From an optimization exercise on the open Yosys and OpenROAD flow, aimed at small area; shortcuts taken in it are not production practice. Only simulation tests tie the RTL to the original design; equivalence was not proved. Not every run is shown, and edits may drop behaviour that the tests do not exercise. Power and IR drop assume default switching activity. The flow treats the clock pin as an ideal source, which a real chip does not have.

Figure 1. Placement view (run 1).
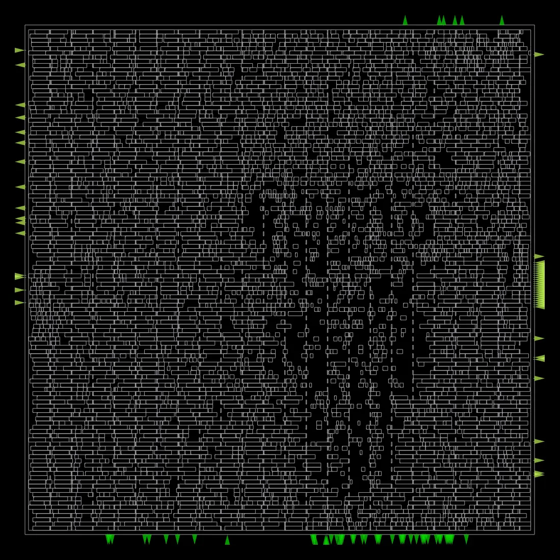
Figure 2. Cell density map (run 1).
Drawn at 1 px/µm. The die is cut into 33 by 33 equal tiles; white is low, dark blue is high, 0 to 100% covered.
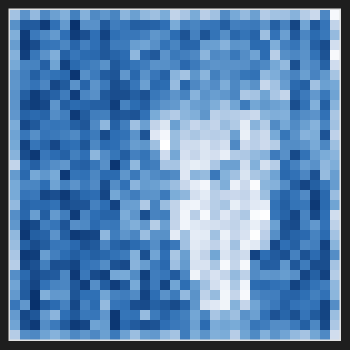
Figure 3. Metal 1 (run 1).
Drawn at 1.5 px/µm.
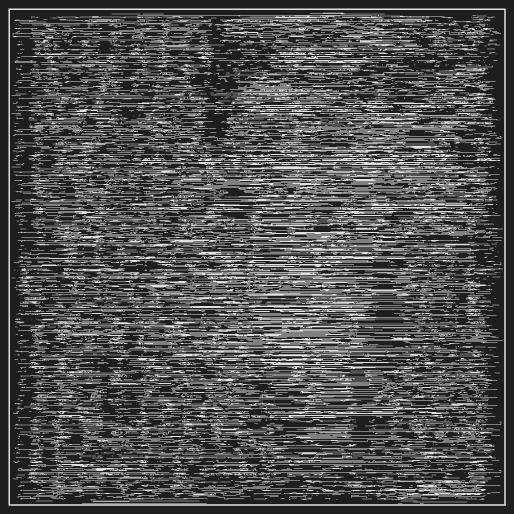
File: flow/design.v
module FA(input a, b, c, output s, co);
    assign s = a ^ b ^ c;
    assign co = (a & b) | (a & c) | (b & c);
endmodule
module HA(input a, b, output s, co);
    assign s = a ^ b;
    assign co = a & b;
endmodule
module BPP(input one, two, neg, x1, x0, output pp);
    assign pp = ((one & x1) | (two & x0)) ^ neg;
endmodule
module ALU (
    input [31:0] in1, in2,
    input [2:0] op,
    input sub,
    output [31:0] alu_result,
    output zero_flag
);
    wire mulm = (op == 3'd2);
    wire srlm = (op == 3'd5);
    wire shm  = (op == 3'd1) | srlm;
    wire addm = ~mulm & ~shm;               
    wire subm = (op == 3'd3) | ((op == 3'd0) & sub);
    wire [31:0] a = in1, b = in2;
    wire [31:0] X;
    genvar gi;
    generate for (gi = 0; gi < 32; gi = gi + 1) begin : g_x
        assign X[gi] = srlm ? a[31-gi] : a[gi];
    end endgenerate
    wire [4:0] sa = b[4:0];
    wire one0 = (mulm & (b[0] ^ 1'b0)) | (shm & ((sa == 5'd0))) | addm;
    wire two0 = (mulm & ((b[1] & ~b[0] & ~1'b0) | (~b[1] & b[0] & 1'b0))) | (shm & (sa == 5'd1));
    wire neg0 = (mulm & b[1]) | (shm & (sa == 5'd1));
    wire one1 = (mulm & (b[2] ^ b[1])) | (shm & ((sa == 5'd2) | (sa == 5'd1)));
    wire two1 = (mulm & ((b[3] & ~b[2] & ~b[1]) | (~b[3] & b[2] & b[1]))) | (shm & (sa == 5'd3));
    wire neg1 = (mulm & b[3]) | (shm & (sa == 5'd3));
    wire one2 = (mulm & (b[4] ^ b[3])) | (shm & ((sa == 5'd4) | (sa == 5'd3)));
    wire two2 = (mulm & ((b[5] & ~b[4] & ~b[3]) | (~b[5] & b[4] & b[3]))) | (shm & (sa == 5'd5));
    wire neg2 = (mulm & b[5]) | (shm & (sa == 5'd5));
    wire one3 = (mulm & (b[6] ^ b[5])) | (shm & ((sa == 5'd6) | (sa == 5'd5)));
    wire two3 = (mulm & ((b[7] & ~b[6] & ~b[5]) | (~b[7] & b[6] & b[5]))) | (shm & (sa == 5'd7));
    wire neg3 = (mulm & b[7]) | (shm & (sa == 5'd7));
    wire one4 = (mulm & (b[8] ^ b[7])) | (shm & ((sa == 5'd8) | (sa == 5'd7)));
    wire two4 = (mulm & ((b[9] & ~b[8] & ~b[7]) | (~b[9] & b[8] & b[7]))) | (shm & (sa == 5'd9));
    wire neg4 = (mulm & b[9]) | (shm & (sa == 5'd9));
    wire one5 = (mulm & (b[10] ^ b[9])) | (shm & ((sa == 5'd10) | (sa == 5'd9)));
    wire two5 = (mulm & ((b[11] & ~b[10] & ~b[9]) | (~b[11] & b[10] & b[9]))) | (shm & (sa == 5'd11));
    wire neg5 = (mulm & b[11]) | (shm & (sa == 5'd11));
    wire one6 = (mulm & (b[12] ^ b[11])) | (shm & ((sa == 5'd12) | (sa == 5'd11)));
    wire two6 = (mulm & ((b[13] & ~b[12] & ~b[11]) | (~b[13] & b[12] & b[11]))) | (shm & (sa == 5'd13));
    wire neg6 = (mulm & b[13]) | (shm & (sa == 5'd13));
    wire one7 = (mulm & (b[14] ^ b[13])) | (shm & ((sa == 5'd14) | (sa == 5'd13)));
    wire two7 = (mulm & ((b[15] & ~b[14] & ~b[13]) | (~b[15] & b[14] & b[13]))) | (shm & (sa == 5'd15));
    wire neg7 = (mulm & b[15]) | (shm & (sa == 5'd15));
    wire one8 = (mulm & (b[16] ^ b[15])) | (shm & ((sa == 5'd16) | (sa == 5'd15)));
    wire two8 = (mulm & ((b[17] & ~b[16] & ~b[15]) | (~b[17] & b[16] & b[15]))) | (shm & (sa == 5'd17));
    wire neg8 = (mulm & b[17]) | (shm & (sa == 5'd17));
    wire one9 = (mulm & (b[18] ^ b[17])) | (shm & ((sa == 5'd18) | (sa == 5'd17)));
    wire two9 = (mulm & ((b[19] & ~b[18] & ~b[17]) | (~b[19] & b[18] & b[17]))) | (shm & (sa == 5'd19));
    wire neg9 = (mulm & b[19]) | (shm & (sa == 5'd19));
    wire one10 = (mulm & (b[20] ^ b[19])) | (shm & ((sa == 5'd20) | (sa == 5'd19)));
    wire two10 = (mulm & ((b[21] & ~b[20] & ~b[19]) | (~b[21] & b[20] & b[19]))) | (shm & (sa == 5'd21));
    wire neg10 = (mulm & b[21]) | (shm & (sa == 5'd21));
    wire one11 = (mulm & (b[22] ^ b[21])) | (shm & ((sa == 5'd22) | (sa == 5'd21)));
    wire two11 = (mulm & ((b[23] & ~b[22] & ~b[21]) | (~b[23] & b[22] & b[21]))) | (shm & (sa == 5'd23));
    wire neg11 = (mulm & b[23]) | (shm & (sa == 5'd23));
    wire one12 = (mulm & (b[24] ^ b[23])) | (shm & ((sa == 5'd24) | (sa == 5'd23)));
    wire two12 = (mulm & ((b[25] & ~b[24] & ~b[23]) | (~b[25] & b[24] & b[23]))) | (shm & (sa == 5'd25));
    wire neg12 = (mulm & b[25]) | (shm & (sa == 5'd25));
    wire one13 = (mulm & (b[26] ^ b[25])) | (shm & ((sa == 5'd26) | (sa == 5'd25)));
    wire two13 = (mulm & ((b[27] & ~b[26] & ~b[25]) | (~b[27] & b[26] & b[25]))) | (shm & (sa == 5'd27));
    wire neg13 = (mulm & b[27]) | (shm & (sa == 5'd27));
    wire one14 = (mulm & (b[28] ^ b[27])) | (shm & ((sa == 5'd28) | (sa == 5'd27)));
    wire two14 = (mulm & ((b[29] & ~b[28] & ~b[27]) | (~b[29] & b[28] & b[27]))) | (shm & (sa == 5'd29));
    wire neg14 = (mulm & b[29]) | (shm & (sa == 5'd29));
    wire one15 = (mulm & (b[30] ^ b[29])) | (shm & ((sa == 5'd30) | (sa == 5'd29)));
    wire two15 = (mulm & ((b[31] & ~b[30] & ~b[29]) | (~b[31] & b[30] & b[29]))) | (shm & (sa == 5'd31));
    wire neg15 = (mulm & b[31]) | (shm & (sa == 5'd31));
    wire nx1 = neg1 | subm;
    wire pp0_0;
    BPP u_pp0_0(.one(one0), .two(two0), .neg(neg0), .x1(X[0]), .x0(1'b0), .pp(pp0_0));
    wire pp0_1;
    BPP u_pp0_1(.one(one0), .two(two0), .neg(neg0), .x1(X[1]), .x0(X[0]), .pp(pp0_1));
    wire pp0_2;
    BPP u_pp0_2(.one(one0), .two(two0), .neg(neg0), .x1(X[2]), .x0(X[1]), .pp(pp0_2));
    wire pp0_3;
    BPP u_pp0_3(.one(one0), .two(two0), .neg(neg0), .x1(X[3]), .x0(X[2]), .pp(pp0_3));
    wire pp0_4;
    BPP u_pp0_4(.one(one0), .two(two0), .neg(neg0), .x1(X[4]), .x0(X[3]), .pp(pp0_4));
    wire pp0_5;
    BPP u_pp0_5(.one(one0), .two(two0), .neg(neg0), .x1(X[5]), .x0(X[4]), .pp(pp0_5));
    wire pp0_6;
    BPP u_pp0_6(.one(one0), .two(two0), .neg(neg0), .x1(X[6]), .x0(X[5]), .pp(pp0_6));
    wire pp0_7;
    BPP u_pp0_7(.one(one0), .two(two0), .neg(neg0), .x1(X[7]), .x0(X[6]), .pp(pp0_7));
    wire pp0_8;
    BPP u_pp0_8(.one(one0), .two(two0), .neg(neg0), .x1(X[8]), .x0(X[7]), .pp(pp0_8));
    wire pp0_9;
    BPP u_pp0_9(.one(one0), .two(two0), .neg(neg0), .x1(X[9]), .x0(X[8]), .pp(pp0_9));
    wire pp0_10;
    BPP u_pp0_10(.one(one0), .two(two0), .neg(neg0), .x1(X[10]), .x0(X[9]), .pp(pp0_10));
    wire pp0_11;
    BPP u_pp0_11(.one(one0), .two(two0), .neg(neg0), .x1(X[11]), .x0(X[10]), .pp(pp0_11));
    wire pp0_12;
    BPP u_pp0_12(.one(one0), .two(two0), .neg(neg0), .x1(X[12]), .x0(X[11]), .pp(pp0_12));
    wire pp0_13;
    BPP u_pp0_13(.one(one0), .two(two0), .neg(neg0), .x1(X[13]), .x0(X[12]), .pp(pp0_13));
    wire pp0_14;
    BPP u_pp0_14(.one(one0), .two(two0), .neg(neg0), .x1(X[14]), .x0(X[13]), .pp(pp0_14));
    wire pp0_15;
    BPP u_pp0_15(.one(one0), .two(two0), .neg(neg0), .x1(X[15]), .x0(X[14]), .pp(pp0_15));
    wire pp0_16;
    BPP u_pp0_16(.one(one0), .two(two0), .neg(neg0), .x1(X[16]), .x0(X[15]), .pp(pp0_16));
    wire pp0_17;
    BPP u_pp0_17(.one(one0), .two(two0), .neg(neg0), .x1(X[17]), .x0(X[16]), .pp(pp0_17));
    wire pp0_18;
    BPP u_pp0_18(.one(one0), .two(two0), .neg(neg0), .x1(X[18]), .x0(X[17]), .pp(pp0_18));
    wire pp0_19;
    BPP u_pp0_19(.one(one0), .two(two0), .neg(neg0), .x1(X[19]), .x0(X[18]), .pp(pp0_19));
    wire pp0_20;
    BPP u_pp0_20(.one(one0), .two(two0), .neg(neg0), .x1(X[20]), .x0(X[19]), .pp(pp0_20));
    wire pp0_21;
    BPP u_pp0_21(.one(one0), .two(two0), .neg(neg0), .x1(X[21]), .x0(X[20]), .pp(pp0_21));
    wire pp0_22;
    BPP u_pp0_22(.one(one0), .two(two0), .neg(neg0), .x1(X[22]), .x0(X[21]), .pp(pp0_22));
    wire pp0_23;
    BPP u_pp0_23(.one(one0), .two(two0), .neg(neg0), .x1(X[23]), .x0(X[22]), .pp(pp0_23));
    wire pp0_24;
    BPP u_pp0_24(.one(one0), .two(two0), .neg(neg0), .x1(X[24]), .x0(X[23]), .pp(pp0_24));
    wire pp0_25;
    BPP u_pp0_25(.one(one0), .two(two0), .neg(neg0), .x1(X[25]), .x0(X[24]), .pp(pp0_25));
    wire pp0_26;
    BPP u_pp0_26(.one(one0), .two(two0), .neg(neg0), .x1(X[26]), .x0(X[25]), .pp(pp0_26));
    wire pp0_27;
    BPP u_pp0_27(.one(one0), .two(two0), .neg(neg0), .x1(X[27]), .x0(X[26]), .pp(pp0_27));
    wire pp0_28;
    BPP u_pp0_28(.one(one0), .two(two0), .neg(neg0), .x1(X[28]), .x0(X[27]), .pp(pp0_28));
    wire pp0_29;
    BPP u_pp0_29(.one(one0), .two(two0), .neg(neg0), .x1(X[29]), .x0(X[28]), .pp(pp0_29));
    wire pp0_30;
    BPP u_pp0_30(.one(one0), .two(two0), .neg(neg0), .x1(X[30]), .x0(X[29]), .pp(pp0_30));
    wire pp0_31;
    BPP u_pp0_31(.one(one0), .two(two0), .neg(neg0), .x1(X[31]), .x0(X[30]), .pp(pp0_31));
    wire pp1_2 = ((one1 & X[0]) | (addm & b[2])) ^ nx1;
    wire pp1_3 = ((one1 & X[1]) | (two1 & X[0]) | (addm & b[3])) ^ nx1;
    wire pp1_4 = ((one1 & X[2]) | (two1 & X[1]) | (addm & b[4])) ^ nx1;
    wire pp1_5 = ((one1 & X[3]) | (two1 & X[2]) | (addm & b[5])) ^ nx1;
    wire pp1_6 = ((one1 & X[4]) | (two1 & X[3]) | (addm & b[6])) ^ nx1;
    wire pp1_7 = ((one1 & X[5]) | (two1 & X[4]) | (addm & b[7])) ^ nx1;
    wire pp1_8 = ((one1 & X[6]) | (two1 & X[5]) | (addm & b[8])) ^ nx1;
    wire pp1_9 = ((one1 & X[7]) | (two1 & X[6]) | (addm & b[9])) ^ nx1;
    wire pp1_10 = ((one1 & X[8]) | (two1 & X[7]) | (addm & b[10])) ^ nx1;
    wire pp1_11 = ((one1 & X[9]) | (two1 & X[8]) | (addm & b[11])) ^ nx1;
    wire pp1_12 = ((one1 & X[10]) | (two1 & X[9]) | (addm & b[12])) ^ nx1;
    wire pp1_13 = ((one1 & X[11]) | (two1 & X[10]) | (addm & b[13])) ^ nx1;
    wire pp1_14 = ((one1 & X[12]) | (two1 & X[11]) | (addm & b[14])) ^ nx1;
    wire pp1_15 = ((one1 & X[13]) | (two1 & X[12]) | (addm & b[15])) ^ nx1;
    wire pp1_16 = ((one1 & X[14]) | (two1 & X[13]) | (addm & b[16])) ^ nx1;
    wire pp1_17 = ((one1 & X[15]) | (two1 & X[14]) | (addm & b[17])) ^ nx1;
    wire pp1_18 = ((one1 & X[16]) | (two1 & X[15]) | (addm & b[18])) ^ nx1;
    wire pp1_19 = ((one1 & X[17]) | (two1 & X[16]) | (addm & b[19])) ^ nx1;
    wire pp1_20 = ((one1 & X[18]) | (two1 & X[17]) | (addm & b[20])) ^ nx1;
    wire pp1_21 = ((one1 & X[19]) | (two1 & X[18]) | (addm & b[21])) ^ nx1;
    wire pp1_22 = ((one1 & X[20]) | (two1 & X[19]) | (addm & b[22])) ^ nx1;
    wire pp1_23 = ((one1 & X[21]) | (two1 & X[20]) | (addm & b[23])) ^ nx1;
    wire pp1_24 = ((one1 & X[22]) | (two1 & X[21]) | (addm & b[24])) ^ nx1;
    wire pp1_25 = ((one1 & X[23]) | (two1 & X[22]) | (addm & b[25])) ^ nx1;
    wire pp1_26 = ((one1 & X[24]) | (two1 & X[23]) | (addm & b[26])) ^ nx1;
    wire pp1_27 = ((one1 & X[25]) | (two1 & X[24]) | (addm & b[27])) ^ nx1;
    wire pp1_28 = ((one1 & X[26]) | (two1 & X[25]) | (addm & b[28])) ^ nx1;
    wire pp1_29 = ((one1 & X[27]) | (two1 & X[26]) | (addm & b[29])) ^ nx1;
    wire pp1_30 = ((one1 & X[28]) | (two1 & X[27]) | (addm & b[30])) ^ nx1;
    wire pp1_31 = ((one1 & X[29]) | (two1 & X[28]) | (addm & b[31])) ^ nx1;
    wire pp2_4;
    BPP u_pp2_4(.one(one2), .two(two2), .neg(neg2), .x1(X[0]), .x0(1'b0), .pp(pp2_4));
    wire pp2_5;
    BPP u_pp2_5(.one(one2), .two(two2), .neg(neg2), .x1(X[1]), .x0(X[0]), .pp(pp2_5));
    wire pp2_6;
    BPP u_pp2_6(.one(one2), .two(two2), .neg(neg2), .x1(X[2]), .x0(X[1]), .pp(pp2_6));
    wire pp2_7;
    BPP u_pp2_7(.one(one2), .two(two2), .neg(neg2), .x1(X[3]), .x0(X[2]), .pp(pp2_7));
    wire pp2_8;
    BPP u_pp2_8(.one(one2), .two(two2), .neg(neg2), .x1(X[4]), .x0(X[3]), .pp(pp2_8));
    wire pp2_9;
    BPP u_pp2_9(.one(one2), .two(two2), .neg(neg2), .x1(X[5]), .x0(X[4]), .pp(pp2_9));
    wire pp2_10;
    BPP u_pp2_10(.one(one2), .two(two2), .neg(neg2), .x1(X[6]), .x0(X[5]), .pp(pp2_10));
    wire pp2_11;
    BPP u_pp2_11(.one(one2), .two(two2), .neg(neg2), .x1(X[7]), .x0(X[6]), .pp(pp2_11));
    wire pp2_12;
    BPP u_pp2_12(.one(one2), .two(two2), .neg(neg2), .x1(X[8]), .x0(X[7]), .pp(pp2_12));
    wire pp2_13;
    BPP u_pp2_13(.one(one2), .two(two2), .neg(neg2), .x1(X[9]), .x0(X[8]), .pp(pp2_13));
    wire pp2_14;
    BPP u_pp2_14(.one(one2), .two(two2), .neg(neg2), .x1(X[10]), .x0(X[9]), .pp(pp2_14));
    wire pp2_15;
    BPP u_pp2_15(.one(one2), .two(two2), .neg(neg2), .x1(X[11]), .x0(X[10]), .pp(pp2_15));
    wire pp2_16;
    BPP u_pp2_16(.one(one2), .two(two2), .neg(neg2), .x1(X[12]), .x0(X[11]), .pp(pp2_16));
    wire pp2_17;
    BPP u_pp2_17(.one(one2), .two(two2), .neg(neg2), .x1(X[13]), .x0(X[12]), .pp(pp2_17));
    wire pp2_18;
    BPP u_pp2_18(.one(one2), .two(two2), .neg(neg2), .x1(X[14]), .x0(X[13]), .pp(pp2_18));
    wire pp2_19;
    BPP u_pp2_19(.one(one2), .two(two2), .neg(neg2), .x1(X[15]), .x0(X[14]), .pp(pp2_19));
    wire pp2_20;
    BPP u_pp2_20(.one(one2), .two(two2), .neg(neg2), .x1(X[16]), .x0(X[15]), .pp(pp2_20));
    wire pp2_21;
    BPP u_pp2_21(.one(one2), .two(two2), .neg(neg2), .x1(X[17]), .x0(X[16]), .pp(pp2_21));
    wire pp2_22;
    BPP u_pp2_22(.one(one2), .two(two2), .neg(neg2), .x1(X[18]), .x0(X[17]), .pp(pp2_22));
    wire pp2_23;
    BPP u_pp2_23(.one(one2), .two(two2), .neg(neg2), .x1(X[19]), .x0(X[18]), .pp(pp2_23));
    wire pp2_24;
    BPP u_pp2_24(.one(one2), .two(two2), .neg(neg2), .x1(X[20]), .x0(X[19]), .pp(pp2_24));
    wire pp2_25;
    BPP u_pp2_25(.one(one2), .two(two2), .neg(neg2), .x1(X[21]), .x0(X[20]), .pp(pp2_25));
    wire pp2_26;
    BPP u_pp2_26(.one(one2), .two(two2), .neg(neg2), .x1(X[22]), .x0(X[21]), .pp(pp2_26));
    wire pp2_27;
    BPP u_pp2_27(.one(one2), .two(two2), .neg(neg2), .x1(X[23]), .x0(X[22]), .pp(pp2_27));
    wire pp2_28;
    BPP u_pp2_28(.one(one2), .two(two2), .neg(neg2), .x1(X[24]), .x0(X[23]), .pp(pp2_28));
    wire pp2_29;
    BPP u_pp2_29(.one(one2), .two(two2), .neg(neg2), .x1(X[25]), .x0(X[24]), .pp(pp2_29));
    wire pp2_30;
    BPP u_pp2_30(.one(one2), .two(two2), .neg(neg2), .x1(X[26]), .x0(X[25]), .pp(pp2_30));
    wire pp2_31;
    BPP u_pp2_31(.one(one2), .two(two2), .neg(neg2), .x1(X[27]), .x0(X[26]), .pp(pp2_31));
    wire pp3_6;
    BPP u_pp3_6(.one(one3), .two(two3), .neg(neg3), .x1(X[0]), .x0(1'b0), .pp(pp3_6));
    wire pp3_7;
    BPP u_pp3_7(.one(one3), .two(two3), .neg(neg3), .x1(X[1]), .x0(X[0]), .pp(pp3_7));
    wire pp3_8;
    BPP u_pp3_8(.one(one3), .two(two3), .neg(neg3), .x1(X[2]), .x0(X[1]), .pp(pp3_8));
    wire pp3_9;
    BPP u_pp3_9(.one(one3), .two(two3), .neg(neg3), .x1(X[3]), .x0(X[2]), .pp(pp3_9));
    wire pp3_10;
    BPP u_pp3_10(.one(one3), .two(two3), .neg(neg3), .x1(X[4]), .x0(X[3]), .pp(pp3_10));
    wire pp3_11;
    BPP u_pp3_11(.one(one3), .two(two3), .neg(neg3), .x1(X[5]), .x0(X[4]), .pp(pp3_11));
    wire pp3_12;
    BPP u_pp3_12(.one(one3), .two(two3), .neg(neg3), .x1(X[6]), .x0(X[5]), .pp(pp3_12));
    wire pp3_13;
    BPP u_pp3_13(.one(one3), .two(two3), .neg(neg3), .x1(X[7]), .x0(X[6]), .pp(pp3_13));
    wire pp3_14;
    BPP u_pp3_14(.one(one3), .two(two3), .neg(neg3), .x1(X[8]), .x0(X[7]), .pp(pp3_14));
    wire pp3_15;
    BPP u_pp3_15(.one(one3), .two(two3), .neg(neg3), .x1(X[9]), .x0(X[8]), .pp(pp3_15));
    wire pp3_16;
    BPP u_pp3_16(.one(one3), .two(two3), .neg(neg3), .x1(X[10]), .x0(X[9]), .pp(pp3_16));
    wire pp3_17;
    BPP u_pp3_17(.one(one3), .two(two3), .neg(neg3), .x1(X[11]), .x0(X[10]), .pp(pp3_17));
    wire pp3_18;
    BPP u_pp3_18(.one(one3), .two(two3), .neg(neg3), .x1(X[12]), .x0(X[11]), .pp(pp3_18));
    wire pp3_19;
    BPP u_pp3_19(.one(one3), .two(two3), .neg(neg3), .x1(X[13]), .x0(X[12]), .pp(pp3_19));
    wire pp3_20;
    BPP u_pp3_20(.one(one3), .two(two3), .neg(neg3), .x1(X[14]), .x0(X[13]), .pp(pp3_20));
    wire pp3_21;
    BPP u_pp3_21(.one(one3), .two(two3), .neg(neg3), .x1(X[15]), .x0(X[14]), .pp(pp3_21));
    wire pp3_22;
    BPP u_pp3_22(.one(one3), .two(two3), .neg(neg3), .x1(X[16]), .x0(X[15]), .pp(pp3_22));
    wire pp3_23;
    BPP u_pp3_23(.one(one3), .two(two3), .neg(neg3), .x1(X[17]), .x0(X[16]), .pp(pp3_23));
    wire pp3_24;
    BPP u_pp3_24(.one(one3), .two(two3), .neg(neg3), .x1(X[18]), .x0(X[17]), .pp(pp3_24));
    wire pp3_25;
    BPP u_pp3_25(.one(one3), .two(two3), .neg(neg3), .x1(X[19]), .x0(X[18]), .pp(pp3_25));
    wire pp3_26;
    BPP u_pp3_26(.one(one3), .two(two3), .neg(neg3), .x1(X[20]), .x0(X[19]), .pp(pp3_26));
    wire pp3_27;
    BPP u_pp3_27(.one(one3), .two(two3), .neg(neg3), .x1(X[21]), .x0(X[20]), .pp(pp3_27));
    wire pp3_28;
    BPP u_pp3_28(.one(one3), .two(two3), .neg(neg3), .x1(X[22]), .x0(X[21]), .pp(pp3_28));
    wire pp3_29;
    BPP u_pp3_29(.one(one3), .two(two3), .neg(neg3), .x1(X[23]), .x0(X[22]), .pp(pp3_29));
    wire pp3_30;
    BPP u_pp3_30(.one(one3), .two(two3), .neg(neg3), .x1(X[24]), .x0(X[23]), .pp(pp3_30));
    wire pp3_31;
    BPP u_pp3_31(.one(one3), .two(two3), .neg(neg3), .x1(X[25]), .x0(X[24]), .pp(pp3_31));
    wire pp4_8;
    BPP u_pp4_8(.one(one4), .two(two4), .neg(neg4), .x1(X[0]), .x0(1'b0), .pp(pp4_8));
    wire pp4_9;
    BPP u_pp4_9(.one(one4), .two(two4), .neg(neg4), .x1(X[1]), .x0(X[0]), .pp(pp4_9));
    wire pp4_10;
    BPP u_pp4_10(.one(one4), .two(two4), .neg(neg4), .x1(X[2]), .x0(X[1]), .pp(pp4_10));
    wire pp4_11;
    BPP u_pp4_11(.one(one4), .two(two4), .neg(neg4), .x1(X[3]), .x0(X[2]), .pp(pp4_11));
    wire pp4_12;
    BPP u_pp4_12(.one(one4), .two(two4), .neg(neg4), .x1(X[4]), .x0(X[3]), .pp(pp4_12));
    wire pp4_13;
    BPP u_pp4_13(.one(one4), .two(two4), .neg(neg4), .x1(X[5]), .x0(X[4]), .pp(pp4_13));
    wire pp4_14;
    BPP u_pp4_14(.one(one4), .two(two4), .neg(neg4), .x1(X[6]), .x0(X[5]), .pp(pp4_14));
    wire pp4_15;
    BPP u_pp4_15(.one(one4), .two(two4), .neg(neg4), .x1(X[7]), .x0(X[6]), .pp(pp4_15));
    wire pp4_16;
    BPP u_pp4_16(.one(one4), .two(two4), .neg(neg4), .x1(X[8]), .x0(X[7]), .pp(pp4_16));
    wire pp4_17;
    BPP u_pp4_17(.one(one4), .two(two4), .neg(neg4), .x1(X[9]), .x0(X[8]), .pp(pp4_17));
    wire pp4_18;
    BPP u_pp4_18(.one(one4), .two(two4), .neg(neg4), .x1(X[10]), .x0(X[9]), .pp(pp4_18));
    wire pp4_19;
    BPP u_pp4_19(.one(one4), .two(two4), .neg(neg4), .x1(X[11]), .x0(X[10]), .pp(pp4_19));
    wire pp4_20;
    BPP u_pp4_20(.one(one4), .two(two4), .neg(neg4), .x1(X[12]), .x0(X[11]), .pp(pp4_20));
    wire pp4_21;
    BPP u_pp4_21(.one(one4), .two(two4), .neg(neg4), .x1(X[13]), .x0(X[12]), .pp(pp4_21));
    wire pp4_22;
    BPP u_pp4_22(.one(one4), .two(two4), .neg(neg4), .x1(X[14]), .x0(X[13]), .pp(pp4_22));
    wire pp4_23;
    BPP u_pp4_23(.one(one4), .two(two4), .neg(neg4), .x1(X[15]), .x0(X[14]), .pp(pp4_23));
    wire pp4_24;
    BPP u_pp4_24(.one(one4), .two(two4), .neg(neg4), .x1(X[16]), .x0(X[15]), .pp(pp4_24));
    wire pp4_25;
    BPP u_pp4_25(.one(one4), .two(two4), .neg(neg4), .x1(X[17]), .x0(X[16]), .pp(pp4_25));
    wire pp4_26;
    BPP u_pp4_26(.one(one4), .two(two4), .neg(neg4), .x1(X[18]), .x0(X[17]), .pp(pp4_26));
    wire pp4_27;
    BPP u_pp4_27(.one(one4), .two(two4), .neg(neg4), .x1(X[19]), .x0(X[18]), .pp(pp4_27));
    wire pp4_28;
    BPP u_pp4_28(.one(one4), .two(two4), .neg(neg4), .x1(X[20]), .x0(X[19]), .pp(pp4_28));
    wire pp4_29;
    BPP u_pp4_29(.one(one4), .two(two4), .neg(neg4), .x1(X[21]), .x0(X[20]), .pp(pp4_29));
    wire pp4_30;
    BPP u_pp4_30(.one(one4), .two(two4), .neg(neg4), .x1(X[22]), .x0(X[21]), .pp(pp4_30));
    wire pp4_31;
    BPP u_pp4_31(.one(one4), .two(two4), .neg(neg4), .x1(X[23]), .x0(X[22]), .pp(pp4_31));
    wire pp5_10;
    BPP u_pp5_10(.one(one5), .two(two5), .neg(neg5), .x1(X[0]), .x0(1'b0), .pp(pp5_10));
    wire pp5_11;
    BPP u_pp5_11(.one(one5), .two(two5), .neg(neg5), .x1(X[1]), .x0(X[0]), .pp(pp5_11));
    wire pp5_12;
    BPP u_pp5_12(.one(one5), .two(two5), .neg(neg5), .x1(X[2]), .x0(X[1]), .pp(pp5_12));
    wire pp5_13;
    BPP u_pp5_13(.one(one5), .two(two5), .neg(neg5), .x1(X[3]), .x0(X[2]), .pp(pp5_13));
    wire pp5_14;
    BPP u_pp5_14(.one(one5), .two(two5), .neg(neg5), .x1(X[4]), .x0(X[3]), .pp(pp5_14));
    wire pp5_15;
    BPP u_pp5_15(.one(one5), .two(two5), .neg(neg5), .x1(X[5]), .x0(X[4]), .pp(pp5_15));
    wire pp5_16;
    BPP u_pp5_16(.one(one5), .two(two5), .neg(neg5), .x1(X[6]), .x0(X[5]), .pp(pp5_16));
    wire pp5_17;
    BPP u_pp5_17(.one(one5), .two(two5), .neg(neg5), .x1(X[7]), .x0(X[6]), .pp(pp5_17));
    wire pp5_18;
    BPP u_pp5_18(.one(one5), .two(two5), .neg(neg5), .x1(X[8]), .x0(X[7]), .pp(pp5_18));
    wire pp5_19;
    BPP u_pp5_19(.one(one5), .two(two5), .neg(neg5), .x1(X[9]), .x0(X[8]), .pp(pp5_19));
    wire pp5_20;
    BPP u_pp5_20(.one(one5), .two(two5), .neg(neg5), .x1(X[10]), .x0(X[9]), .pp(pp5_20));
    wire pp5_21;
    BPP u_pp5_21(.one(one5), .two(two5), .neg(neg5), .x1(X[11]), .x0(X[10]), .pp(pp5_21));
    wire pp5_22;
    BPP u_pp5_22(.one(one5), .two(two5), .neg(neg5), .x1(X[12]), .x0(X[11]), .pp(pp5_22));
    wire pp5_23;
    BPP u_pp5_23(.one(one5), .two(two5), .neg(neg5), .x1(X[13]), .x0(X[12]), .pp(pp5_23));
    wire pp5_24;
    BPP u_pp5_24(.one(one5), .two(two5), .neg(neg5), .x1(X[14]), .x0(X[13]), .pp(pp5_24));
    wire pp5_25;
    BPP u_pp5_25(.one(one5), .two(two5), .neg(neg5), .x1(X[15]), .x0(X[14]), .pp(pp5_25));
    wire pp5_26;
    BPP u_pp5_26(.one(one5), .two(two5), .neg(neg5), .x1(X[16]), .x0(X[15]), .pp(pp5_26));
    wire pp5_27;
    BPP u_pp5_27(.one(one5), .two(two5), .neg(neg5), .x1(X[17]), .x0(X[16]), .pp(pp5_27));
    wire pp5_28;
    BPP u_pp5_28(.one(one5), .two(two5), .neg(neg5), .x1(X[18]), .x0(X[17]), .pp(pp5_28));
    wire pp5_29;
    BPP u_pp5_29(.one(one5), .two(two5), .neg(neg5), .x1(X[19]), .x0(X[18]), .pp(pp5_29));
    wire pp5_30;
    BPP u_pp5_30(.one(one5), .two(two5), .neg(neg5), .x1(X[20]), .x0(X[19]), .pp(pp5_30));
    wire pp5_31;
    BPP u_pp5_31(.one(one5), .two(two5), .neg(neg5), .x1(X[21]), .x0(X[20]), .pp(pp5_31));
    wire pp6_12;
    BPP u_pp6_12(.one(one6), .two(two6), .neg(neg6), .x1(X[0]), .x0(1'b0), .pp(pp6_12));
    wire pp6_13;
    BPP u_pp6_13(.one(one6), .two(two6), .neg(neg6), .x1(X[1]), .x0(X[0]), .pp(pp6_13));
    wire pp6_14;
    BPP u_pp6_14(.one(one6), .two(two6), .neg(neg6), .x1(X[2]), .x0(X[1]), .pp(pp6_14));
    wire pp6_15;
    BPP u_pp6_15(.one(one6), .two(two6), .neg(neg6), .x1(X[3]), .x0(X[2]), .pp(pp6_15));
    wire pp6_16;
    BPP u_pp6_16(.one(one6), .two(two6), .neg(neg6), .x1(X[4]), .x0(X[3]), .pp(pp6_16));
    wire pp6_17;
    BPP u_pp6_17(.one(one6), .two(two6), .neg(neg6), .x1(X[5]), .x0(X[4]), .pp(pp6_17));
    wire pp6_18;
    BPP u_pp6_18(.one(one6), .two(two6), .neg(neg6), .x1(X[6]), .x0(X[5]), .pp(pp6_18));
    wire pp6_19;
    BPP u_pp6_19(.one(one6), .two(two6), .neg(neg6), .x1(X[7]), .x0(X[6]), .pp(pp6_19));
    wire pp6_20;
    BPP u_pp6_20(.one(one6), .two(two6), .neg(neg6), .x1(X[8]), .x0(X[7]), .pp(pp6_20));
    wire pp6_21;
    BPP u_pp6_21(.one(one6), .two(two6), .neg(neg6), .x1(X[9]), .x0(X[8]), .pp(pp6_21));
    wire pp6_22;
    BPP u_pp6_22(.one(one6), .two(two6), .neg(neg6), .x1(X[10]), .x0(X[9]), .pp(pp6_22));
    wire pp6_23;
    BPP u_pp6_23(.one(one6), .two(two6), .neg(neg6), .x1(X[11]), .x0(X[10]), .pp(pp6_23));
    wire pp6_24;
    BPP u_pp6_24(.one(one6), .two(two6), .neg(neg6), .x1(X[12]), .x0(X[11]), .pp(pp6_24));
    wire pp6_25;
    BPP u_pp6_25(.one(one6), .two(two6), .neg(neg6), .x1(X[13]), .x0(X[12]), .pp(pp6_25));
    wire pp6_26;
    BPP u_pp6_26(.one(one6), .two(two6), .neg(neg6), .x1(X[14]), .x0(X[13]), .pp(pp6_26));
    wire pp6_27;
    BPP u_pp6_27(.one(one6), .two(two6), .neg(neg6), .x1(X[15]), .x0(X[14]), .pp(pp6_27));
    wire pp6_28;
    BPP u_pp6_28(.one(one6), .two(two6), .neg(neg6), .x1(X[16]), .x0(X[15]), .pp(pp6_28));
    wire pp6_29;
    BPP u_pp6_29(.one(one6), .two(two6), .neg(neg6), .x1(X[17]), .x0(X[16]), .pp(pp6_29));
    wire pp6_30;
    BPP u_pp6_30(.one(one6), .two(two6), .neg(neg6), .x1(X[18]), .x0(X[17]), .pp(pp6_30));
    wire pp6_31;
    BPP u_pp6_31(.one(one6), .two(two6), .neg(neg6), .x1(X[19]), .x0(X[18]), .pp(pp6_31));
    wire pp7_14;
    BPP u_pp7_14(.one(one7), .two(two7), .neg(neg7), .x1(X[0]), .x0(1'b0), .pp(pp7_14));
    wire pp7_15;
    BPP u_pp7_15(.one(one7), .two(two7), .neg(neg7), .x1(X[1]), .x0(X[0]), .pp(pp7_15));
    wire pp7_16;
    BPP u_pp7_16(.one(one7), .two(two7), .neg(neg7), .x1(X[2]), .x0(X[1]), .pp(pp7_16));
    wire pp7_17;
    BPP u_pp7_17(.one(one7), .two(two7), .neg(neg7), .x1(X[3]), .x0(X[2]), .pp(pp7_17));
    wire pp7_18;
    BPP u_pp7_18(.one(one7), .two(two7), .neg(neg7), .x1(X[4]), .x0(X[3]), .pp(pp7_18));
    wire pp7_19;
    BPP u_pp7_19(.one(one7), .two(two7), .neg(neg7), .x1(X[5]), .x0(X[4]), .pp(pp7_19));
    wire pp7_20;
    BPP u_pp7_20(.one(one7), .two(two7), .neg(neg7), .x1(X[6]), .x0(X[5]), .pp(pp7_20));
    wire pp7_21;
    BPP u_pp7_21(.one(one7), .two(two7), .neg(neg7), .x1(X[7]), .x0(X[6]), .pp(pp7_21));
    wire pp7_22;
    BPP u_pp7_22(.one(one7), .two(two7), .neg(neg7), .x1(X[8]), .x0(X[7]), .pp(pp7_22));
    wire pp7_23;
    BPP u_pp7_23(.one(one7), .two(two7), .neg(neg7), .x1(X[9]), .x0(X[8]), .pp(pp7_23));
    wire pp7_24;
    BPP u_pp7_24(.one(one7), .two(two7), .neg(neg7), .x1(X[10]), .x0(X[9]), .pp(pp7_24));
    wire pp7_25;
    BPP u_pp7_25(.one(one7), .two(two7), .neg(neg7), .x1(X[11]), .x0(X[10]), .pp(pp7_25));
    wire pp7_26;
    BPP u_pp7_26(.one(one7), .two(two7), .neg(neg7), .x1(X[12]), .x0(X[11]), .pp(pp7_26));
    wire pp7_27;
    BPP u_pp7_27(.one(one7), .two(two7), .neg(neg7), .x1(X[13]), .x0(X[12]), .pp(pp7_27));
    wire pp7_28;
    BPP u_pp7_28(.one(one7), .two(two7), .neg(neg7), .x1(X[14]), .x0(X[13]), .pp(pp7_28));
    wire pp7_29;
    BPP u_pp7_29(.one(one7), .two(two7), .neg(neg7), .x1(X[15]), .x0(X[14]), .pp(pp7_29));
    wire pp7_30;
    BPP u_pp7_30(.one(one7), .two(two7), .neg(neg7), .x1(X[16]), .x0(X[15]), .pp(pp7_30));
    wire pp7_31;
    BPP u_pp7_31(.one(one7), .two(two7), .neg(neg7), .x1(X[17]), .x0(X[16]), .pp(pp7_31));
    wire pp8_16;
    BPP u_pp8_16(.one(one8), .two(two8), .neg(neg8), .x1(X[0]), .x0(1'b0), .pp(pp8_16));
    wire pp8_17;
    BPP u_pp8_17(.one(one8), .two(two8), .neg(neg8), .x1(X[1]), .x0(X[0]), .pp(pp8_17));
    wire pp8_18;
    BPP u_pp8_18(.one(one8), .two(two8), .neg(neg8), .x1(X[2]), .x0(X[1]), .pp(pp8_18));
    wire pp8_19;
    BPP u_pp8_19(.one(one8), .two(two8), .neg(neg8), .x1(X[3]), .x0(X[2]), .pp(pp8_19));
    wire pp8_20;
    BPP u_pp8_20(.one(one8), .two(two8), .neg(neg8), .x1(X[4]), .x0(X[3]), .pp(pp8_20));
    wire pp8_21;
    BPP u_pp8_21(.one(one8), .two(two8), .neg(neg8), .x1(X[5]), .x0(X[4]), .pp(pp8_21));
    wire pp8_22;
    BPP u_pp8_22(.one(one8), .two(two8), .neg(neg8), .x1(X[6]), .x0(X[5]), .pp(pp8_22));
    wire pp8_23;
    BPP u_pp8_23(.one(one8), .two(two8), .neg(neg8), .x1(X[7]), .x0(X[6]), .pp(pp8_23));
    wire pp8_24;
    BPP u_pp8_24(.one(one8), .two(two8), .neg(neg8), .x1(X[8]), .x0(X[7]), .pp(pp8_24));
    wire pp8_25;
    BPP u_pp8_25(.one(one8), .two(two8), .neg(neg8), .x1(X[9]), .x0(X[8]), .pp(pp8_25));
    wire pp8_26;
    BPP u_pp8_26(.one(one8), .two(two8), .neg(neg8), .x1(X[10]), .x0(X[9]), .pp(pp8_26));
    wire pp8_27;
    BPP u_pp8_27(.one(one8), .two(two8), .neg(neg8), .x1(X[11]), .x0(X[10]), .pp(pp8_27));
    wire pp8_28;
    BPP u_pp8_28(.one(one8), .two(two8), .neg(neg8), .x1(X[12]), .x0(X[11]), .pp(pp8_28));
    wire pp8_29;
    BPP u_pp8_29(.one(one8), .two(two8), .neg(neg8), .x1(X[13]), .x0(X[12]), .pp(pp8_29));
    wire pp8_30;
    BPP u_pp8_30(.one(one8), .two(two8), .neg(neg8), .x1(X[14]), .x0(X[13]), .pp(pp8_30));
    wire pp8_31;
    BPP u_pp8_31(.one(one8), .two(two8), .neg(neg8), .x1(X[15]), .x0(X[14]), .pp(pp8_31));
    wire pp9_18;
    BPP u_pp9_18(.one(one9), .two(two9), .neg(neg9), .x1(X[0]), .x0(1'b0), .pp(pp9_18));
    wire pp9_19;
    BPP u_pp9_19(.one(one9), .two(two9), .neg(neg9), .x1(X[1]), .x0(X[0]), .pp(pp9_19));
    wire pp9_20;
    BPP u_pp9_20(.one(one9), .two(two9), .neg(neg9), .x1(X[2]), .x0(X[1]), .pp(pp9_20));
    wire pp9_21;
    BPP u_pp9_21(.one(one9), .two(two9), .neg(neg9), .x1(X[3]), .x0(X[2]), .pp(pp9_21));
    wire pp9_22;
    BPP u_pp9_22(.one(one9), .two(two9), .neg(neg9), .x1(X[4]), .x0(X[3]), .pp(pp9_22));
    wire pp9_23;
    BPP u_pp9_23(.one(one9), .two(two9), .neg(neg9), .x1(X[5]), .x0(X[4]), .pp(pp9_23));
    wire pp9_24;
    BPP u_pp9_24(.one(one9), .two(two9), .neg(neg9), .x1(X[6]), .x0(X[5]), .pp(pp9_24));
    wire pp9_25;
    BPP u_pp9_25(.one(one9), .two(two9), .neg(neg9), .x1(X[7]), .x0(X[6]), .pp(pp9_25));
    wire pp9_26;
    BPP u_pp9_26(.one(one9), .two(two9), .neg(neg9), .x1(X[8]), .x0(X[7]), .pp(pp9_26));
    wire pp9_27;
    BPP u_pp9_27(.one(one9), .two(two9), .neg(neg9), .x1(X[9]), .x0(X[8]), .pp(pp9_27));
    wire pp9_28;
    BPP u_pp9_28(.one(one9), .two(two9), .neg(neg9), .x1(X[10]), .x0(X[9]), .pp(pp9_28));
    wire pp9_29;
    BPP u_pp9_29(.one(one9), .two(two9), .neg(neg9), .x1(X[11]), .x0(X[10]), .pp(pp9_29));
    wire pp9_30;
    BPP u_pp9_30(.one(one9), .two(two9), .neg(neg9), .x1(X[12]), .x0(X[11]), .pp(pp9_30));
    wire pp9_31;
    BPP u_pp9_31(.one(one9), .two(two9), .neg(neg9), .x1(X[13]), .x0(X[12]), .pp(pp9_31));
    wire pp10_20;
    BPP u_pp10_20(.one(one10), .two(two10), .neg(neg10), .x1(X[0]), .x0(1'b0), .pp(pp10_20));
    wire pp10_21;
    BPP u_pp10_21(.one(one10), .two(two10), .neg(neg10), .x1(X[1]), .x0(X[0]), .pp(pp10_21));
    wire pp10_22;
    BPP u_pp10_22(.one(one10), .two(two10), .neg(neg10), .x1(X[2]), .x0(X[1]), .pp(pp10_22));
    wire pp10_23;
    BPP u_pp10_23(.one(one10), .two(two10), .neg(neg10), .x1(X[3]), .x0(X[2]), .pp(pp10_23));
    wire pp10_24;
    BPP u_pp10_24(.one(one10), .two(two10), .neg(neg10), .x1(X[4]), .x0(X[3]), .pp(pp10_24));
    wire pp10_25;
    BPP u_pp10_25(.one(one10), .two(two10), .neg(neg10), .x1(X[5]), .x0(X[4]), .pp(pp10_25));
    wire pp10_26;
    BPP u_pp10_26(.one(one10), .two(two10), .neg(neg10), .x1(X[6]), .x0(X[5]), .pp(pp10_26));
    wire pp10_27;
    BPP u_pp10_27(.one(one10), .two(two10), .neg(neg10), .x1(X[7]), .x0(X[6]), .pp(pp10_27));
    wire pp10_28;
    BPP u_pp10_28(.one(one10), .two(two10), .neg(neg10), .x1(X[8]), .x0(X[7]), .pp(pp10_28));
    wire pp10_29;
    BPP u_pp10_29(.one(one10), .two(two10), .neg(neg10), .x1(X[9]), .x0(X[8]), .pp(pp10_29));
    wire pp10_30;
    BPP u_pp10_30(.one(one10), .two(two10), .neg(neg10), .x1(X[10]), .x0(X[9]), .pp(pp10_30));
    wire pp10_31;
    BPP u_pp10_31(.one(one10), .two(two10), .neg(neg10), .x1(X[11]), .x0(X[10]), .pp(pp10_31));
    wire pp11_22;
    BPP u_pp11_22(.one(one11), .two(two11), .neg(neg11), .x1(X[0]), .x0(1'b0), .pp(pp11_22));
    wire pp11_23;
    BPP u_pp11_23(.one(one11), .two(two11), .neg(neg11), .x1(X[1]), .x0(X[0]), .pp(pp11_23));
    wire pp11_24;
    BPP u_pp11_24(.one(one11), .two(two11), .neg(neg11), .x1(X[2]), .x0(X[1]), .pp(pp11_24));
    wire pp11_25;
    BPP u_pp11_25(.one(one11), .two(two11), .neg(neg11), .x1(X[3]), .x0(X[2]), .pp(pp11_25));
    wire pp11_26;
    BPP u_pp11_26(.one(one11), .two(two11), .neg(neg11), .x1(X[4]), .x0(X[3]), .pp(pp11_26));
    wire pp11_27;
    BPP u_pp11_27(.one(one11), .two(two11), .neg(neg11), .x1(X[5]), .x0(X[4]), .pp(pp11_27));
    wire pp11_28;
    BPP u_pp11_28(.one(one11), .two(two11), .neg(neg11), .x1(X[6]), .x0(X[5]), .pp(pp11_28));
    wire pp11_29;
    BPP u_pp11_29(.one(one11), .two(two11), .neg(neg11), .x1(X[7]), .x0(X[6]), .pp(pp11_29));
    wire pp11_30;
    BPP u_pp11_30(.one(one11), .two(two11), .neg(neg11), .x1(X[8]), .x0(X[7]), .pp(pp11_30));
    wire pp11_31;
    BPP u_pp11_31(.one(one11), .two(two11), .neg(neg11), .x1(X[9]), .x0(X[8]), .pp(pp11_31));
    wire pp12_24;
    BPP u_pp12_24(.one(one12), .two(two12), .neg(neg12), .x1(X[0]), .x0(1'b0), .pp(pp12_24));
    wire pp12_25;
    BPP u_pp12_25(.one(one12), .two(two12), .neg(neg12), .x1(X[1]), .x0(X[0]), .pp(pp12_25));
    wire pp12_26;
    BPP u_pp12_26(.one(one12), .two(two12), .neg(neg12), .x1(X[2]), .x0(X[1]), .pp(pp12_26));
    wire pp12_27;
    BPP u_pp12_27(.one(one12), .two(two12), .neg(neg12), .x1(X[3]), .x0(X[2]), .pp(pp12_27));
    wire pp12_28;
    BPP u_pp12_28(.one(one12), .two(two12), .neg(neg12), .x1(X[4]), .x0(X[3]), .pp(pp12_28));
    wire pp12_29;
    BPP u_pp12_29(.one(one12), .two(two12), .neg(neg12), .x1(X[5]), .x0(X[4]), .pp(pp12_29));
    wire pp12_30;
    BPP u_pp12_30(.one(one12), .two(two12), .neg(neg12), .x1(X[6]), .x0(X[5]), .pp(pp12_30));
    wire pp12_31;
    BPP u_pp12_31(.one(one12), .two(two12), .neg(neg12), .x1(X[7]), .x0(X[6]), .pp(pp12_31));
    wire pp13_26;
    BPP u_pp13_26(.one(one13), .two(two13), .neg(neg13), .x1(X[0]), .x0(1'b0), .pp(pp13_26));
    wire pp13_27;
    BPP u_pp13_27(.one(one13), .two(two13), .neg(neg13), .x1(X[1]), .x0(X[0]), .pp(pp13_27));
    wire pp13_28;
    BPP u_pp13_28(.one(one13), .two(two13), .neg(neg13), .x1(X[2]), .x0(X[1]), .pp(pp13_28));
    wire pp13_29;
    BPP u_pp13_29(.one(one13), .two(two13), .neg(neg13), .x1(X[3]), .x0(X[2]), .pp(pp13_29));
    wire pp13_30;
    BPP u_pp13_30(.one(one13), .two(two13), .neg(neg13), .x1(X[4]), .x0(X[3]), .pp(pp13_30));
    wire pp13_31;
    BPP u_pp13_31(.one(one13), .two(two13), .neg(neg13), .x1(X[5]), .x0(X[4]), .pp(pp13_31));
    wire pp14_28;
    BPP u_pp14_28(.one(one14), .two(two14), .neg(neg14), .x1(X[0]), .x0(1'b0), .pp(pp14_28));
    wire pp14_29;
    BPP u_pp14_29(.one(one14), .two(two14), .neg(neg14), .x1(X[1]), .x0(X[0]), .pp(pp14_29));
    wire pp14_30;
    BPP u_pp14_30(.one(one14), .two(two14), .neg(neg14), .x1(X[2]), .x0(X[1]), .pp(pp14_30));
    wire pp14_31;
    BPP u_pp14_31(.one(one14), .two(two14), .neg(neg14), .x1(X[3]), .x0(X[2]), .pp(pp14_31));
    wire pp15_30;
    BPP u_pp15_30(.one(one15), .two(two15), .neg(neg15), .x1(X[0]), .x0(1'b0), .pp(pp15_30));
    wire pp15_31;
    BPP u_pp15_31(.one(one15), .two(two15), .neg(neg15), .x1(X[1]), .x0(X[0]), .pp(pp15_31));
    wire ns0 = neg0 | (addm & (b[0] ^ subm));
    wire e1 = addm & (b[1] ^ subm);
    wire s1, c2;
    FA u_s1(.a(pp0_0), .b(ns0), .c(subm), .s(s1), .co(c2));
    wire s3, c4;
    HA u_s3(.a(pp0_1), .b(e1), .s(s3), .co(c4));
    wire s5, c6;
    FA u_s5(.a(pp0_2), .b(pp1_2), .c(neg1), .s(s5), .co(c6));
    wire s7, c8;
    HA u_s7(.a(pp0_3), .b(pp1_3), .s(s7), .co(c8));
    wire s9, c10;
    FA u_s9(.a(pp0_4), .b(pp1_4), .c(pp2_4), .s(s9), .co(c10));
    wire s11, c12;
    FA u_s11(.a(pp0_5), .b(pp1_5), .c(pp2_5), .s(s11), .co(c12));
    wire s13, c14;
    FA u_s13(.a(pp0_6), .b(pp1_6), .c(pp2_6), .s(s13), .co(c14));
    wire s15, c16;
    FA u_s15(.a(pp0_7), .b(pp1_7), .c(pp2_7), .s(s15), .co(c16));
    wire s17, c18;
    FA u_s17(.a(pp0_8), .b(pp1_8), .c(pp2_8), .s(s17), .co(c18));
    wire s19, c20;
    FA u_s19(.a(pp0_9), .b(pp1_9), .c(pp2_9), .s(s19), .co(c20));
    wire s21, c22;
    FA u_s21(.a(pp0_10), .b(pp1_10), .c(pp2_10), .s(s21), .co(c22));
    wire s23, c24;
    FA u_s23(.a(pp0_11), .b(pp1_11), .c(pp2_11), .s(s23), .co(c24));
    wire s25, c26;
    FA u_s25(.a(pp0_12), .b(pp1_12), .c(pp2_12), .s(s25), .co(c26));
    wire s27, c28;
    FA u_s27(.a(pp0_13), .b(pp1_13), .c(pp2_13), .s(s27), .co(c28));
    wire s29, c30;
    FA u_s29(.a(pp0_14), .b(pp1_14), .c(pp2_14), .s(s29), .co(c30));
    wire s31, c32;
    FA u_s31(.a(pp0_15), .b(pp1_15), .c(pp2_15), .s(s31), .co(c32));
    wire s33, c34;
    FA u_s33(.a(pp0_16), .b(pp1_16), .c(pp2_16), .s(s33), .co(c34));
    wire s35, c36;
    FA u_s35(.a(pp0_17), .b(pp1_17), .c(pp2_17), .s(s35), .co(c36));
    wire s37, c38;
    FA u_s37(.a(pp0_18), .b(pp1_18), .c(pp2_18), .s(s37), .co(c38));
    wire s39, c40;
    FA u_s39(.a(pp0_19), .b(pp1_19), .c(pp2_19), .s(s39), .co(c40));
    wire s41, c42;
    FA u_s41(.a(pp0_20), .b(pp1_20), .c(pp2_20), .s(s41), .co(c42));
    wire s43, c44;
    FA u_s43(.a(pp0_21), .b(pp1_21), .c(pp2_21), .s(s43), .co(c44));
    wire s45, c46;
    FA u_s45(.a(pp0_22), .b(pp1_22), .c(pp2_22), .s(s45), .co(c46));
    wire s47, c48;
    FA u_s47(.a(pp0_23), .b(pp1_23), .c(pp2_23), .s(s47), .co(c48));
    wire s49, c50;
    FA u_s49(.a(pp0_24), .b(pp1_24), .c(pp2_24), .s(s49), .co(c50));
    wire s51, c52;
    FA u_s51(.a(pp0_25), .b(pp1_25), .c(pp2_25), .s(s51), .co(c52));
    wire s53, c54;
    FA u_s53(.a(pp0_26), .b(pp1_26), .c(pp2_26), .s(s53), .co(c54));
    wire s55, c56;
    FA u_s55(.a(pp0_27), .b(pp1_27), .c(pp2_27), .s(s55), .co(c56));
    wire s57, c58;
    FA u_s57(.a(pp0_28), .b(pp1_28), .c(pp2_28), .s(s57), .co(c58));
    wire s59, c60;
    FA u_s59(.a(pp0_29), .b(pp1_29), .c(pp2_29), .s(s59), .co(c60));
    wire s61, c62;
    FA u_s61(.a(pp0_30), .b(pp1_30), .c(pp2_30), .s(s61), .co(c62));
    wire s63, c64;
    FA u_s63(.a(pp0_31), .b(pp1_31), .c(pp2_31), .s(s63), .co(c64));
    wire s65, c66;
    HA u_s65(.a(neg2), .b(c8), .s(s65), .co(c66));
    wire s67, c68;
    HA u_s67(.a(c10), .b(c66), .s(s67), .co(c68));
    wire s69, c70;
    FA u_s69(.a(pp3_6), .b(neg3), .c(c12), .s(s69), .co(c70));
    wire s71, c72;
    HA u_s71(.a(s13), .b(c68), .s(s71), .co(c72));
    wire s73, c74;
    FA u_s73(.a(pp3_7), .b(c14), .c(s15), .s(s73), .co(c74));
    wire s75, c76;
    HA u_s75(.a(c70), .b(c72), .s(s75), .co(c76));
    wire s77, c78;
    FA u_s77(.a(pp3_8), .b(pp4_8), .c(neg4), .s(s77), .co(c78));
    wire s79, c80;
    FA u_s79(.a(c16), .b(s17), .c(s77), .s(s79), .co(c80));
    wire s81, c82;
    HA u_s81(.a(c74), .b(s79), .s(s81), .co(c82));
    wire s83, c84;
    FA u_s83(.a(pp3_9), .b(pp4_9), .c(c18), .s(s83), .co(c84));
    wire s85, c86;
    FA u_s85(.a(c78), .b(s19), .c(c80), .s(s85), .co(c86));
    wire s87, c88;
    HA u_s87(.a(s83), .b(c82), .s(s87), .co(c88));
    wire s89, c90;
    FA u_s89(.a(pp3_10), .b(pp4_10), .c(pp5_10), .s(s89), .co(c90));
    wire s91, c92;
    FA u_s91(.a(neg5), .b(c20), .c(s21), .s(s91), .co(c92));
    wire s93, c94;
    FA u_s93(.a(s89), .b(c84), .c(s91), .s(s93), .co(c94));
    wire s95, c96;
    HA u_s95(.a(c86), .b(c88), .s(s95), .co(c96));
    wire s97, c98;
    FA u_s97(.a(pp3_11), .b(pp4_11), .c(pp5_11), .s(s97), .co(c98));
    wire s99, c100;
    FA u_s99(.a(c22), .b(c90), .c(s23), .s(s99), .co(c100));
    wire s101, c102;
    FA u_s101(.a(s97), .b(c92), .c(s99), .s(s101), .co(c102));
    wire s103, c104;
    HA u_s103(.a(c94), .b(s101), .s(s103), .co(c104));
    wire s105, c106;
    FA u_s105(.a(pp3_12), .b(pp4_12), .c(pp5_12), .s(s105), .co(c106));
    wire s107, c108;
    FA u_s107(.a(pp6_12), .b(neg6), .c(c24), .s(s107), .co(c108));
    wire s109, c110;
    FA u_s109(.a(c98), .b(s25), .c(s105), .s(s109), .co(c110));
    wire s111, c112;
    FA u_s111(.a(c100), .b(s107), .c(s109), .s(s111), .co(c112));
    wire s113, c114;
    HA u_s113(.a(c102), .b(s111), .s(s113), .co(c114));
    wire s115, c116;
    FA u_s115(.a(pp3_13), .b(pp4_13), .c(pp5_13), .s(s115), .co(c116));
    wire s117, c118;
    FA u_s117(.a(pp6_13), .b(c26), .c(c106), .s(s117), .co(c118));
    wire s119, c120;
    FA u_s119(.a(s27), .b(s115), .c(c108), .s(s119), .co(c120));
    wire s121, c122;
    FA u_s121(.a(c110), .b(s117), .c(s119), .s(s121), .co(c122));
    wire s123, c124;
    HA u_s123(.a(c112), .b(c114), .s(s123), .co(c124));
    wire s125, c126;
    FA u_s125(.a(pp3_14), .b(pp4_14), .c(pp5_14), .s(s125), .co(c126));
    wire s127, c128;
    FA u_s127(.a(pp6_14), .b(pp7_14), .c(neg7), .s(s127), .co(c128));
    wire s129, c130;
    FA u_s129(.a(c28), .b(c116), .c(s29), .s(s129), .co(c130));
    wire s131, c132;
    FA u_s131(.a(s125), .b(s127), .c(c118), .s(s131), .co(c132));
    wire s133, c134;
    FA u_s133(.a(s129), .b(c120), .c(s131), .s(s133), .co(c134));
    wire s135, c136;
    HA u_s135(.a(c122), .b(s133), .s(s135), .co(c136));
    wire s137, c138;
    FA u_s137(.a(pp3_15), .b(pp4_15), .c(pp5_15), .s(s137), .co(c138));
    wire s139, c140;
    FA u_s139(.a(pp6_15), .b(pp7_15), .c(c30), .s(s139), .co(c140));
    wire s141, c142;
    FA u_s141(.a(c126), .b(c128), .c(s31), .s(s141), .co(c142));
    wire s143, c144;
    FA u_s143(.a(s137), .b(c130), .c(s139), .s(s143), .co(c144));
    wire s145, c146;
    FA u_s145(.a(s141), .b(c132), .c(s143), .s(s145), .co(c146));
    wire s147, c148;
    HA u_s147(.a(c134), .b(s145), .s(s147), .co(c148));
    wire s149, c150;
    FA u_s149(.a(pp3_16), .b(pp4_16), .c(pp5_16), .s(s149), .co(c150));
    wire s151, c152;
    FA u_s151(.a(pp6_16), .b(pp7_16), .c(pp8_16), .s(s151), .co(c152));
    wire s153, c154;
    FA u_s153(.a(neg8), .b(c32), .c(c138), .s(s153), .co(c154));
    wire s155, c156;
    FA u_s155(.a(s33), .b(s149), .c(s151), .s(s155), .co(c156));
    wire s157, c158;
    FA u_s157(.a(c140), .b(c142), .c(s153), .s(s157), .co(c158));
    wire s159, c160;
    FA u_s159(.a(s155), .b(c144), .c(s157), .s(s159), .co(c160));
    wire s161, c162;
    HA u_s161(.a(c146), .b(s159), .s(s161), .co(c162));
    wire s163, c164;
    FA u_s163(.a(pp3_17), .b(pp4_17), .c(pp5_17), .s(s163), .co(c164));
    wire s165, c166;
    FA u_s165(.a(pp6_17), .b(pp7_17), .c(pp8_17), .s(s165), .co(c166));
    wire s167, c168;
    FA u_s167(.a(c34), .b(c150), .c(c152), .s(s167), .co(c168));
    wire s169, c170;
    FA u_s169(.a(s35), .b(s163), .c(s165), .s(s169), .co(c170));
    wire s171, c172;
    FA u_s171(.a(c154), .b(c156), .c(s167), .s(s171), .co(c172));
    wire s173, c174;
    FA u_s173(.a(s169), .b(c158), .c(s171), .s(s173), .co(c174));
    wire s175, c176;
    HA u_s175(.a(c160), .b(s173), .s(s175), .co(c176));
    wire s177, c178;
    FA u_s177(.a(pp3_18), .b(pp4_18), .c(pp5_18), .s(s177), .co(c178));
    wire s179, c180;
    FA u_s179(.a(pp6_18), .b(pp7_18), .c(pp8_18), .s(s179), .co(c180));
    wire s181, c182;
    FA u_s181(.a(pp9_18), .b(neg9), .c(c36), .s(s181), .co(c182));
    wire s183, c184;
    FA u_s183(.a(c164), .b(c166), .c(s37), .s(s183), .co(c184));
    wire s185, c186;
    FA u_s185(.a(s177), .b(s179), .c(c168), .s(s185), .co(c186));
    wire s187, c188;
    FA u_s187(.a(c170), .b(s181), .c(s183), .s(s187), .co(c188));
    wire s189, c190;
    FA u_s189(.a(c172), .b(s185), .c(s187), .s(s189), .co(c190));
    wire s191, c192;
    HA u_s191(.a(c174), .b(s189), .s(s191), .co(c192));
    wire s193, c194;
    FA u_s193(.a(pp3_19), .b(pp4_19), .c(pp5_19), .s(s193), .co(c194));
    wire s195, c196;
    FA u_s195(.a(pp6_19), .b(pp7_19), .c(pp8_19), .s(s195), .co(c196));
    wire s197, c198;
    FA u_s197(.a(pp9_19), .b(c38), .c(c178), .s(s197), .co(c198));
    wire s199, c200;
    FA u_s199(.a(c180), .b(s39), .c(s193), .s(s199), .co(c200));
    wire s201, c202;
    FA u_s201(.a(s195), .b(c182), .c(c184), .s(s201), .co(c202));
    wire s203, c204;
    FA u_s203(.a(s197), .b(s199), .c(c186), .s(s203), .co(c204));
    wire s205, c206;
    FA u_s205(.a(c188), .b(s201), .c(s203), .s(s205), .co(c206));
    wire s207, c208;
    HA u_s207(.a(c190), .b(c192), .s(s207), .co(c208));
    wire s209, c210;
    FA u_s209(.a(pp3_20), .b(pp4_20), .c(pp5_20), .s(s209), .co(c210));
    wire s211, c212;
    FA u_s211(.a(pp6_20), .b(pp7_20), .c(pp8_20), .s(s211), .co(c212));
    wire s213, c214;
    FA u_s213(.a(pp9_20), .b(pp10_20), .c(neg10), .s(s213), .co(c214));
    wire s215, c216;
    FA u_s215(.a(c40), .b(c194), .c(c196), .s(s215), .co(c216));
    wire s217, c218;
    FA u_s217(.a(s41), .b(s209), .c(s211), .s(s217), .co(c218));
    wire s219, c220;
    FA u_s219(.a(s213), .b(c198), .c(c200), .s(s219), .co(c220));
    wire s221, c222;
    FA u_s221(.a(s215), .b(s217), .c(c202), .s(s221), .co(c222));
    wire s223, c224;
    FA u_s223(.a(s219), .b(c204), .c(s221), .s(s223), .co(c224));
    wire s225, c226;
    HA u_s225(.a(c206), .b(s223), .s(s225), .co(c226));
    wire s227, c228;
    FA u_s227(.a(pp3_21), .b(pp4_21), .c(pp5_21), .s(s227), .co(c228));
    wire s229, c230;
    FA u_s229(.a(pp6_21), .b(pp7_21), .c(pp8_21), .s(s229), .co(c230));
    wire s231, c232;
    FA u_s231(.a(pp9_21), .b(pp10_21), .c(c42), .s(s231), .co(c232));
    wire s233, c234;
    FA u_s233(.a(c210), .b(c212), .c(c214), .s(s233), .co(c234));
    wire s235, c236;
    FA u_s235(.a(s43), .b(s227), .c(s229), .s(s235), .co(c236));
    wire s237, c238;
    FA u_s237(.a(c216), .b(c218), .c(s231), .s(s237), .co(c238));
    wire s239, c240;
    FA u_s239(.a(s233), .b(s235), .c(c220), .s(s239), .co(c240));
    wire s241, c242;
    FA u_s241(.a(s237), .b(c222), .c(s239), .s(s241), .co(c242));
    wire s243, c244;
    HA u_s243(.a(c224), .b(s241), .s(s243), .co(c244));
    wire s245, c246;
    FA u_s245(.a(pp3_22), .b(pp4_22), .c(pp5_22), .s(s245), .co(c246));
    wire s247, c248;
    FA u_s247(.a(pp6_22), .b(pp7_22), .c(pp8_22), .s(s247), .co(c248));
    wire s249, c250;
    FA u_s249(.a(pp9_22), .b(pp10_22), .c(pp11_22), .s(s249), .co(c250));
    wire s251, c252;
    FA u_s251(.a(neg11), .b(c44), .c(c228), .s(s251), .co(c252));
    wire s253, c254;
    FA u_s253(.a(c230), .b(s45), .c(s245), .s(s253), .co(c254));
    wire s255, c256;
    FA u_s255(.a(s247), .b(s249), .c(c232), .s(s255), .co(c256));
    wire s257, c258;
    FA u_s257(.a(c234), .b(c236), .c(s251), .s(s257), .co(c258));
    wire s259, c260;
    FA u_s259(.a(s253), .b(c238), .c(s255), .s(s259), .co(c260));
    wire s261, c262;
    FA u_s261(.a(s257), .b(c240), .c(s259), .s(s261), .co(c262));
    wire s263, c264;
    HA u_s263(.a(c242), .b(s261), .s(s263), .co(c264));
    wire s265, c266;
    FA u_s265(.a(pp3_23), .b(pp4_23), .c(pp5_23), .s(s265), .co(c266));
    wire s267, c268;
    FA u_s267(.a(pp6_23), .b(pp7_23), .c(pp8_23), .s(s267), .co(c268));
    wire s269, c270;
    FA u_s269(.a(pp9_23), .b(pp10_23), .c(pp11_23), .s(s269), .co(c270));
    wire s271, c272;
    FA u_s271(.a(c46), .b(c246), .c(c248), .s(s271), .co(c272));
    wire s273, c274;
    FA u_s273(.a(c250), .b(s47), .c(s265), .s(s273), .co(c274));
    wire s275, c276;
    FA u_s275(.a(s267), .b(s269), .c(c252), .s(s275), .co(c276));
    wire s277, c278;
    FA u_s277(.a(c254), .b(s271), .c(s273), .s(s277), .co(c278));
    wire s279, c280;
    FA u_s279(.a(c256), .b(c258), .c(s275), .s(s279), .co(c280));
    wire s281, c282;
    FA u_s281(.a(s277), .b(c260), .c(s279), .s(s281), .co(c282));
    wire s283, c284;
    HA u_s283(.a(c262), .b(s281), .s(s283), .co(c284));
    wire s285, c286;
    FA u_s285(.a(pp3_24), .b(pp4_24), .c(pp5_24), .s(s285), .co(c286));
    wire s287, c288;
    FA u_s287(.a(pp6_24), .b(pp7_24), .c(pp8_24), .s(s287), .co(c288));
    wire s289, c290;
    FA u_s289(.a(pp9_24), .b(pp10_24), .c(pp11_24), .s(s289), .co(c290));
    wire s291, c292;
    FA u_s291(.a(pp12_24), .b(neg12), .c(c48), .s(s291), .co(c292));
    wire s293, c294;
    FA u_s293(.a(c266), .b(c268), .c(c270), .s(s293), .co(c294));
    wire s295, c296;
    FA u_s295(.a(s49), .b(s285), .c(s287), .s(s295), .co(c296));
    wire s297, c298;
    FA u_s297(.a(s289), .b(c272), .c(c274), .s(s297), .co(c298));
    wire s299, c300;
    FA u_s299(.a(s291), .b(s293), .c(s295), .s(s299), .co(c300));
    wire s301, c302;
    FA u_s301(.a(c276), .b(c278), .c(s297), .s(s301), .co(c302));
    wire s303, c304;
    FA u_s303(.a(s299), .b(c280), .c(s301), .s(s303), .co(c304));
    wire s305, c306;
    HA u_s305(.a(c282), .b(s303), .s(s305), .co(c306));
    wire s307, c308;
    FA u_s307(.a(pp3_25), .b(pp4_25), .c(pp5_25), .s(s307), .co(c308));
    wire s309, c310;
    FA u_s309(.a(pp6_25), .b(pp7_25), .c(pp8_25), .s(s309), .co(c310));
    wire s311, c312;
    FA u_s311(.a(pp9_25), .b(pp10_25), .c(pp11_25), .s(s311), .co(c312));
    wire s313, c314;
    FA u_s313(.a(pp12_25), .b(c50), .c(c286), .s(s313), .co(c314));
    wire s315, c316;
    FA u_s315(.a(c288), .b(c290), .c(s51), .s(s315), .co(c316));
    wire s317, c318;
    FA u_s317(.a(s307), .b(s309), .c(s311), .s(s317), .co(c318));
    wire s319, c320;
    FA u_s319(.a(c292), .b(c294), .c(c296), .s(s319), .co(c320));
    wire s321, c322;
    FA u_s321(.a(s313), .b(s315), .c(s317), .s(s321), .co(c322));
    wire s323, c324;
    FA u_s323(.a(c298), .b(c300), .c(s319), .s(s323), .co(c324));
    wire s325, c326;
    FA u_s325(.a(s321), .b(c302), .c(s323), .s(s325), .co(c326));
    wire s327, c328;
    HA u_s327(.a(c304), .b(s325), .s(s327), .co(c328));
    wire s329, c330;
    FA u_s329(.a(pp3_26), .b(pp4_26), .c(pp5_26), .s(s329), .co(c330));
    wire s331, c332;
    FA u_s331(.a(pp6_26), .b(pp7_26), .c(pp8_26), .s(s331), .co(c332));
    wire s333, c334;
    FA u_s333(.a(pp9_26), .b(pp10_26), .c(pp11_26), .s(s333), .co(c334));
    wire s335, c336;
    FA u_s335(.a(pp12_26), .b(pp13_26), .c(neg13), .s(s335), .co(c336));
    wire s337, c338;
    FA u_s337(.a(c52), .b(c308), .c(c310), .s(s337), .co(c338));
    wire s339, c340;
    FA u_s339(.a(c312), .b(s53), .c(s329), .s(s339), .co(c340));
    wire s341, c342;
    FA u_s341(.a(s331), .b(s333), .c(s335), .s(s341), .co(c342));
    wire s343, c344;
    FA u_s343(.a(c314), .b(c316), .c(c318), .s(s343), .co(c344));
    wire s345, c346;
    FA u_s345(.a(s337), .b(s339), .c(s341), .s(s345), .co(c346));
    wire s347, c348;
    FA u_s347(.a(c320), .b(c322), .c(s343), .s(s347), .co(c348));
    wire s349, c350;
    FA u_s349(.a(s345), .b(c324), .c(s347), .s(s349), .co(c350));
    wire s351, c352;
    HA u_s351(.a(c326), .b(s349), .s(s351), .co(c352));
    wire s353, c354;
    FA u_s353(.a(pp3_27), .b(pp4_27), .c(pp5_27), .s(s353), .co(c354));
    wire s355, c356;
    FA u_s355(.a(pp6_27), .b(pp7_27), .c(pp8_27), .s(s355), .co(c356));
    wire s357, c358;
    FA u_s357(.a(pp9_27), .b(pp10_27), .c(pp11_27), .s(s357), .co(c358));
    wire s359, c360;
    FA u_s359(.a(pp12_27), .b(pp13_27), .c(c54), .s(s359), .co(c360));
    wire s361, c362;
    FA u_s361(.a(c330), .b(c332), .c(c334), .s(s361), .co(c362));
    wire s363, c364;
    FA u_s363(.a(c336), .b(s55), .c(s353), .s(s363), .co(c364));
    wire s365, c366;
    FA u_s365(.a(s355), .b(s357), .c(c338), .s(s365), .co(c366));
    wire s367, c368;
    FA u_s367(.a(c340), .b(c342), .c(s359), .s(s367), .co(c368));
    wire s369, c370;
    FA u_s369(.a(s361), .b(s363), .c(c344), .s(s369), .co(c370));
    wire s371, c372;
    FA u_s371(.a(s365), .b(c346), .c(s367), .s(s371), .co(c372));
    wire s373, c374;
    FA u_s373(.a(s369), .b(c348), .c(s371), .s(s373), .co(c374));
    wire s375, c376;
    HA u_s375(.a(c350), .b(s373), .s(s375), .co(c376));
    wire s377, c378;
    FA u_s377(.a(pp3_28), .b(pp4_28), .c(pp5_28), .s(s377), .co(c378));
    wire s379, c380;
    FA u_s379(.a(pp6_28), .b(pp7_28), .c(pp8_28), .s(s379), .co(c380));
    wire s381, c382;
    FA u_s381(.a(pp9_28), .b(pp10_28), .c(pp11_28), .s(s381), .co(c382));
    wire s383, c384;
    FA u_s383(.a(pp12_28), .b(pp13_28), .c(pp14_28), .s(s383), .co(c384));
    wire s385, c386;
    FA u_s385(.a(neg14), .b(c56), .c(c354), .s(s385), .co(c386));
    wire s387, c388;
    FA u_s387(.a(c356), .b(c358), .c(s57), .s(s387), .co(c388));
    wire s389, c390;
    FA u_s389(.a(s377), .b(s379), .c(s381), .s(s389), .co(c390));
    wire s391, c392;
    FA u_s391(.a(s383), .b(c360), .c(c362), .s(s391), .co(c392));
    wire s393, c394;
    FA u_s393(.a(c364), .b(s385), .c(s387), .s(s393), .co(c394));
    wire s395, c396;
    FA u_s395(.a(s389), .b(c366), .c(c368), .s(s395), .co(c396));
    wire s397, c398;
    FA u_s397(.a(s391), .b(s393), .c(c370), .s(s397), .co(c398));
    wire s399, c400;
    FA u_s399(.a(s395), .b(c372), .c(s397), .s(s399), .co(c400));
    wire s401, c402;
    HA u_s401(.a(c374), .b(c376), .s(s401), .co(c402));
    wire s403, c404;
    FA u_s403(.a(pp3_29), .b(pp4_29), .c(pp5_29), .s(s403), .co(c404));
    wire s405, c406;
    FA u_s405(.a(pp6_29), .b(pp7_29), .c(pp8_29), .s(s405), .co(c406));
    wire s407, c408;
    FA u_s407(.a(pp9_29), .b(pp10_29), .c(pp11_29), .s(s407), .co(c408));
    wire s409, c410;
    FA u_s409(.a(pp12_29), .b(pp13_29), .c(pp14_29), .s(s409), .co(c410));
    wire s411, c412;
    FA u_s411(.a(c58), .b(c378), .c(c380), .s(s411), .co(c412));
    wire s413, c414;
    FA u_s413(.a(c382), .b(c384), .c(s59), .s(s413), .co(c414));
    wire s415, c416;
    FA u_s415(.a(s403), .b(s405), .c(s407), .s(s415), .co(c416));
    wire s417, c418;
    FA u_s417(.a(s409), .b(c386), .c(c388), .s(s417), .co(c418));
    wire s419, c420;
    FA u_s419(.a(c390), .b(s411), .c(s413), .s(s419), .co(c420));
    wire s421, c422;
    FA u_s421(.a(s415), .b(c392), .c(c394), .s(s421), .co(c422));
    wire s423, c424;
    FA u_s423(.a(s417), .b(s419), .c(c396), .s(s423), .co(c424));
    wire s425, c426;
    FA u_s425(.a(s421), .b(c398), .c(s423), .s(s425), .co(c426));
    wire s427, c428;
    HA u_s427(.a(c400), .b(s425), .s(s427), .co(c428));
    wire s429, c430;
    FA u_s429(.a(pp3_30), .b(pp4_30), .c(pp5_30), .s(s429), .co(c430));
    wire s431, c432;
    FA u_s431(.a(pp6_30), .b(pp7_30), .c(pp8_30), .s(s431), .co(c432));
    wire s433, c434;
    FA u_s433(.a(pp9_30), .b(pp10_30), .c(pp11_30), .s(s433), .co(c434));
    wire s435, c436;
    FA u_s435(.a(pp12_30), .b(pp13_30), .c(pp14_30), .s(s435), .co(c436));
    wire s437, c438;
    FA u_s437(.a(pp15_30), .b(neg15), .c(c60), .s(s437), .co(c438));
    wire s439, c440;
    FA u_s439(.a(c404), .b(c406), .c(c408), .s(s439), .co(c440));
    wire s441, c442;
    FA u_s441(.a(c410), .b(s61), .c(s429), .s(s441), .co(c442));
    wire s443, c444;
    FA u_s443(.a(s431), .b(s433), .c(s435), .s(s443), .co(c444));
    wire s445, c446;
    FA u_s445(.a(c412), .b(c414), .c(c416), .s(s445), .co(c446));
    wire s447, c448;
    FA u_s447(.a(s437), .b(s439), .c(s441), .s(s447), .co(c448));
    wire s449, c450;
    FA u_s449(.a(s443), .b(c418), .c(c420), .s(s449), .co(c450));
    wire s451, c452;
    FA u_s451(.a(s445), .b(s447), .c(c422), .s(s451), .co(c452));
    wire s453, c454;
    FA u_s453(.a(s449), .b(c424), .c(s451), .s(s453), .co(c454));
    wire s455, c456;
    HA u_s455(.a(c426), .b(s453), .s(s455), .co(c456));
    wire s457 = pp3_31 ^ pp4_31;
    wire s458 = pp5_31 ^ pp6_31;
    wire s459 = pp7_31 ^ pp8_31;
    wire s460 = pp9_31 ^ pp10_31;
    wire s461 = pp11_31 ^ pp12_31;
    wire s462 = pp13_31 ^ pp14_31;
    wire s463 = pp15_31 ^ s457;
    wire s464 = s458 ^ s459;
    wire s465 = s460 ^ s461;
    wire s466 = s462 ^ c62;
    wire s467 = c430 ^ c432;
    wire s468 = c434 ^ c436;
    wire s469 = s463 ^ s464;
    wire s470 = s465 ^ s63;
    wire s471 = s466 ^ s467;
    wire s472 = s468 ^ s469;
    wire s473 = s470 ^ c438;
    wire s474 = c440 ^ s471;
    wire s475 = s472 ^ c442;
    wire s476 = c444 ^ s473;
    wire s477 = s474 ^ s475;
    wire s478 = s476 ^ c446;
    wire s479 = s477 ^ c448;
    wire s480 = s478 ^ s479;
    wire s481 = s480 ^ c450;
    wire s482 = s481 ^ c452;
    wire s483 = s482 ^ c454;
    wire [31:0] P;
    wire [31:0] G0, P0;
    assign G0[0] = s1 & 1'b0;
    assign P0[0] = s1 ^ 1'b0;
    assign G0[1] = c2 & s3;
    assign P0[1] = c2 ^ s3;
    assign G0[2] = c4 & s5;
    assign P0[2] = c4 ^ s5;
    assign G0[3] = c6 & s7;
    assign P0[3] = c6 ^ s7;
    assign G0[4] = s9 & s65;
    assign P0[4] = s9 ^ s65;
    assign G0[5] = s11 & s67;
    assign P0[5] = s11 ^ s67;
    assign G0[6] = s69 & s71;
    assign P0[6] = s69 ^ s71;
    assign G0[7] = s73 & s75;
    assign P0[7] = s73 ^ s75;
    assign G0[8] = c76 & s81;
    assign P0[8] = c76 ^ s81;
    assign G0[9] = s85 & s87;
    assign P0[9] = s85 ^ s87;
    assign G0[10] = s93 & s95;
    assign P0[10] = s93 ^ s95;
    assign G0[11] = c96 & s103;
    assign P0[11] = c96 ^ s103;
    assign G0[12] = c104 & s113;
    assign P0[12] = c104 ^ s113;
    assign G0[13] = s121 & s123;
    assign P0[13] = s121 ^ s123;
    assign G0[14] = c124 & s135;
    assign P0[14] = c124 ^ s135;
    assign G0[15] = c136 & s147;
    assign P0[15] = c136 ^ s147;
    assign G0[16] = c148 & s161;
    assign P0[16] = c148 ^ s161;
    assign G0[17] = c162 & s175;
    assign P0[17] = c162 ^ s175;
    assign G0[18] = c176 & s191;
    assign P0[18] = c176 ^ s191;
    assign G0[19] = s205 & s207;
    assign P0[19] = s205 ^ s207;
    assign G0[20] = c208 & s225;
    assign P0[20] = c208 ^ s225;
    assign G0[21] = c226 & s243;
    assign P0[21] = c226 ^ s243;
    assign G0[22] = c244 & s263;
    assign P0[22] = c244 ^ s263;
    assign G0[23] = c264 & s283;
    assign P0[23] = c264 ^ s283;
    assign G0[24] = c284 & s305;
    assign P0[24] = c284 ^ s305;
    assign G0[25] = c306 & s327;
    assign P0[25] = c306 ^ s327;
    assign G0[26] = c328 & s351;
    assign P0[26] = c328 ^ s351;
    assign G0[27] = c352 & s375;
    assign P0[27] = c352 ^ s375;
    assign G0[28] = s399 & s401;
    assign P0[28] = s399 ^ s401;
    assign G0[29] = c402 & s427;
    assign P0[29] = c402 ^ s427;
    assign G0[30] = c428 & s455;
    assign P0[30] = c428 ^ s455;
    assign G0[31] = s483 & c456;
    assign P0[31] = s483 ^ c456;
    wire g484 = G0[1] | (P0[1] & G0[0]);
    wire p485 = P0[1] & P0[0];
    wire g486 = G0[3] | (P0[3] & G0[2]);
    wire p487 = P0[3] & P0[2];
    wire g488 = G0[5] | (P0[5] & G0[4]);
    wire p489 = P0[5] & P0[4];
    wire g490 = G0[7] | (P0[7] & G0[6]);
    wire p491 = P0[7] & P0[6];
    wire g492 = G0[9] | (P0[9] & G0[8]);
    wire p493 = P0[9] & P0[8];
    wire g494 = G0[11] | (P0[11] & G0[10]);
    wire p495 = P0[11] & P0[10];
    wire g496 = G0[13] | (P0[13] & G0[12]);
    wire p497 = P0[13] & P0[12];
    wire g498 = G0[15] | (P0[15] & G0[14]);
    wire p499 = P0[15] & P0[14];
    wire g500 = G0[17] | (P0[17] & G0[16]);
    wire p501 = P0[17] & P0[16];
    wire g502 = G0[19] | (P0[19] & G0[18]);
    wire p503 = P0[19] & P0[18];
    wire g504 = G0[21] | (P0[21] & G0[20]);
    wire p505 = P0[21] & P0[20];
    wire g506 = G0[23] | (P0[23] & G0[22]);
    wire p507 = P0[23] & P0[22];
    wire g508 = G0[25] | (P0[25] & G0[24]);
    wire p509 = P0[25] & P0[24];
    wire g510 = G0[27] | (P0[27] & G0[26]);
    wire p511 = P0[27] & P0[26];
    wire g512 = G0[29] | (P0[29] & G0[28]);
    wire p513 = P0[29] & P0[28];
    wire g514 = G0[31] | (P0[31] & G0[30]);
    wire p515 = P0[31] & P0[30];
    wire g516 = g486 | (p487 & g484);
    wire p517 = p487 & p485;
    wire g518 = g490 | (p491 & g488);
    wire p519 = p491 & p489;
    wire g520 = g494 | (p495 & g492);
    wire p521 = p495 & p493;
    wire g522 = g498 | (p499 & g496);
    wire p523 = p499 & p497;
    wire g524 = g502 | (p503 & g500);
    wire p525 = p503 & p501;
    wire g526 = g506 | (p507 & g504);
    wire p527 = p507 & p505;
    wire g528 = g510 | (p511 & g508);
    wire p529 = p511 & p509;
    wire g530 = g514 | (p515 & g512);
    wire p531 = p515 & p513;
    wire g532 = g518 | (p519 & g516);
    wire p533 = p519 & p517;
    wire g534 = g522 | (p523 & g520);
    wire p535 = p523 & p521;
    wire g536 = g526 | (p527 & g524);
    wire p537 = p527 & p525;
    wire g538 = g530 | (p531 & g528);
    wire p539 = p531 & p529;
    wire g540 = g534 | (p535 & g532);
    wire p541 = p535 & p533;
    wire g542 = g538 | (p539 & g536);
    wire p543 = p539 & p537;
    wire g544 = g542 | (p543 & g540);
    wire p545 = p543 & p541;
    wire g546 = g536 | (p537 & g540);
    wire p547 = p537 & p541;
    wire g548 = g520 | (p521 & g532);
    wire p549 = p521 & p533;
    wire g550 = g524 | (p525 & g540);
    wire p551 = p525 & p541;
    wire g552 = g528 | (p529 & g546);
    wire p553 = p529 & p547;
    wire g554 = g488 | (p489 & g516);
    wire p555 = p489 & p517;
    wire g556 = g492 | (p493 & g532);
    wire p557 = p493 & p533;
    wire g558 = g496 | (p497 & g548);
    wire p559 = p497 & p549;
    wire g560 = g500 | (p501 & g540);
    wire p561 = p501 & p541;
    wire g562 = g504 | (p505 & g550);
    wire p563 = p505 & p551;
    wire g564 = g508 | (p509 & g546);
    wire p565 = p509 & p547;
    wire g566 = g512 | (p513 & g552);
    wire p567 = p513 & p553;
    wire g568 = G0[2] | (P0[2] & g484);
    wire p569 = P0[2] & p485;
    wire g570 = G0[4] | (P0[4] & g516);
    wire p571 = P0[4] & p517;
    wire g572 = G0[6] | (P0[6] & g554);
    wire p573 = P0[6] & p555;
    wire g574 = G0[8] | (P0[8] & g532);
    wire p575 = P0[8] & p533;
    wire g576 = G0[10] | (P0[10] & g556);
    wire p577 = P0[10] & p557;
    wire g578 = G0[12] | (P0[12] & g548);
    wire p579 = P0[12] & p549;
    wire g580 = G0[14] | (P0[14] & g558);
    wire p581 = P0[14] & p559;
    wire g582 = G0[16] | (P0[16] & g540);
    wire p583 = P0[16] & p541;
    wire g584 = G0[18] | (P0[18] & g560);
    wire p585 = P0[18] & p561;
    wire g586 = G0[20] | (P0[20] & g550);
    wire p587 = P0[20] & p551;
    wire g588 = G0[22] | (P0[22] & g562);
    wire p589 = P0[22] & p563;
    wire g590 = G0[24] | (P0[24] & g546);
    wire p591 = P0[24] & p547;
    wire g592 = G0[26] | (P0[26] & g564);
    wire p593 = P0[26] & p565;
    wire g594 = G0[28] | (P0[28] & g552);
    wire p595 = P0[28] & p553;
    wire g596 = G0[30] | (P0[30] & g566);
    wire p597 = P0[30] & p567;
    assign P[0] = P0[0];
    assign P[1] = P0[1] ^ G0[0];
    assign P[2] = P0[2] ^ g484;
    assign P[3] = P0[3] ^ g568;
    assign P[4] = P0[4] ^ g516;
    assign P[5] = P0[5] ^ g570;
    assign P[6] = P0[6] ^ g554;
    assign P[7] = P0[7] ^ g572;
    assign P[8] = P0[8] ^ g532;
    assign P[9] = P0[9] ^ g574;
    assign P[10] = P0[10] ^ g556;
    assign P[11] = P0[11] ^ g576;
    assign P[12] = P0[12] ^ g548;
    assign P[13] = P0[13] ^ g578;
    assign P[14] = P0[14] ^ g558;
    assign P[15] = P0[15] ^ g580;
    assign P[16] = P0[16] ^ g540;
    assign P[17] = P0[17] ^ g582;
    assign P[18] = P0[18] ^ g560;
    assign P[19] = P0[19] ^ g584;
    assign P[20] = P0[20] ^ g550;
    assign P[21] = P0[21] ^ g586;
    assign P[22] = P0[22] ^ g562;
    assign P[23] = P0[23] ^ g588;
    assign P[24] = P0[24] ^ g546;
    assign P[25] = P0[25] ^ g590;
    assign P[26] = P0[26] ^ g564;
    assign P[27] = P0[27] ^ g592;
    assign P[28] = P0[28] ^ g552;
    assign P[29] = P0[29] ^ g594;
    assign P[30] = P0[30] ^ g566;
    assign P[31] = P0[31] ^ g596;
    wire [31:0] xo, an;
    assign xo[0] = s1; assign an[0] = c2;
    assign xo[1] = s3; assign an[1] = c4;
    assign xo[2] = s5; assign an[2] = c6;
    assign xo[3] = s7; assign an[3] = c8;
    assign xo[4] = s9; assign an[4] = c10;
    assign xo[5] = s11; assign an[5] = c12;
    assign xo[6] = s13; assign an[6] = c14;
    assign xo[7] = s15; assign an[7] = c16;
    assign xo[8] = s17; assign an[8] = c18;
    assign xo[9] = s19; assign an[9] = c20;
    assign xo[10] = s21; assign an[10] = c22;
    assign xo[11] = s23; assign an[11] = c24;
    assign xo[12] = s25; assign an[12] = c26;
    assign xo[13] = s27; assign an[13] = c28;
    assign xo[14] = s29; assign an[14] = c30;
    assign xo[15] = s31; assign an[15] = c32;
    assign xo[16] = s33; assign an[16] = c34;
    assign xo[17] = s35; assign an[17] = c36;
    assign xo[18] = s37; assign an[18] = c38;
    assign xo[19] = s39; assign an[19] = c40;
    assign xo[20] = s41; assign an[20] = c42;
    assign xo[21] = s43; assign an[21] = c44;
    assign xo[22] = s45; assign an[22] = c46;
    assign xo[23] = s47; assign an[23] = c48;
    assign xo[24] = s49; assign an[24] = c50;
    assign xo[25] = s51; assign an[25] = c52;
    assign xo[26] = s53; assign an[26] = c54;
    assign xo[27] = s55; assign an[27] = c56;
    assign xo[28] = s57; assign an[28] = c58;
    assign xo[29] = s59; assign an[29] = c60;
    assign xo[30] = s61; assign an[30] = c62;
    assign xo[31] = s63; assign an[31] = c64;
    wire ltu = xo[31] ? P[31] : b[31];
    wire big = |b[31:5];
    wire selp = (op == 3'd0) | (op == 3'd2) | ((op == 3'd1) & ~big);
    wire selr = srlm & ~big;
    wire sel_x = (op == 3'd4) | (op == 3'd6);
    wire sel_g = (op == 3'd7) | (op == 3'd6);
    wire sel_l = (op == 3'd3);
    wire [31:0] r;
    generate for (gi = 0; gi < 32; gi = gi + 1) begin : g_r
        if (gi == 0) assign r[gi] = (selp & P[gi]) | (selr & P[31-gi]) | (sel_x & xo[gi]) | (sel_g & an[gi]) | (sel_l & ltu);
        else         assign r[gi] = (selp & P[gi]) | (selr & P[31-gi]) | (sel_x & xo[gi]) | (sel_g & an[gi]);
    end endgenerate
    assign alu_result = r;
    assign zero_flag = ~|r;
endmodule
module AO3(
    input s0, d0, s1, d1, s2, d2,
    output y
);
    assign y = ~((s0 & d0) | (s1 & d1) | (s2 & d2));
endmodule
module AO2(
    input s0, d0, s1, d1,
    output y
);
    assign y = ~((s0 & d0) | (s1 & d1));
endmodule
module RDBIT(
    input [31:0] sel,
    input [31:0] d,
    output q
);
    wire [10:0] y;
    genvar k;
    generate for (k = 0; k < 10; k = k + 1) begin : g_ao
        AO3 u(.s0(sel[3*k]), .d0(d[3*k]), .s1(sel[3*k+1]), .d1(d[3*k+1]), .s2(sel[3*k+2]), .d2(d[3*k+2]), .y(y[k]));
    end endgenerate
    AO2 u10(.s0(sel[30]), .d0(d[30]), .s1(sel[31]), .d1(d[31]), .y(y[10]));
    assign q = ~&y;
endmodule
module REG_FILE(
    input [4:0] read_reg_num1,
    input [4:0] read_reg_num2,
    input [4:0] write_reg,
    input [31:0] write_data,
    output [31:0] read_data1,
    output [31:0] read_data2,
    input regwrite,
    input clock,
    input reset
);
    reg [31:0] mem [0:31];
    reg [31:0] valid;
    function [5:0] rval(input [4:0] n);
        rval = (n < 10) ? {1'b0, n} : (n < 20) ? 6'h10 + n - 10 : (n < 30) ? 6'h20 + n - 20 : 6'h30 + n - 30;
    endfunction
    wire [31:0] wsel = regwrite ? (32'd1 << write_reg) : 32'd0;
    integer i;
    always @(posedge clock)
        for (i = 0; i < 32; i = i + 1)
            if (wsel[i]) mem[i] <= write_data;
    always @(posedge clock, posedge reset)
        if (reset) valid <= 32'd0;
        else       valid <= valid | wsel;
    wire [31:0] dec1 = 32'd1 << read_reg_num1;
    wire [31:0] dec2 = 32'd1 << read_reg_num2;
    wire [31:0] s1 = dec1 & valid;
    wire [31:0] s2 = dec2 & valid;
    reg [5:0] rv1, rv2;
    integer j;
    always @(*) begin
        rv1 = 6'd0; rv2 = 6'd0;
        for (j = 0; j < 32; j = j + 1) begin
            rv1 = rv1 | ({6{dec1[j] & ~valid[j]}} & rval(j));
            rv2 = rv2 | ({6{dec2[j] & ~valid[j]}} & rval(j));
        end
    end
    wire [31:0] q1, q2;
    genvar b, r;
    generate for (b = 0; b < 32; b = b + 1) begin : g_bit
        wire [31:0] col;
        for (r = 0; r < 32; r = r + 1) begin : g_col
            assign col[r] = mem[r][b];
        end
        RDBIT p1(.sel(s1), .d(col), .q(q1[b]));
        RDBIT p2(.sel(s2), .d(col), .q(q2[b]));
    end endgenerate
    assign read_data1 = q1 | {26'd0, rv1};
    assign read_data2 = q2 | {26'd0, rv2};
endmodule
module DATAPATH(
    input [4:0] read_reg_num1,
    input [4:0] read_reg_num2,
    input [4:0] write_reg,
    input [2:0] op,
    input sub,
    input regwrite,
    input clock,
    input reset,
    output [31:0] alu_result,
    output zero_flag
);
    wire [31:0] read_data1, read_data2;
    REG_FILE reg_file_module(read_reg_num1, read_reg_num2, write_reg, alu_result,
                             read_data1, read_data2, regwrite, clock, reset);
    ALU alu_module(read_data1, read_data2, op, sub, alu_result, zero_flag);
endmodule
module CONTROL(
    input [6:0] funct7,
    input [2:0] funct3,
    input [6:0] opcode,
    output [2:0] op,
    output sub,
    output regwrite_control
);
    wire rtype = (opcode == 7'b0110011);
    wire f7_0  = (funct7 == 7'd0);
    wire f7_32 = (funct7 == 7'd32);
    wire slt = ~rtype | (funct3 == 3'd0 & ~f7_0 & ~f7_32);
    assign op  = slt ? 3'd3 : funct3;
    assign sub = ~f7_0;    
    assign regwrite_control = rtype;
endmodule
module IFU(
    input clock, reset,
    output [31:0] PC_out
);
    reg [29:0] pc;
    assign PC_out = {pc, 2'b00};
    always @(posedge clock, posedge reset)
        if (reset) pc <= 30'd0;
        else       pc <= pc + 30'd1;
endmodule
module PROCESSOR(
    input clock,
    input reset,
    output [31:0] instr_addr,
    input [31:0] instr,
    output [31:0] alu_result,
    output zero
);
    wire [2:0] op;
    wire sub, regwrite;
    IFU IFU_module(clock, reset, instr_addr);
    CONTROL control_module(instr[31:25], instr[14:12], instr[6:0], op, sub, regwrite);
    DATAPATH datapath_module(instr[19:15], instr[24:20], instr[11:7], op, sub, regwrite,
                             clock, reset, alu_result, zero);
endmodule
File: flow/run.sh
#!/bin/bash
# synth_recipe.tcl (not shown) runs the flow's synth.tcl, then flattens the netlist and writes it again
# the make line also repeats each setting of config.mk as NAME=value (left out here)
make -C /OpenROAD-flow-scripts/flow DESIGN_CONFIG=/design/flow/config.mk WORK_HOME=/design/flow/orfs CLKGATE_MAP_FILE= SYNTH_SCRIPT=/design/flow/synth_recipe.tcl finish
File: flow/config.mk
export PLATFORM = sky130hd
export DESIGN_NAME = PROCESSOR
export DESIGN_NICKNAME = PROCESSOR
export VERILOG_FILES = /design/flow/design.v
export SDC_FILE = /design/flow/constraint.sdc
export NUM_CORES = 4
export LEC_CHECK = 0
export CAP_MARGIN = 20
export CORE_MARGIN = 2
export CORE_UTILIZATION = 55
export PLACE_DENSITY = 0.65
export SLEW_MARGIN = 20
export SYNTH_HIERARCHICAL = 1
export SYNTH_MINIMUM_KEEP_SIZE = 0
File: flow/constraint.sdc
create_clock -name core_clock -period 22.0 [get_ports {clock}]
set_input_delay 4.4000 -clock core_clock [delete_from_list [all_inputs] [get_ports {clock}]]
set_output_delay 4.4000 -clock core_clock [all_outputs]
set_load 0.01 [all_outputs]
==> impl_metrics.json, run 1 <==
{
  "io_pins": 99,
  "regArea_mm2": 0.0323,
  "drt_wl_total_um": 248000,
  "worstMarginPinSlew_ns": 1.23,
  "worst_path_max_delay_cell": "clkdlybuf4s50_1",
  "switching_power_uw": 1040,
  "p_leak_uw": 0.0243,
  "buffer_area_share_pct": 4.75,
  "start_util_pct": 55.4,
  "antenna_found_initial": 39,
  "p_sw_share_pct": 23.9,
  "use_met2_pct": 63.7,
  "worstPathArrival_ns": 17.29,
  "synth.distinct_cells": 83,
  "syn_area_per_cell_um2": 14.9,
  "top_regs": "datapath_module.reg_file_module.mem (1024), datapath_module.reg_file_module.valid (32), IFU_module.pc (30)",
  "met1_length_um": 87500,
  "place.gp.congestion": 1.03,
  "drtAntennaViolNets": 0,
  "relSlewSlack_pct": 18.3,
  "whs_path_depth": 1,
  "fp.dieH_um": 330,
  "root_buffer": "clkbuf_16",
  "final_common_cell": "edfxtp_1",
  "max_freq_mhz": 46.1,
  "clkPwrFrac_pct": 41.1,
  "core_area_mm2": 0.105,
  "synthXorXnorAreaFrac_pct": 5.20,
  "met3_length_um": 40100,
  "seq_cell_count": 1086,
  "grt_pass1_vias": 43700,
  "cts_tree": "built",
  "syn_area_mm2": 0.0583,
  "cap_violations": 0,
  "synth_top_area_share_pct": 52.8,
  "crit_top_cell": "fa_1",
  "reg2reg_to": "datapath_module.reg_file_module.mem[3][0]$_DFFE_PP_",
  "cp-end-kind": "output port",
  "crit_buf_inv": 5,
  "r2r-start": "datapath_module.reg_file_module.valid[20]$_DFF_PP0_",
  "dpl_worst_slack_ns": 0.558,
  "hold_viol": 0,
  "clkLatencyLatePin_ns": 0.76,
  "path_class": "in2out",
  "top_usage_layer": "met2",
  "cp_max_fo": 13,
  "postCtsSetupBuffers": 0,
  "hold_path.class": "reg2reg",
  "cts_max_level": 3,
  "drt-initial-drc-count": 11000,
  "dpl-instance-area_mm2": 0.0635,
  "total_power_uw": 4360,
  "grt_max_degree": 35,
  "status": "finished clean",
  "clockNetworkAreaShare_pct": 5.12,
  "yosys.area_share.simple_pct": 6.88,
  "fin_crit_ns": 21.69,
  "synth_fa_ha_area_share_pct": 8.90,
  "ys_top_cells_by_count": "edfxtp_1 (1024), a222oi_1 (643), a22oi_2 (306)",
  "vias": 46100,
  "pwr-share-comb_pct": 7.5,
  "synth_warnings": 9,
  "cp_top_family": "simple AND/OR/NAND/NOR gates",
  "seq_area_frac_synth_pct": 55.4,
  "startpoint": "instr[22]",
  "finalSetupViolCount": 0,
  "crit_path_end": "alu_result[31]",
  "largest_register_ff_count": 1024,
  "synth_compound_area_share_pct": 20.7,
  "final_util_pct": 63.7,
  "reg2regPathDepth": 35,
  "n_all_buffers": 385,
  "n_antenna_cell": 18,
  "min-delay-start": "IFU_module.pc[0]$_DFF_PP0_",
  "die_area_mm2": 0.109,
  "largest_cell_class": "registers",
  "final_cell_mix": "edfxtp_1 (1024), a222oi_1 (643), a22oi_2 (306)",
  "required_ns": 17.60,
  "synth_mux_area_share_pct": 0.988,
  "port_buffers": 96,
  "synthTopCellsByArea": "edfxtp_1 (53%), a222oi_1 (11%), fa_1 (7.4%), a22oi_2 (6.6%), xnor2_1 (4.3%)",
  "place_inst": 5589,
  "dieWidth_um": 330,
  "route.met2.wl_um": 103000,
  "crit_path_start_kind": "primary input",
  "synth_top_family_by_area": "compound AO/OA/AOI/OAI gates",
  "grt-ovfl-total": 0,
  "multi_input_area_share_pct": 38.6,
  "intPower_uw": 3320
}
## Picture notes: Figure 1
fill cell count: 7805
Core Rows: 119
fraction of area in registers: 48.2%
Tap Count: 1391

## Picture notes: Figure 2
mean over tiles: 60%
nearly empty tiles: 0.30%
emptiest ninth of the die: center
tiles over 75% full: 27%
fullest tile: 100%

## Picture notes: Figure 3
longest straight run: 156 µm
share of all routed wire: 35%
wire length on this layer: 87.5 mm

--- run 2: outline of the changes from run 1 ---
flow/design.v: 1471 -> 1761 lines; modules unchanged: 9
  FA1: new, 4 lines
  PPN: new, 3 lines
  ALU: edited, 1327 -> 1604 lines
  IFU: edited, 10 -> 19 lines
  removed: BPP
==> module IFU as of run 2 <==
module IFU(
    input clock, reset,
    output [31:0] PC_out
);
    reg [29:0] pc;
    wire [29:0] nxt;
    wire [30:0] c;
    assign c[0] = 1'b1;
    assign nxt[0] = ~pc[0];
    assign c[1] = pc[0];
    genvar i;
    generate for (i = 1; i < 30; i = i + 1) begin : g_inc
        HA u(.a(pc[i]), .b(c[i]), .s(nxt[i]), .co(c[i+1]));
    end endgenerate
    assign PC_out = {pc, 2'b00};
    always @(posedge clock, posedge reset)
        if (reset) pc <= 30'd0;
        else       pc <= nxt;
endmodule
==> module PPN as of run 2 <==
module PPN(input s1, x1, s2, x2, s3, x3, output n);
    assign n = ~((s1 & x1) | (s2 & x2) | (s3 & x3));
endmodule
==> module FA1 as of run 2 <==
module FA1(input a, b, output s, co);
    assign s = ~(a ^ b);
    assign co = a | b;
endmodule
==> flow/flow/run.sh (new file) <==
#!/bin/bash
# Layout: the standard flow (standard synthesis unchanged), with two changes:
# the port buffers use buf_2 instead of the flow's default pick, and a
# power-recovery pass after global routing downsizes cells off the critical paths.
set -euo pipefail
bash standard.sh finish RECOVER_POWER=100 "BUFFER_PORTS_ARGS=-buffer_cell sky130_fd_sc_hd__buf_2" > make_finish.log 2>&1
==> flow/standard.sh (new file) <==
#!/bin/bash
# synth_recipe.tcl (not shown) runs the flow's synth.tcl, then flattens the netlist and writes it again
# the make line also repeats each setting of config.mk as NAME=value (left out here)
make -C /OpenROAD-flow-scripts/flow DESIGN_CONFIG=/design/flow/config.mk WORK_HOME=/design/flow/orfs CLKGATE_MAP_FILE= SYNTH_SCRIPT=/design/flow/synth_recipe.tcl "${@:-finish}"
--- a/flow/config.mk
+++ b/flow/config.mk
@@ -8,6 +8,6 @@
 export CAP_MARGIN = 20
 export CORE_MARGIN = 2
-export CORE_UTILIZATION = 55
-export PLACE_DENSITY = 0.65
+export CORE_UTILIZATION = 50
+export PLACE_DENSITY = 0.6
 export SLEW_MARGIN = 20
 export SYNTH_HIERARCHICAL = 1
removed: flow/run.sh
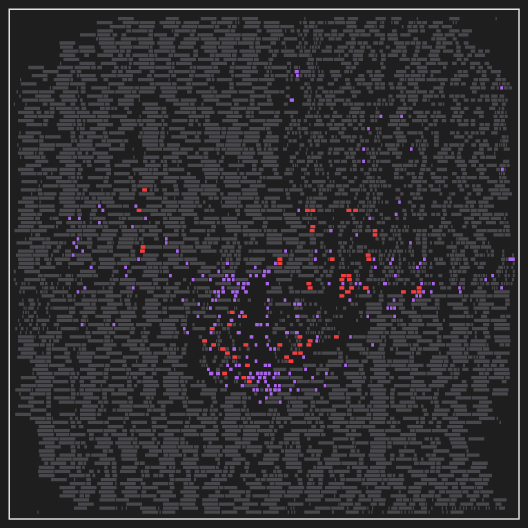
Figure 4: run 2, gate families picked out.
Drawn at 1.5 px/µm.
[purple] and/or cells | cells: 207
[red] mux cells | cells: 56

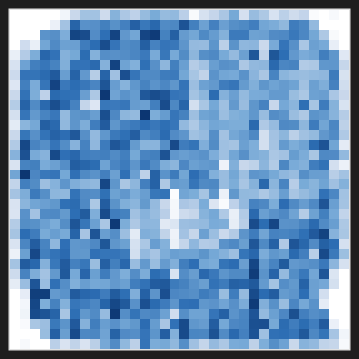
Figure 5: run 2, cell density map.
Drawn at 1 px/µm. The die is cut into 34 by 34 equal tiles; white is low, dark blue is high, 0 to 100% covered.
tiles over 75% full: 15%
fullest tile: 98%
nearly empty tiles: 3.5%
mean over tiles: 54%

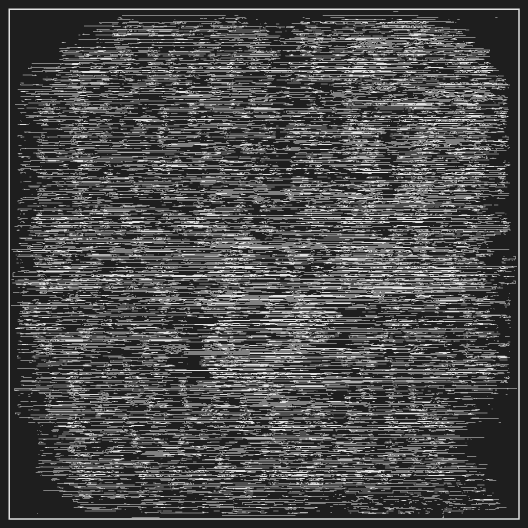
Figure 6: run 2, metal 1.
Drawn at 1.5 px/µm.
longest straight run: 123 µm
nets with wire on the layer: 4179
main direction: horizontal
wire length on this layer: 81.6 mm

==> run 2 against run 1 <==
Register-to-register slack lost 1.8 ns. Flip-flop and latch count is the same. Fmax grew 0.24%. Synthesized cell count shrank 5.5%. Critical path type unchanged. Clock power grew 6%. Sequential power is essentially flat. Largest cell class unchanged. Global-route usage shrank 4.8 points. Now fails the layout checks on max-capacitance violations, max-slew violations. Sequential share of layout area grew 2.8 points. Non-clock buffer count shrank 54. Total power grew 1.3%.
==> impl_metrics.json, run 2 <==
{
  "seq_cell_count": 1086,
  "top_usage_layer": "met2",
  "synth_warnings": 9,
  "crit_path_start_kind": "primary input",
  "finalSetupViolCount": 0,
  "place_inst": 5419,
  "status": "complete, but fails checks",
  "root_buffer": "clkbuf_16",
  "seq_area_frac_synth_pct": 57.6,
  "switching_power_uw": 1000,
  "synth_top_family_by_area": "compound AO/OA/AOI/OAI gates",
  "port_buffers": 96,
  "synthXorXnorAreaFrac_pct": 1.73,
  "whs_path_depth": 1,
  "synth_top_area_share_pct": 54.8,
  "synth.distinct_cells": 88,
  "hold_path.class": "reg2reg",
  "worstMarginPinSlew_ns": 3.22,
  "startpoint": "instr[15]",
  "clkLatencyLatePin_ns": 0.73,
  "path_class": "in2out",
  "dpl-instance-area_mm2": 0.0604,
  "r2r-start": "datapath_module.reg_file_module.valid[3]$_DFF_PP0_",
  "grt_max_degree": 48,
  "vias": 45800,
  "ys_top_cells_by_count": "edfxtp_1 (1024), a222oi_1 (868), fa_1 (202)",
  "die_area_mm2": 0.115,
  "sh_seq_area_pct": 51.0,
  "nFillCells": 8948,
  "dieWidth_um": 339,
  "total_power_uw": 4420,
  "max_freq_mhz": 46.2,
  "cp-end-kind": "output port",
  "final_util_pct": 57.1,
  "slew_viol_final": 1532,
  "reg2regPathDepth": 35,
  "p_sw_share_pct": 22.7,
  "place.gp.congestion": 1.04,
  "cts_max_level": 3,
  "cp_top_family": "compound AO/OA/AOI/OAI gates",
  "cp_max_fo": 20,
  "use_met2_pct": 58.4,
  "n_antenna_cell": 6,
  "cap_violations": 51,
  "reg2reg_to": "datapath_module.reg_file_module.mem[27][5]$_DFFE_PP_",
  "required_ns": 17.60,
  "largest_register_ff_count": 1024,
  "regArea_mm2": 0.0323,
  "synth_mux_area_share_pct": 1.01,
  "top_regs": "datapath_module.reg_file_module.mem (1024), datapath_module.reg_file_module.valid (32), IFU_module.pc (30)",
  "yosys.area_share.simple_pct": 7.08,
  "core_area_mm2": 0.111,
  "syn_area_mm2": 0.0561,
  "worstPathArrival_ns": 17.24,
  "p_leak_uw": 0.0227,
  "synth_fa_ha_area_share_pct": 10.0,
  "row_count": 122,
  "drt-initial-drc-count": 13000,
  "fin_crit_ns": 21.64,
  "postCtsSetupBuffers": 0,
  "hold_viol": 0,
  "violations": "max-capacitance violations, max-slew violations",
  "start_util_pct": 50.5,
  "relSlewSlack_pct": -115,
  "min-delay-start": "IFU_module.pc[0]$_DFF_PP0_",
  "clkPwrFrac_pct": 42.9,
  "taps": 1488,
  "cts_tree": "built"
}
==> run 2 -> run 3 <==
==> flow/flow/run.sh (replaced) <==
#!/bin/bash
# Layout: the standard flow (standard synthesis unchanged), with these changes:
# the port buffers use buf_2 instead of the flow's default pick; clock-tree
# synthesis clusters more flip-flops per leaf buffer and adds no dummy loads;
# no other change.
set -euo pipefail
bash standard.sh finish \
  "BUFFER_PORTS_ARGS=-buffer_cell sky130_fd_sc_hd__buf_2" \
  "CTS_ARGS=-sink_clustering_enable -repair_clock_nets -sink_clustering_size 30 -sink_clustering_max_diameter 120 -dont_use_dummy_load" \
  > make_finish.log 2>&1
==> flow/config.mk (replaced) <==
export PLATFORM = sky130hd
export DESIGN_NAME = PROCESSOR
export DESIGN_NICKNAME = PROCESSOR
export VERILOG_FILES = /design/flow/design.v
export SDC_FILE = /design/flow/constraint.sdc
export NUM_CORES = 4
export LEC_CHECK = 0
export CAP_MARGIN = 10
export CORE_MARGIN = 2
export CORE_UTILIZATION = 45
export PLACE_DENSITY = 0.55
export SLEW_MARGIN = 10
export SYNTH_HIERARCHICAL = 1
export SYNTH_MINIMUM_KEEP_SIZE = 0
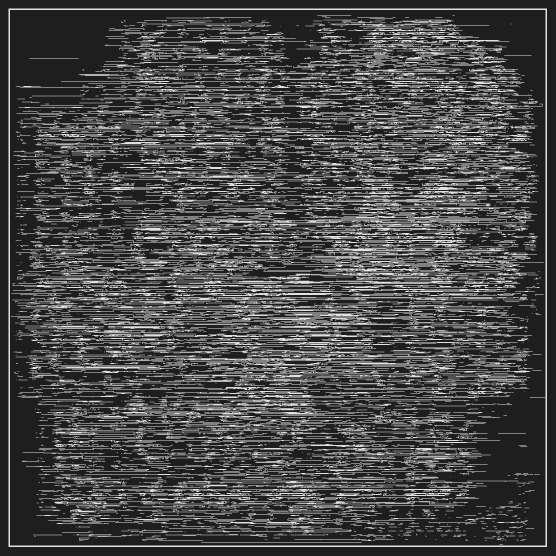
Figure 7: run 3, metal 1.
Drawn at 1.5 px/µm.
longest straight run: 118 µm
main direction: horizontal
share of all routed wire: 36%
wire length on this layer: 86.4 mm
nets with wire on the layer: 4082

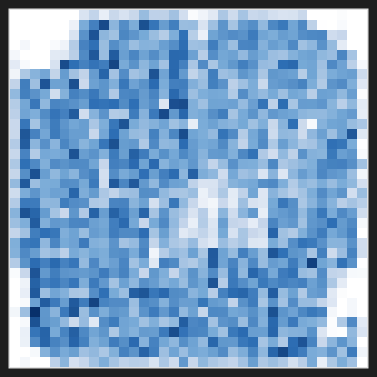
Figure 8: run 3, cell density map.
Drawn at 1 px/µm. The die is cut into 36 by 36 equal tiles; white is low, dark blue is high, 0 to 100% covered.
mean over tiles: 47%
nearly empty tiles: 5.3%
tiles over 75% full: 7.3%
fullest tile: 100%

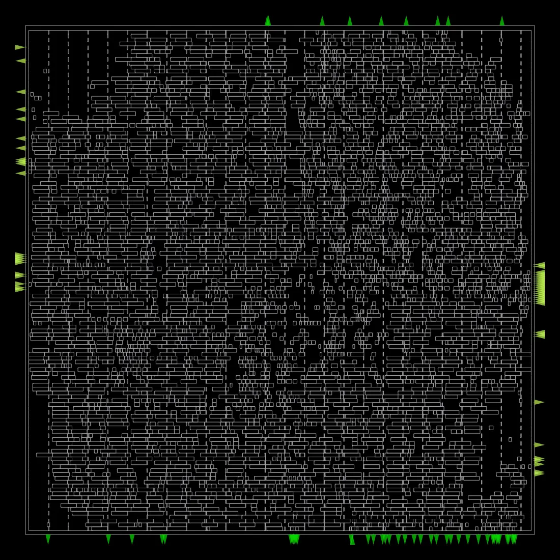
Figure 9: run 3, placement view.
FF+latch count: 1086
fraction of area in registers: 52.3%
core area: 0.124 mm²

==> run 3 against run 2 <==
The run now finishes clean. Clock skew rose by 0.053 ns. Critical path depth rose by 1. Utilization fell by 7.1 points. Synthesized cell count did not move. Via count fell by 1.3%. Area after synthesis did not move. Wire length rose by 2.3%. Design area fell by 2.5%. Worst hold slack improved by 0.00085 ns. Clock-buffer cell count fell by 104. Total power fell by 21%. Flip-flop and latch count did not move.
==> impl_metrics.json, run 3 <==
{
  "status": "finished clean",
  "hold_path.class": "reg2reg",
  "io_pins": 99,
  "slew_viol_final": 0,
  "clkLatencyLatePin_ns": 0.70,
  "cp_max_fo": 17,
  "worstMarginPinSlew_ns": 1.31,
  "dpl-instance-area_mm2": 0.0607,
  "seq_area_frac_synth_pct": 57.6,
  "p_leak_uw": 0.0220,
  "place_inst": 5574,
  "grt_pass1_vias": 42800,
  "syn_area_mm2": 0.0561,
  "synth_fa_ha_area_share_pct": 10.0,
  "ys_top_cells_by_count": "edfxtp_1 (1024), a222oi_1 (868), fa_1 (202)",
  "cp-end-kind": "output port",
  "regArea_mm2": 0.0323,
  "place.gp.congestion": 1.01,
  "synth_top_family_by_area": "compound AO/OA/AOI/OAI gates",
  "top_usage_layer": "met2",
  "nFillCells": 10700,
  "die_area_mm2": 0.127,
  "worst_slack_ns": 0.479,
  "postCtsSetupBuffers": 0,
  "drt-initial-drc-count": 12000,
  "required_ns": 17.60,
  "yosys.area_share.simple_pct": 7.08,
  "fin_crit_ns": 21.52,
  "crit_path_start_kind": "primary input",
  "top_regs": "datapath_module.reg_file_module.mem (1024), datapath_module.reg_file_module.valid (32), IFU_module.pc (30)",
  "final_util_pct": 50.0,
  "startpoint": "instr[19]",
  "reg2reg_to": "datapath_module.reg_file_module.mem[2][30]$_DFFE_PP_",
  "synth_warnings": 9,
  "row_count": 129,
  "vias": 45200,
  "start_util_pct": 45.4,
  "root_buffer": "clkbuf_16",
  "hold_viol": 0,
  "synth_mux_area_share_pct": 1.01,
  "synth.distinct_cells": 88,
  "taps": 1637,
  "ctsResizeCount": 0,
  "path_class": "in2out",
  "min-delay-start": "IFU_module.pc[0]$_DFF_PP0_",
  "switching_power_uw": 822,
  "clkPwrFrac_pct": 27.5,
  "cts_max_level": 2,
  "p_sw_share_pct": 23.5,
  "n_antenna_cell": 10,
  "use_met2_pct": 55.7,
  "relSlewSlack_pct": 12.6,
  "port_buffers": 96,
  "synthXorXnorAreaFrac_pct": 1.73,
  "total_power_uw": 3500,
  "cp_top_family": "adder cells",
  "whs_path_depth": 1,
  "grt_max_degree": 48
}
==> run 3 -> run 4 <==
--- a/flow/design.v
+++ b/flow/design.v
@@ -1629,6 +1629,26 @@
 );
     assign y = ~((s0 & d0) | (s1 & d1));
 endmodule
+module AO2R(
+    input s0, d0, s1, d1, r,
+    output y
+);
+    assign y = ~((s0 & d0) | (s1 & d1) | r);
+endmodule
+module RDBITR(
+    input [31:0] sel,
+    input [31:0] d,
+    input r,
+    output q
+);
+    wire [10:0] y;
+    genvar k;
+    generate for (k = 0; k < 10; k = k + 1) begin : g_ao
+        AO3 u(.s0(sel[3*k]), .d0(d[3*k]), .s1(sel[3*k+1]), .d1(d[3*k+1]), .s2(sel[3*k+2]), .d2(d[3*k+2]), .y(y[k]));
+    end endgenerate
+    AO2R u10(.s0(sel[30]), .d0(d[30]), .s1(sel[31]), .d1(d[31]), .r(r), .y(y[10]));
+    assign q = ~&y;
+endmodule
 module RDBIT(
     input [31:0] sel,
     input [31:0] d,
@@ -1686,11 +1706,16 @@
         for (r = 0; r < 32; r = r + 1) begin : g_col
             assign col[r] = mem[r][b];
         end
-        RDBIT p1(.sel(s1), .d(col), .q(q1[b]));
-        RDBIT p2(.sel(s2), .d(col), .q(q2[b]));
+        if (b < 6) begin : g_r
+            RDBITR p1(.sel(s1), .d(col), .r(rv1[b]), .q(q1[b]));
+            RDBITR p2(.sel(s2), .d(col), .r(rv2[b]), .q(q2[b]));
+        end else begin : g_n
+            RDBIT p1(.sel(s1), .d(col), .q(q1[b]));
+            RDBIT p2(.sel(s2), .d(col), .q(q2[b]));
+        end
     end endgenerate
-    assign read_data1 = q1 | {26'd0, rv1};
-    assign read_data2 = q2 | {26'd0, rv2};
+    assign read_data1 = q1;
+    assign read_data2 = q2;
 endmodule
 module DATAPATH(
     input [4:0] read_reg_num1,
==> flow/flow/run.sh (replaced) <==
#!/bin/bash
# Layout: the standard flow (standard synthesis unchanged), with these changes:
# the port buffers use buf_2 instead of the flow's default pick; clock-tree
# synthesis clusters more flip-flops per leaf buffer and adds no dummy loads.
set -euo pipefail
bash standard.sh finish \
  "BUFFER_PORTS_ARGS=-buffer_cell sky130_fd_sc_hd__buf_2" \
  "CTS_ARGS=-sink_clustering_enable -repair_clock_nets -sink_clustering_size 25 -sink_clustering_max_diameter 110 -dont_use_dummy_load" \
  > make_finish.log 2>&1
--- a/flow/config.mk
+++ b/flow/config.mk
@@ -9,6 +9,7 @@
 export CORE_MARGIN = 2
 export CORE_UTILIZATION = 45
 export PLACE_DENSITY = 0.55
+export SETUP_SLACK_MARGIN = 0.1
 export SLEW_MARGIN = 10
 export SYNTH_HIERARCHICAL = 1
 export SYNTH_MINIMUM_KEEP_SIZE = 0
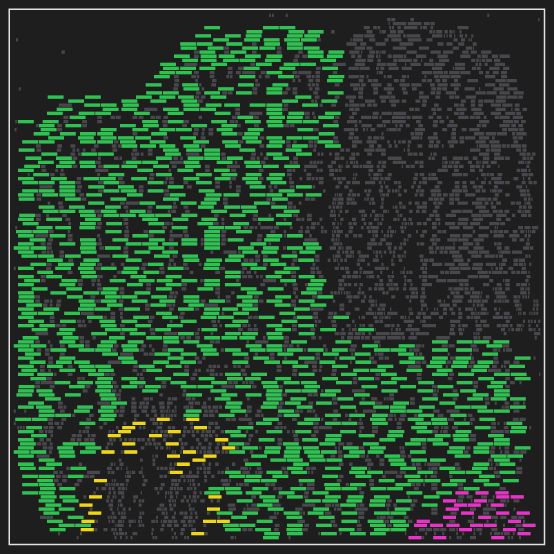
Figure 10: run 4, sequential cells grouped by signal name.
Drawn at 1.5 px/µm.
[green] `datapath_module.reg_file_module.mem` | placed flops: 1024 | where: all over the die
[magenta] `IFU_module.pc` | placed flops: 30 | where: lower right
[yellow] `datapath_module.reg_file_module.valid` | placed flops: 32

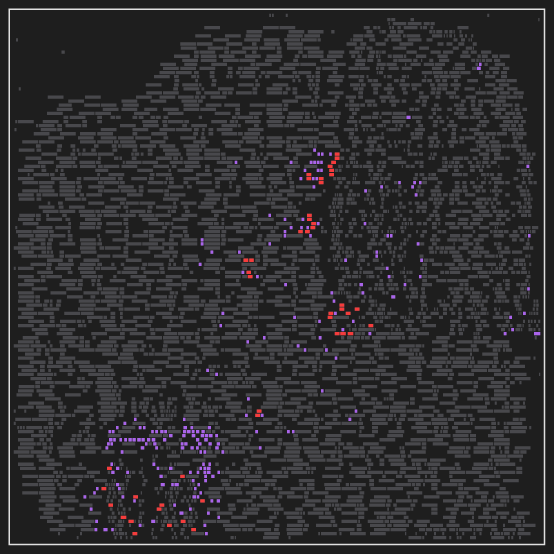
Figure 11: run 4, gate families picked out.
Drawn at 1.5 px/µm.
[purple] and/or cells | cells: 211
[red] mux cells | cells: 46

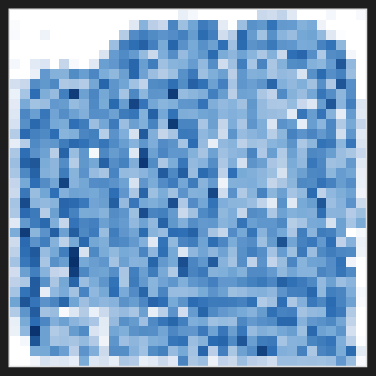
Figure 12: run 4, cell density map.
Drawn at 1 px/µm. The die is cut into 36 by 36 equal tiles; white is low, dark blue is high, 0 to 100% covered.
tiles over 75% full: 7.9%
nearly empty tiles: 7.7%
fullest tile: 100%

==> run 4 against run 3 <==
Clock-buffer cell count rose by 8. Cell count decreased by 0.71%. Synthesized cell count fell by 1.3%. Clock power rose by 9%. Utilization hardly changed.
==> impl_metrics.json, run 4 <==
{
  "place_inst": 5530,
  "cts_tree": "built",
  "core_area_mm2": 0.123,
  "use_met2_pct": 55.5,
  "taps": 1637,
  "synth_edf_count": 1024,
  "met3_length_um": 35800,
  "synth_mux_area_share_pct": 0.835,
  "worstMarginPinSlew_ns": 1.17,
  "clkLatencyLatePin_ns": 0.71,
  "syn_area_mm2": 0.0557,
  "worst_slack_ns": 0.667,
  "clkPwrFrac_pct": 28.7,
  "cts_max_level": 2,
  "hold_viol": 0,
  "yosysMostFrequentCell": "edfxtp_1",
  "p_leak_uw": 0.0218,
  "ir_drop_mv": 0.0670,
  "path_class": "in2out",
  "multi_input_area_share_pct": 38.7,
  "fin_crit_ns": 21.33,
  "total_power_uw": 3640,
  "row_count": 129,
  "pg_clk_uw": 1050,
  "n_all_buffers": 290,
  "crit_path_start_kind": "primary input",
  "min-delay-start": "IFU_module.pc[0]$_DFF_PP0_",
  "synth_top_family_by_area": "compound AO/OA/AOI/OAI gates",
  "startpoint": "instr[6]",
  "dpl-instance-area_mm2": 0.0603,
  "status": "finished clean",
  "cp-end-kind": "output port",
  "cp_top_family": "simple AND/OR/NAND/NOR gates",
  "cts-buffers-inserted": 51,
  "r2r-start": "datapath_module.reg_file_module.valid[15]$_DFF_PP0_",
  "gr-usage-met3_pct": 11.9,
  "sh_seq_area_pct": 52.4,
  "synthXorXnorAreaFrac_pct": 1.74,
  "ctsResizeCount": 0,
  "topRoutingLayerUsed": "met5",
  "root_buffer": "clkbuf_16",
  "reg2reg_to": "datapath_module.reg_file_module.mem[28][26]$_DFFE_PP_",
  "fp.dieH_um": 356,
  "grt_pass1_vias": 42800,
  "max_freq_mhz": 46.9,
  "powerSeq_uw": 2240,
  "p_sw_share_pct": 24.4,
  "port_buffers": 96,
  "cp_max_fo": 35,
  "synth_fa_ha_area_share_pct": 10.1,
  "regArea_mm2": 0.0323,
  "final_util_pct": 50.0,
  "switching_power_uw": 891,
  "yosys.area_share.simple_pct": 7.28,
  "top_usage_layer": "met2",
  "async_flop_share_pct": 5.71,
  "postCtsSetupBuffers": 0,
  "place.gp.congestion": 1.03,
  "hold_end": "IFU_module.pc[0]$_DFF_PP0_",
  "seq_cell_count": 1086,
  "slew_viol_final": 0,
  "vias": 44900,
  "synth_top_flop_cell": "edfxtp_1",
  "relSlewSlack_pct": 19.9,
  "whs_path_depth": 1,
  "largest_cell_class": "registers",
  "top_regs": "datapath_module.reg_file_module.mem (1024), datapath_module.reg_file_module.valid (32), IFU_module.pc (30)",
  "io_pins": 99,
  "drt-initial-drc-count": 11700,
  "synth.distinct_cells": 82,
  "drtPass1Iterations": 23,
  "synth_top_area_share_pct": 55.2,
  "synth_warnings": 9,
  "grtUsageMet1_pct": 47.9,
  "start_util_pct": 45.2,
  "n_antenna_cell": 6,
  "reg2regPathDepth": 34,
  "nFillCells": 10600,
  "route.met2.wl_um": 104000,
  "seq_area_frac_synth_pct": 58.0,
  "die_area_mm2": 0.127,
  "grt_max_degree": 48,
  "hold_path.class": "reg2reg",
  "required_ns": 17.60,
  "drc": 0,
  "ys_top_cells_by_count": "edfxtp_1 (1024), a222oi_1 (869), fa_1 (202)"
}
==> run 4 -> run 5 <==
--- a/flow/flow/run.sh
+++ b/flow/flow/run.sh
@@ -5,5 +5,5 @@
 set -euo pipefail
 bash standard.sh finish \
   "BUFFER_PORTS_ARGS=-buffer_cell sky130_fd_sc_hd__buf_2" \
-  "CTS_ARGS=-sink_clustering_enable -repair_clock_nets -sink_clustering_size 25 -sink_clustering_max_diameter 110 -dont_use_dummy_load" \
+  "CTS_ARGS=-sink_clustering_enable -repair_clock_nets -sink_clustering_size 30 -sink_clustering_max_diameter 100 -dont_use_dummy_load" \
   > make_finish.log 2>&1
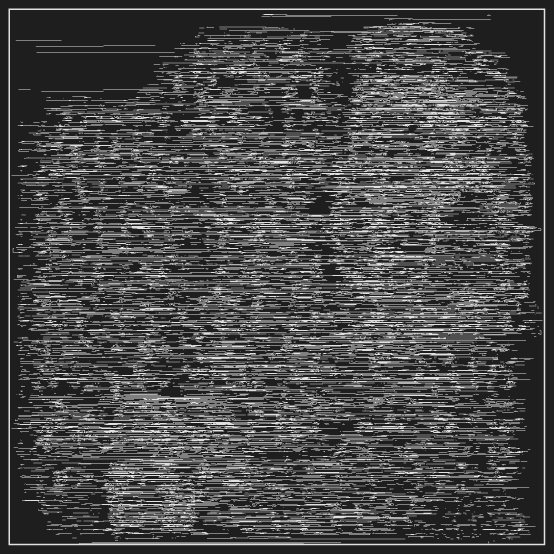
Figure 13: run 5, metal 1.
Drawn at 1.5 px/µm.
longest straight run: 166 µm
main direction: horizontal
nets with wire on the layer: 4037

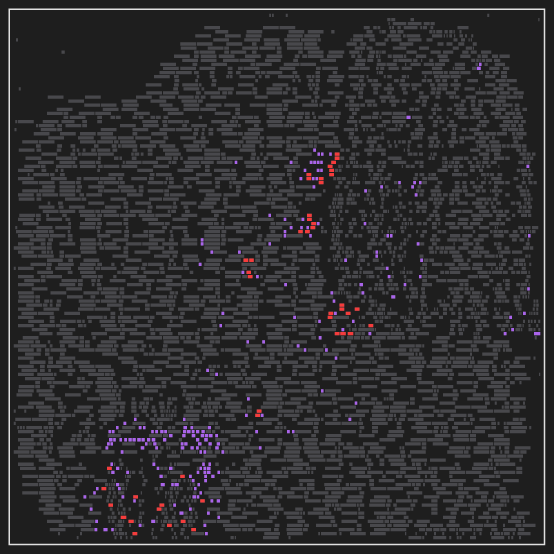
Figure 14: run 5, gate families picked out.
Drawn at 1.5 px/µm.
[purple] and/or cells | cells: 211
[red] mux cells | cells: 46

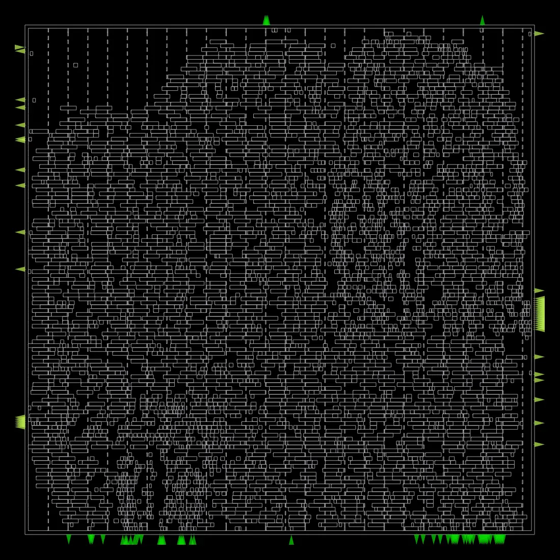
Figure 15: run 5, placement view.
core area: 0.123 mm²
Core Rows: 129
Final Non-Filler Cells: 5583

==> run 5 against run 4 <==
Clock power decreased by 7%. Highest routed layer unchanged. Clock skew decreased by 0.051 ns. Setup slack got worse by 0.050 ns. Utilization decreased by 0.14 points. Die area unchanged. Still clean. Sequential power about the same. Clock-buffer cell count decreased by 7. Via count about the same.
==> impl_metrics.json, run 5 <==
{
  "synth_top_flop_cell": "edfxtp_1",
  "worstMarginPinSlew_ns": 1.21,
  "seq_cell_count": 1086,
  "drive_gt1_share_pct": 14.8,
  "regArea_mm2": 0.0323,
  "ctsResizeCount": 0,
  "hold_viol": 0,
  "port_buffers": 96,
  "root_buffer": "clkbuf_16",
  "startpoint": "instr[6]",
  "synth_top_area_share_pct": 55.2,
  "largest_register_ff_count": 1024,
  "grtUsageMet1_pct": 47.9,
  "async_flop_share_pct": 5.71,
  "synth_mux_area_share_pct": 0.835,
  "met3_length_um": 35600,
  "synthXorXnorAreaFrac_pct": 1.74,
  "synth.distinct_cells": 82,
  "whs_path_depth": 1,
  "synth_edf_count": 1024,
  "synth_fa_ha_area_share_pct": 10.1,
  "route.met2.wl_um": 103000,
  "r2r-start": "datapath_module.reg_file_module.valid[15]$_DFF_PP0_",
  "reg2regPathDepth": 34,
  "clkPwrFrac_pct": 27.4,
  "multi_input_area_share_pct": 38.8,
  "yosysMostFrequentCell": "edfxtp_1",
  "nFillCells": 10600,
  "fp.dieH_um": 356,
  "top_regs": "datapath_module.reg_file_module.mem (1024), datapath_module.reg_file_module.valid (32), IFU_module.pc (30)",
  "cp_max_fo": 35,
  "p_comb_uw": 357,
  "hold_end": "IFU_module.pc[0]$_DFF_PP0_",
  "hpwl_um": 158000,
  "hold_path.class": "reg2reg",
  "cts_max_level": 2,
  "cts_tree": "built",
  "grt_pass1_vias": 42600,
  "buffer_area_share_pct": 3.15,
  "top_usage_layer": "met2",
  "switching_power_uw": 875,
  "clock_skew_ns": 0.0768,
  "cp_top_family": "simple AND/OR/NAND/NOR gates",
  "drtPass1Iterations": 22,
  "place_inst": 5530,
  "relSlewSlack_pct": 19.1,
  "postCtsSetupBuffers": 0,
  "n_all_buffers": 290,
  "ys_top_cells_by_count": "edfxtp_1 (1024), a222oi_1 (869), fa_1 (202)",
  "grt_max_degree": 48,
  "drt-initial-drc-count": 12200,
  "io_pins": 99,
  "synth_compound_area_share_pct": 21.1,
  "total_power_uw": 3580,
  "largest_cell_class": "registers",
  "seq_area_frac_synth_pct": 58.0,
  "crit_path_start_kind": "primary input",
  "clkLatencyLatePin_ns": 0.69,
  "reg2reg_to": "datapath_module.reg_file_module.mem[1][26]$_DFFE_PP_",
  "powerSeq_uw": 2240,
  "final_util_pct": 49.8,
  "p_sw_share_pct": 24.5,
  "taps": 1637,
  "place.gp.congestion": 1.03,
  "pg_clk_uw": 979,
  "die_area_mm2": 0.127,
  "synth_top_family_by_area": "compound AO/OA/AOI/OAI gates",
  "gr-usage-met3_pct": 12.0,
  "min-delay-start": "IFU_module.pc[0]$_DFF_PP0_",
  "fin_crit_ns": 21.38,
  "crit_path_end": "zero",
  "cts-buffers-inserted": 44,
  "use_met2_pct": 55.4,
  "sh_seq_area_pct": 52.6,
  "start_util_pct": 45.2,
  "drc": 0,
  "path_class": "in2out",
  "ir_drop_mv": 0.0770,
  "dieWidth_um": 356,
  "cp_num_cells": 37,
  "dpl_worst_slack_ns": 1.00,
  "met1_length_um": 85500,
  "vias": 44900,
  "topRoutingLayerUsed": "met5",
  "synth_warnings": 9,
  "cp-end-kind": "output port",
  "yosys.area_share.simple_pct": 7.28,
  "dpl-instance-area_mm2": 0.0603,
  "syn_area_mm2": 0.0557,
  "p_leak_uw": 0.0217,
  "required_ns": 17.60,
  "critPathMaxStageDelay_ns": 0.88,
  "setup_tns_ns": 0,
  "max_freq_mhz": 46.8,
  "status": "finished clean",
  "slew_viol_final": 0,
  "fin_nets": 4302,
  "worst_slack_ns": 0.617,
  "n_antenna_cell": 9
}
==> run 5 -> run 6 <==
--- a/flow/config.mk
+++ b/flow/config.mk
@@ -5,11 +5,11 @@
 export SDC_FILE = /design/flow/constraint.sdc
 export NUM_CORES = 4
 export LEC_CHECK = 0
-export CAP_MARGIN = 10
+export CAP_MARGIN = 5
 export CORE_MARGIN = 2
 export CORE_UTILIZATION = 45
 export PLACE_DENSITY = 0.55
 export SETUP_SLACK_MARGIN = 0.1
-export SLEW_MARGIN = 10
+export SLEW_MARGIN = 5
 export SYNTH_HIERARCHICAL = 1
 export SYNTH_MINIMUM_KEEP_SIZE = 0
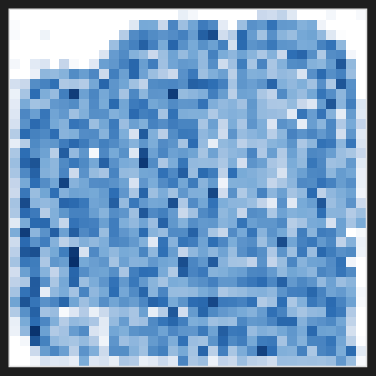
Figure 16: run 6, cell density map.
Drawn at 1 px/µm. The die is cut into 36 by 36 equal tiles; white is low, dark blue is high, 0 to 100% covered.
tiles over 75% full: 7.9%
nearly empty tiles: 7.7%
emptiest ninth of the die: upper left
mean over tiles: 47%

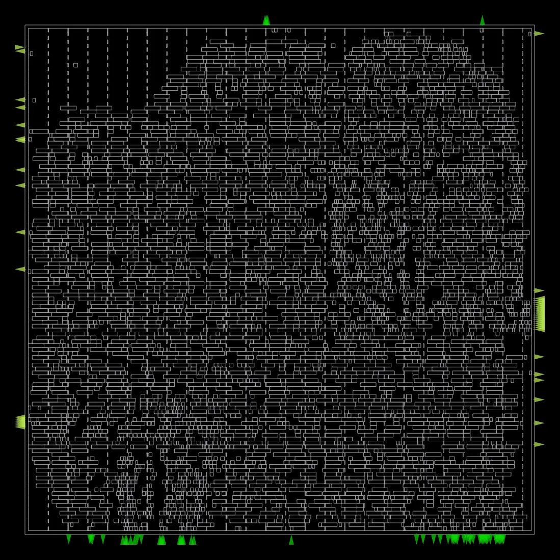
Figure 17: run 6, placement view.
post-layout util: 49.8%
Tap Count: 1637
Final Non-Filler Cells: 5582

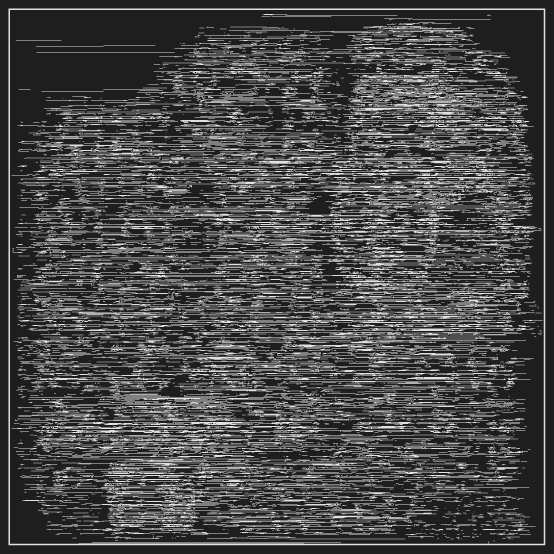
Figure 18: run 6, metal 1.
Drawn at 1.5 px/µm.
share of all routed wire: 36%
main direction: horizontal
nets with wire on the layer: 4049
wire length on this layer: 85.2 mm

==> run 6 against run 5 <==
Combinational power about the same. Utilization barely moved. Clock power about the same. Highest routed layer unchanged. Critical endpoint unchanged. Total power is essentially flat. First-iteration DRC count stayed put. Still clean on timing, DRC and antenna. Critical path depth stayed put. Register-to-register slack barely moved. Largest power group unchanged. Global-route usage is the same. Flip-flop and latch count did not move. Largest cell class unchanged. Clock skew grew 0.0015 ns.
==> impl_metrics.json, run 6 <==
{
  "sh_seq_area_pct": 52.6,
  "synth_top_family_by_area": "compound AO/OA/AOI/OAI gates",
  "die_area_mm2": 0.127,
  "drtPass1Iterations": 21,
  "grt_max_degree": 48,
  "n_all_buffers": 290,
  "use_met2_pct": 55.4,
  "cp-end-kind": "output port",
  "cts-buffers-inserted": 44,
  "seq_area_frac_synth_pct": 58.0,
  "synthXorXnorAreaFrac_pct": 1.74,
  "ir_drop_mv": 0.0771,
  "topRoutingLayerUsed": "met5",
  "nFillCells": 10600,
  "synth_top_flop_cell": "edfxtp_1",
  "fin_crit_ns": 21.37,
  "grtUsageMet1_pct": 47.9,
  "status": "finished clean",
  "start_util_pct": 45.2,
  "synth_mux_area_share_pct": 0.835,
  "synth.distinct_cells": 82,
  "fin_nets": 4302,
  "vias": 45000,
  "slew_viol_final": 0,
  "max_freq_mhz": 46.8,
  "dieWidth_um": 356,
  "clock_skew_ns": 0.0782,
  "r2r-start": "datapath_module.reg_file_module.valid[25]$_DFF_PP0_",
  "crit_path_start_kind": "primary input",
  "top_regs": "datapath_module.reg_file_module.mem (1024), datapath_module.reg_file_module.valid (32), IFU_module.pc (30)",
  "hpwl_um": 158000,
  "multi_input_area_share_pct": 38.8,
  "buffer_area_share_pct": 3.15,
  "yosysMostFrequentCell": "edfxtp_1",
  "synth_top_area_share_pct": 55.2,
  "route.met2.wl_um": 103000,
  "place.gp.congestion": 1.03,
  "met1_length_um": 85200,
  "async_flop_share_pct": 5.71,
  "clkPwrFrac_pct": 27.4,
  "n_antenna_cell": 8,
  "hold_path.class": "reg2reg",
  "whs_path_depth": 1,
  "clkLatencyLatePin_ns": 0.69,
  "yosys.area_share.simple_pct": 7.28,
  "critPathMaxStageDelay_ns": 0.87,
  "fp.dieH_um": 356,
  "place_inst": 5530,
  "crit_path_end": "zero",
  "met3_length_um": 35800,
  "postCtsSetupBuffers": 0,
  "cp_max_fo": 35,
  "gr-usage-met3_pct": 12.0,
  "p_leak_uw": 0.0217,
  "path_class": "in2out",
  "setup_tns_ns": 0,
  "synth_warnings": 9
}

re-timing with driven ports:
How much do the figures lean on ideal ports? The routed layouts below were timed once more, with nothing changed but the port constraints.
Step 1 sets driving cells, clkbuf_16 on the clock port and buf_2 on the other inputs (assumed; they add their load-dependent delay and slew).
Step 2 moves the port delays by t, midway between the first and last clock arrival at a register: inputs arrive t later, outputs are due t later. That takes back most of the time a late clock gives input paths.
Three values: no drivers, after step 1, after step 2; two values: the first two.
run | t, ns | setup WS [ns] | worst register clock-pin slew, ns | worst slew at a driven data input, ns
run 1 | 0.788 | 0.308 / 0.221 / 0.221 | 0.08 / 0.08 | 0.10
run 2 | 0.776 | 0.361 / 0.230 / 0.230 | 0.07 / 0.07 | 0.16
run 3 | 0.722 | 0.479 / 0.343 / 0.343 | 0.12 / 0.12 | 0.18
run 4 | 0.712 | 0.667 / 0.646 / 0.646 | 0.11 / 0.11 | 0.04
run 5 | 0.734 | 0.617 / 0.596 / 0.596 | 0.12 / 0.12 | 0.04
run 6 | 0.734 | 0.630 / 0.608 / 0.608 | 0.12 / 0.12 | 0.04
The setup slack of run 3, which loses most, moves by -0.136 ns with the drivers and by -0.136 ns with both steps.
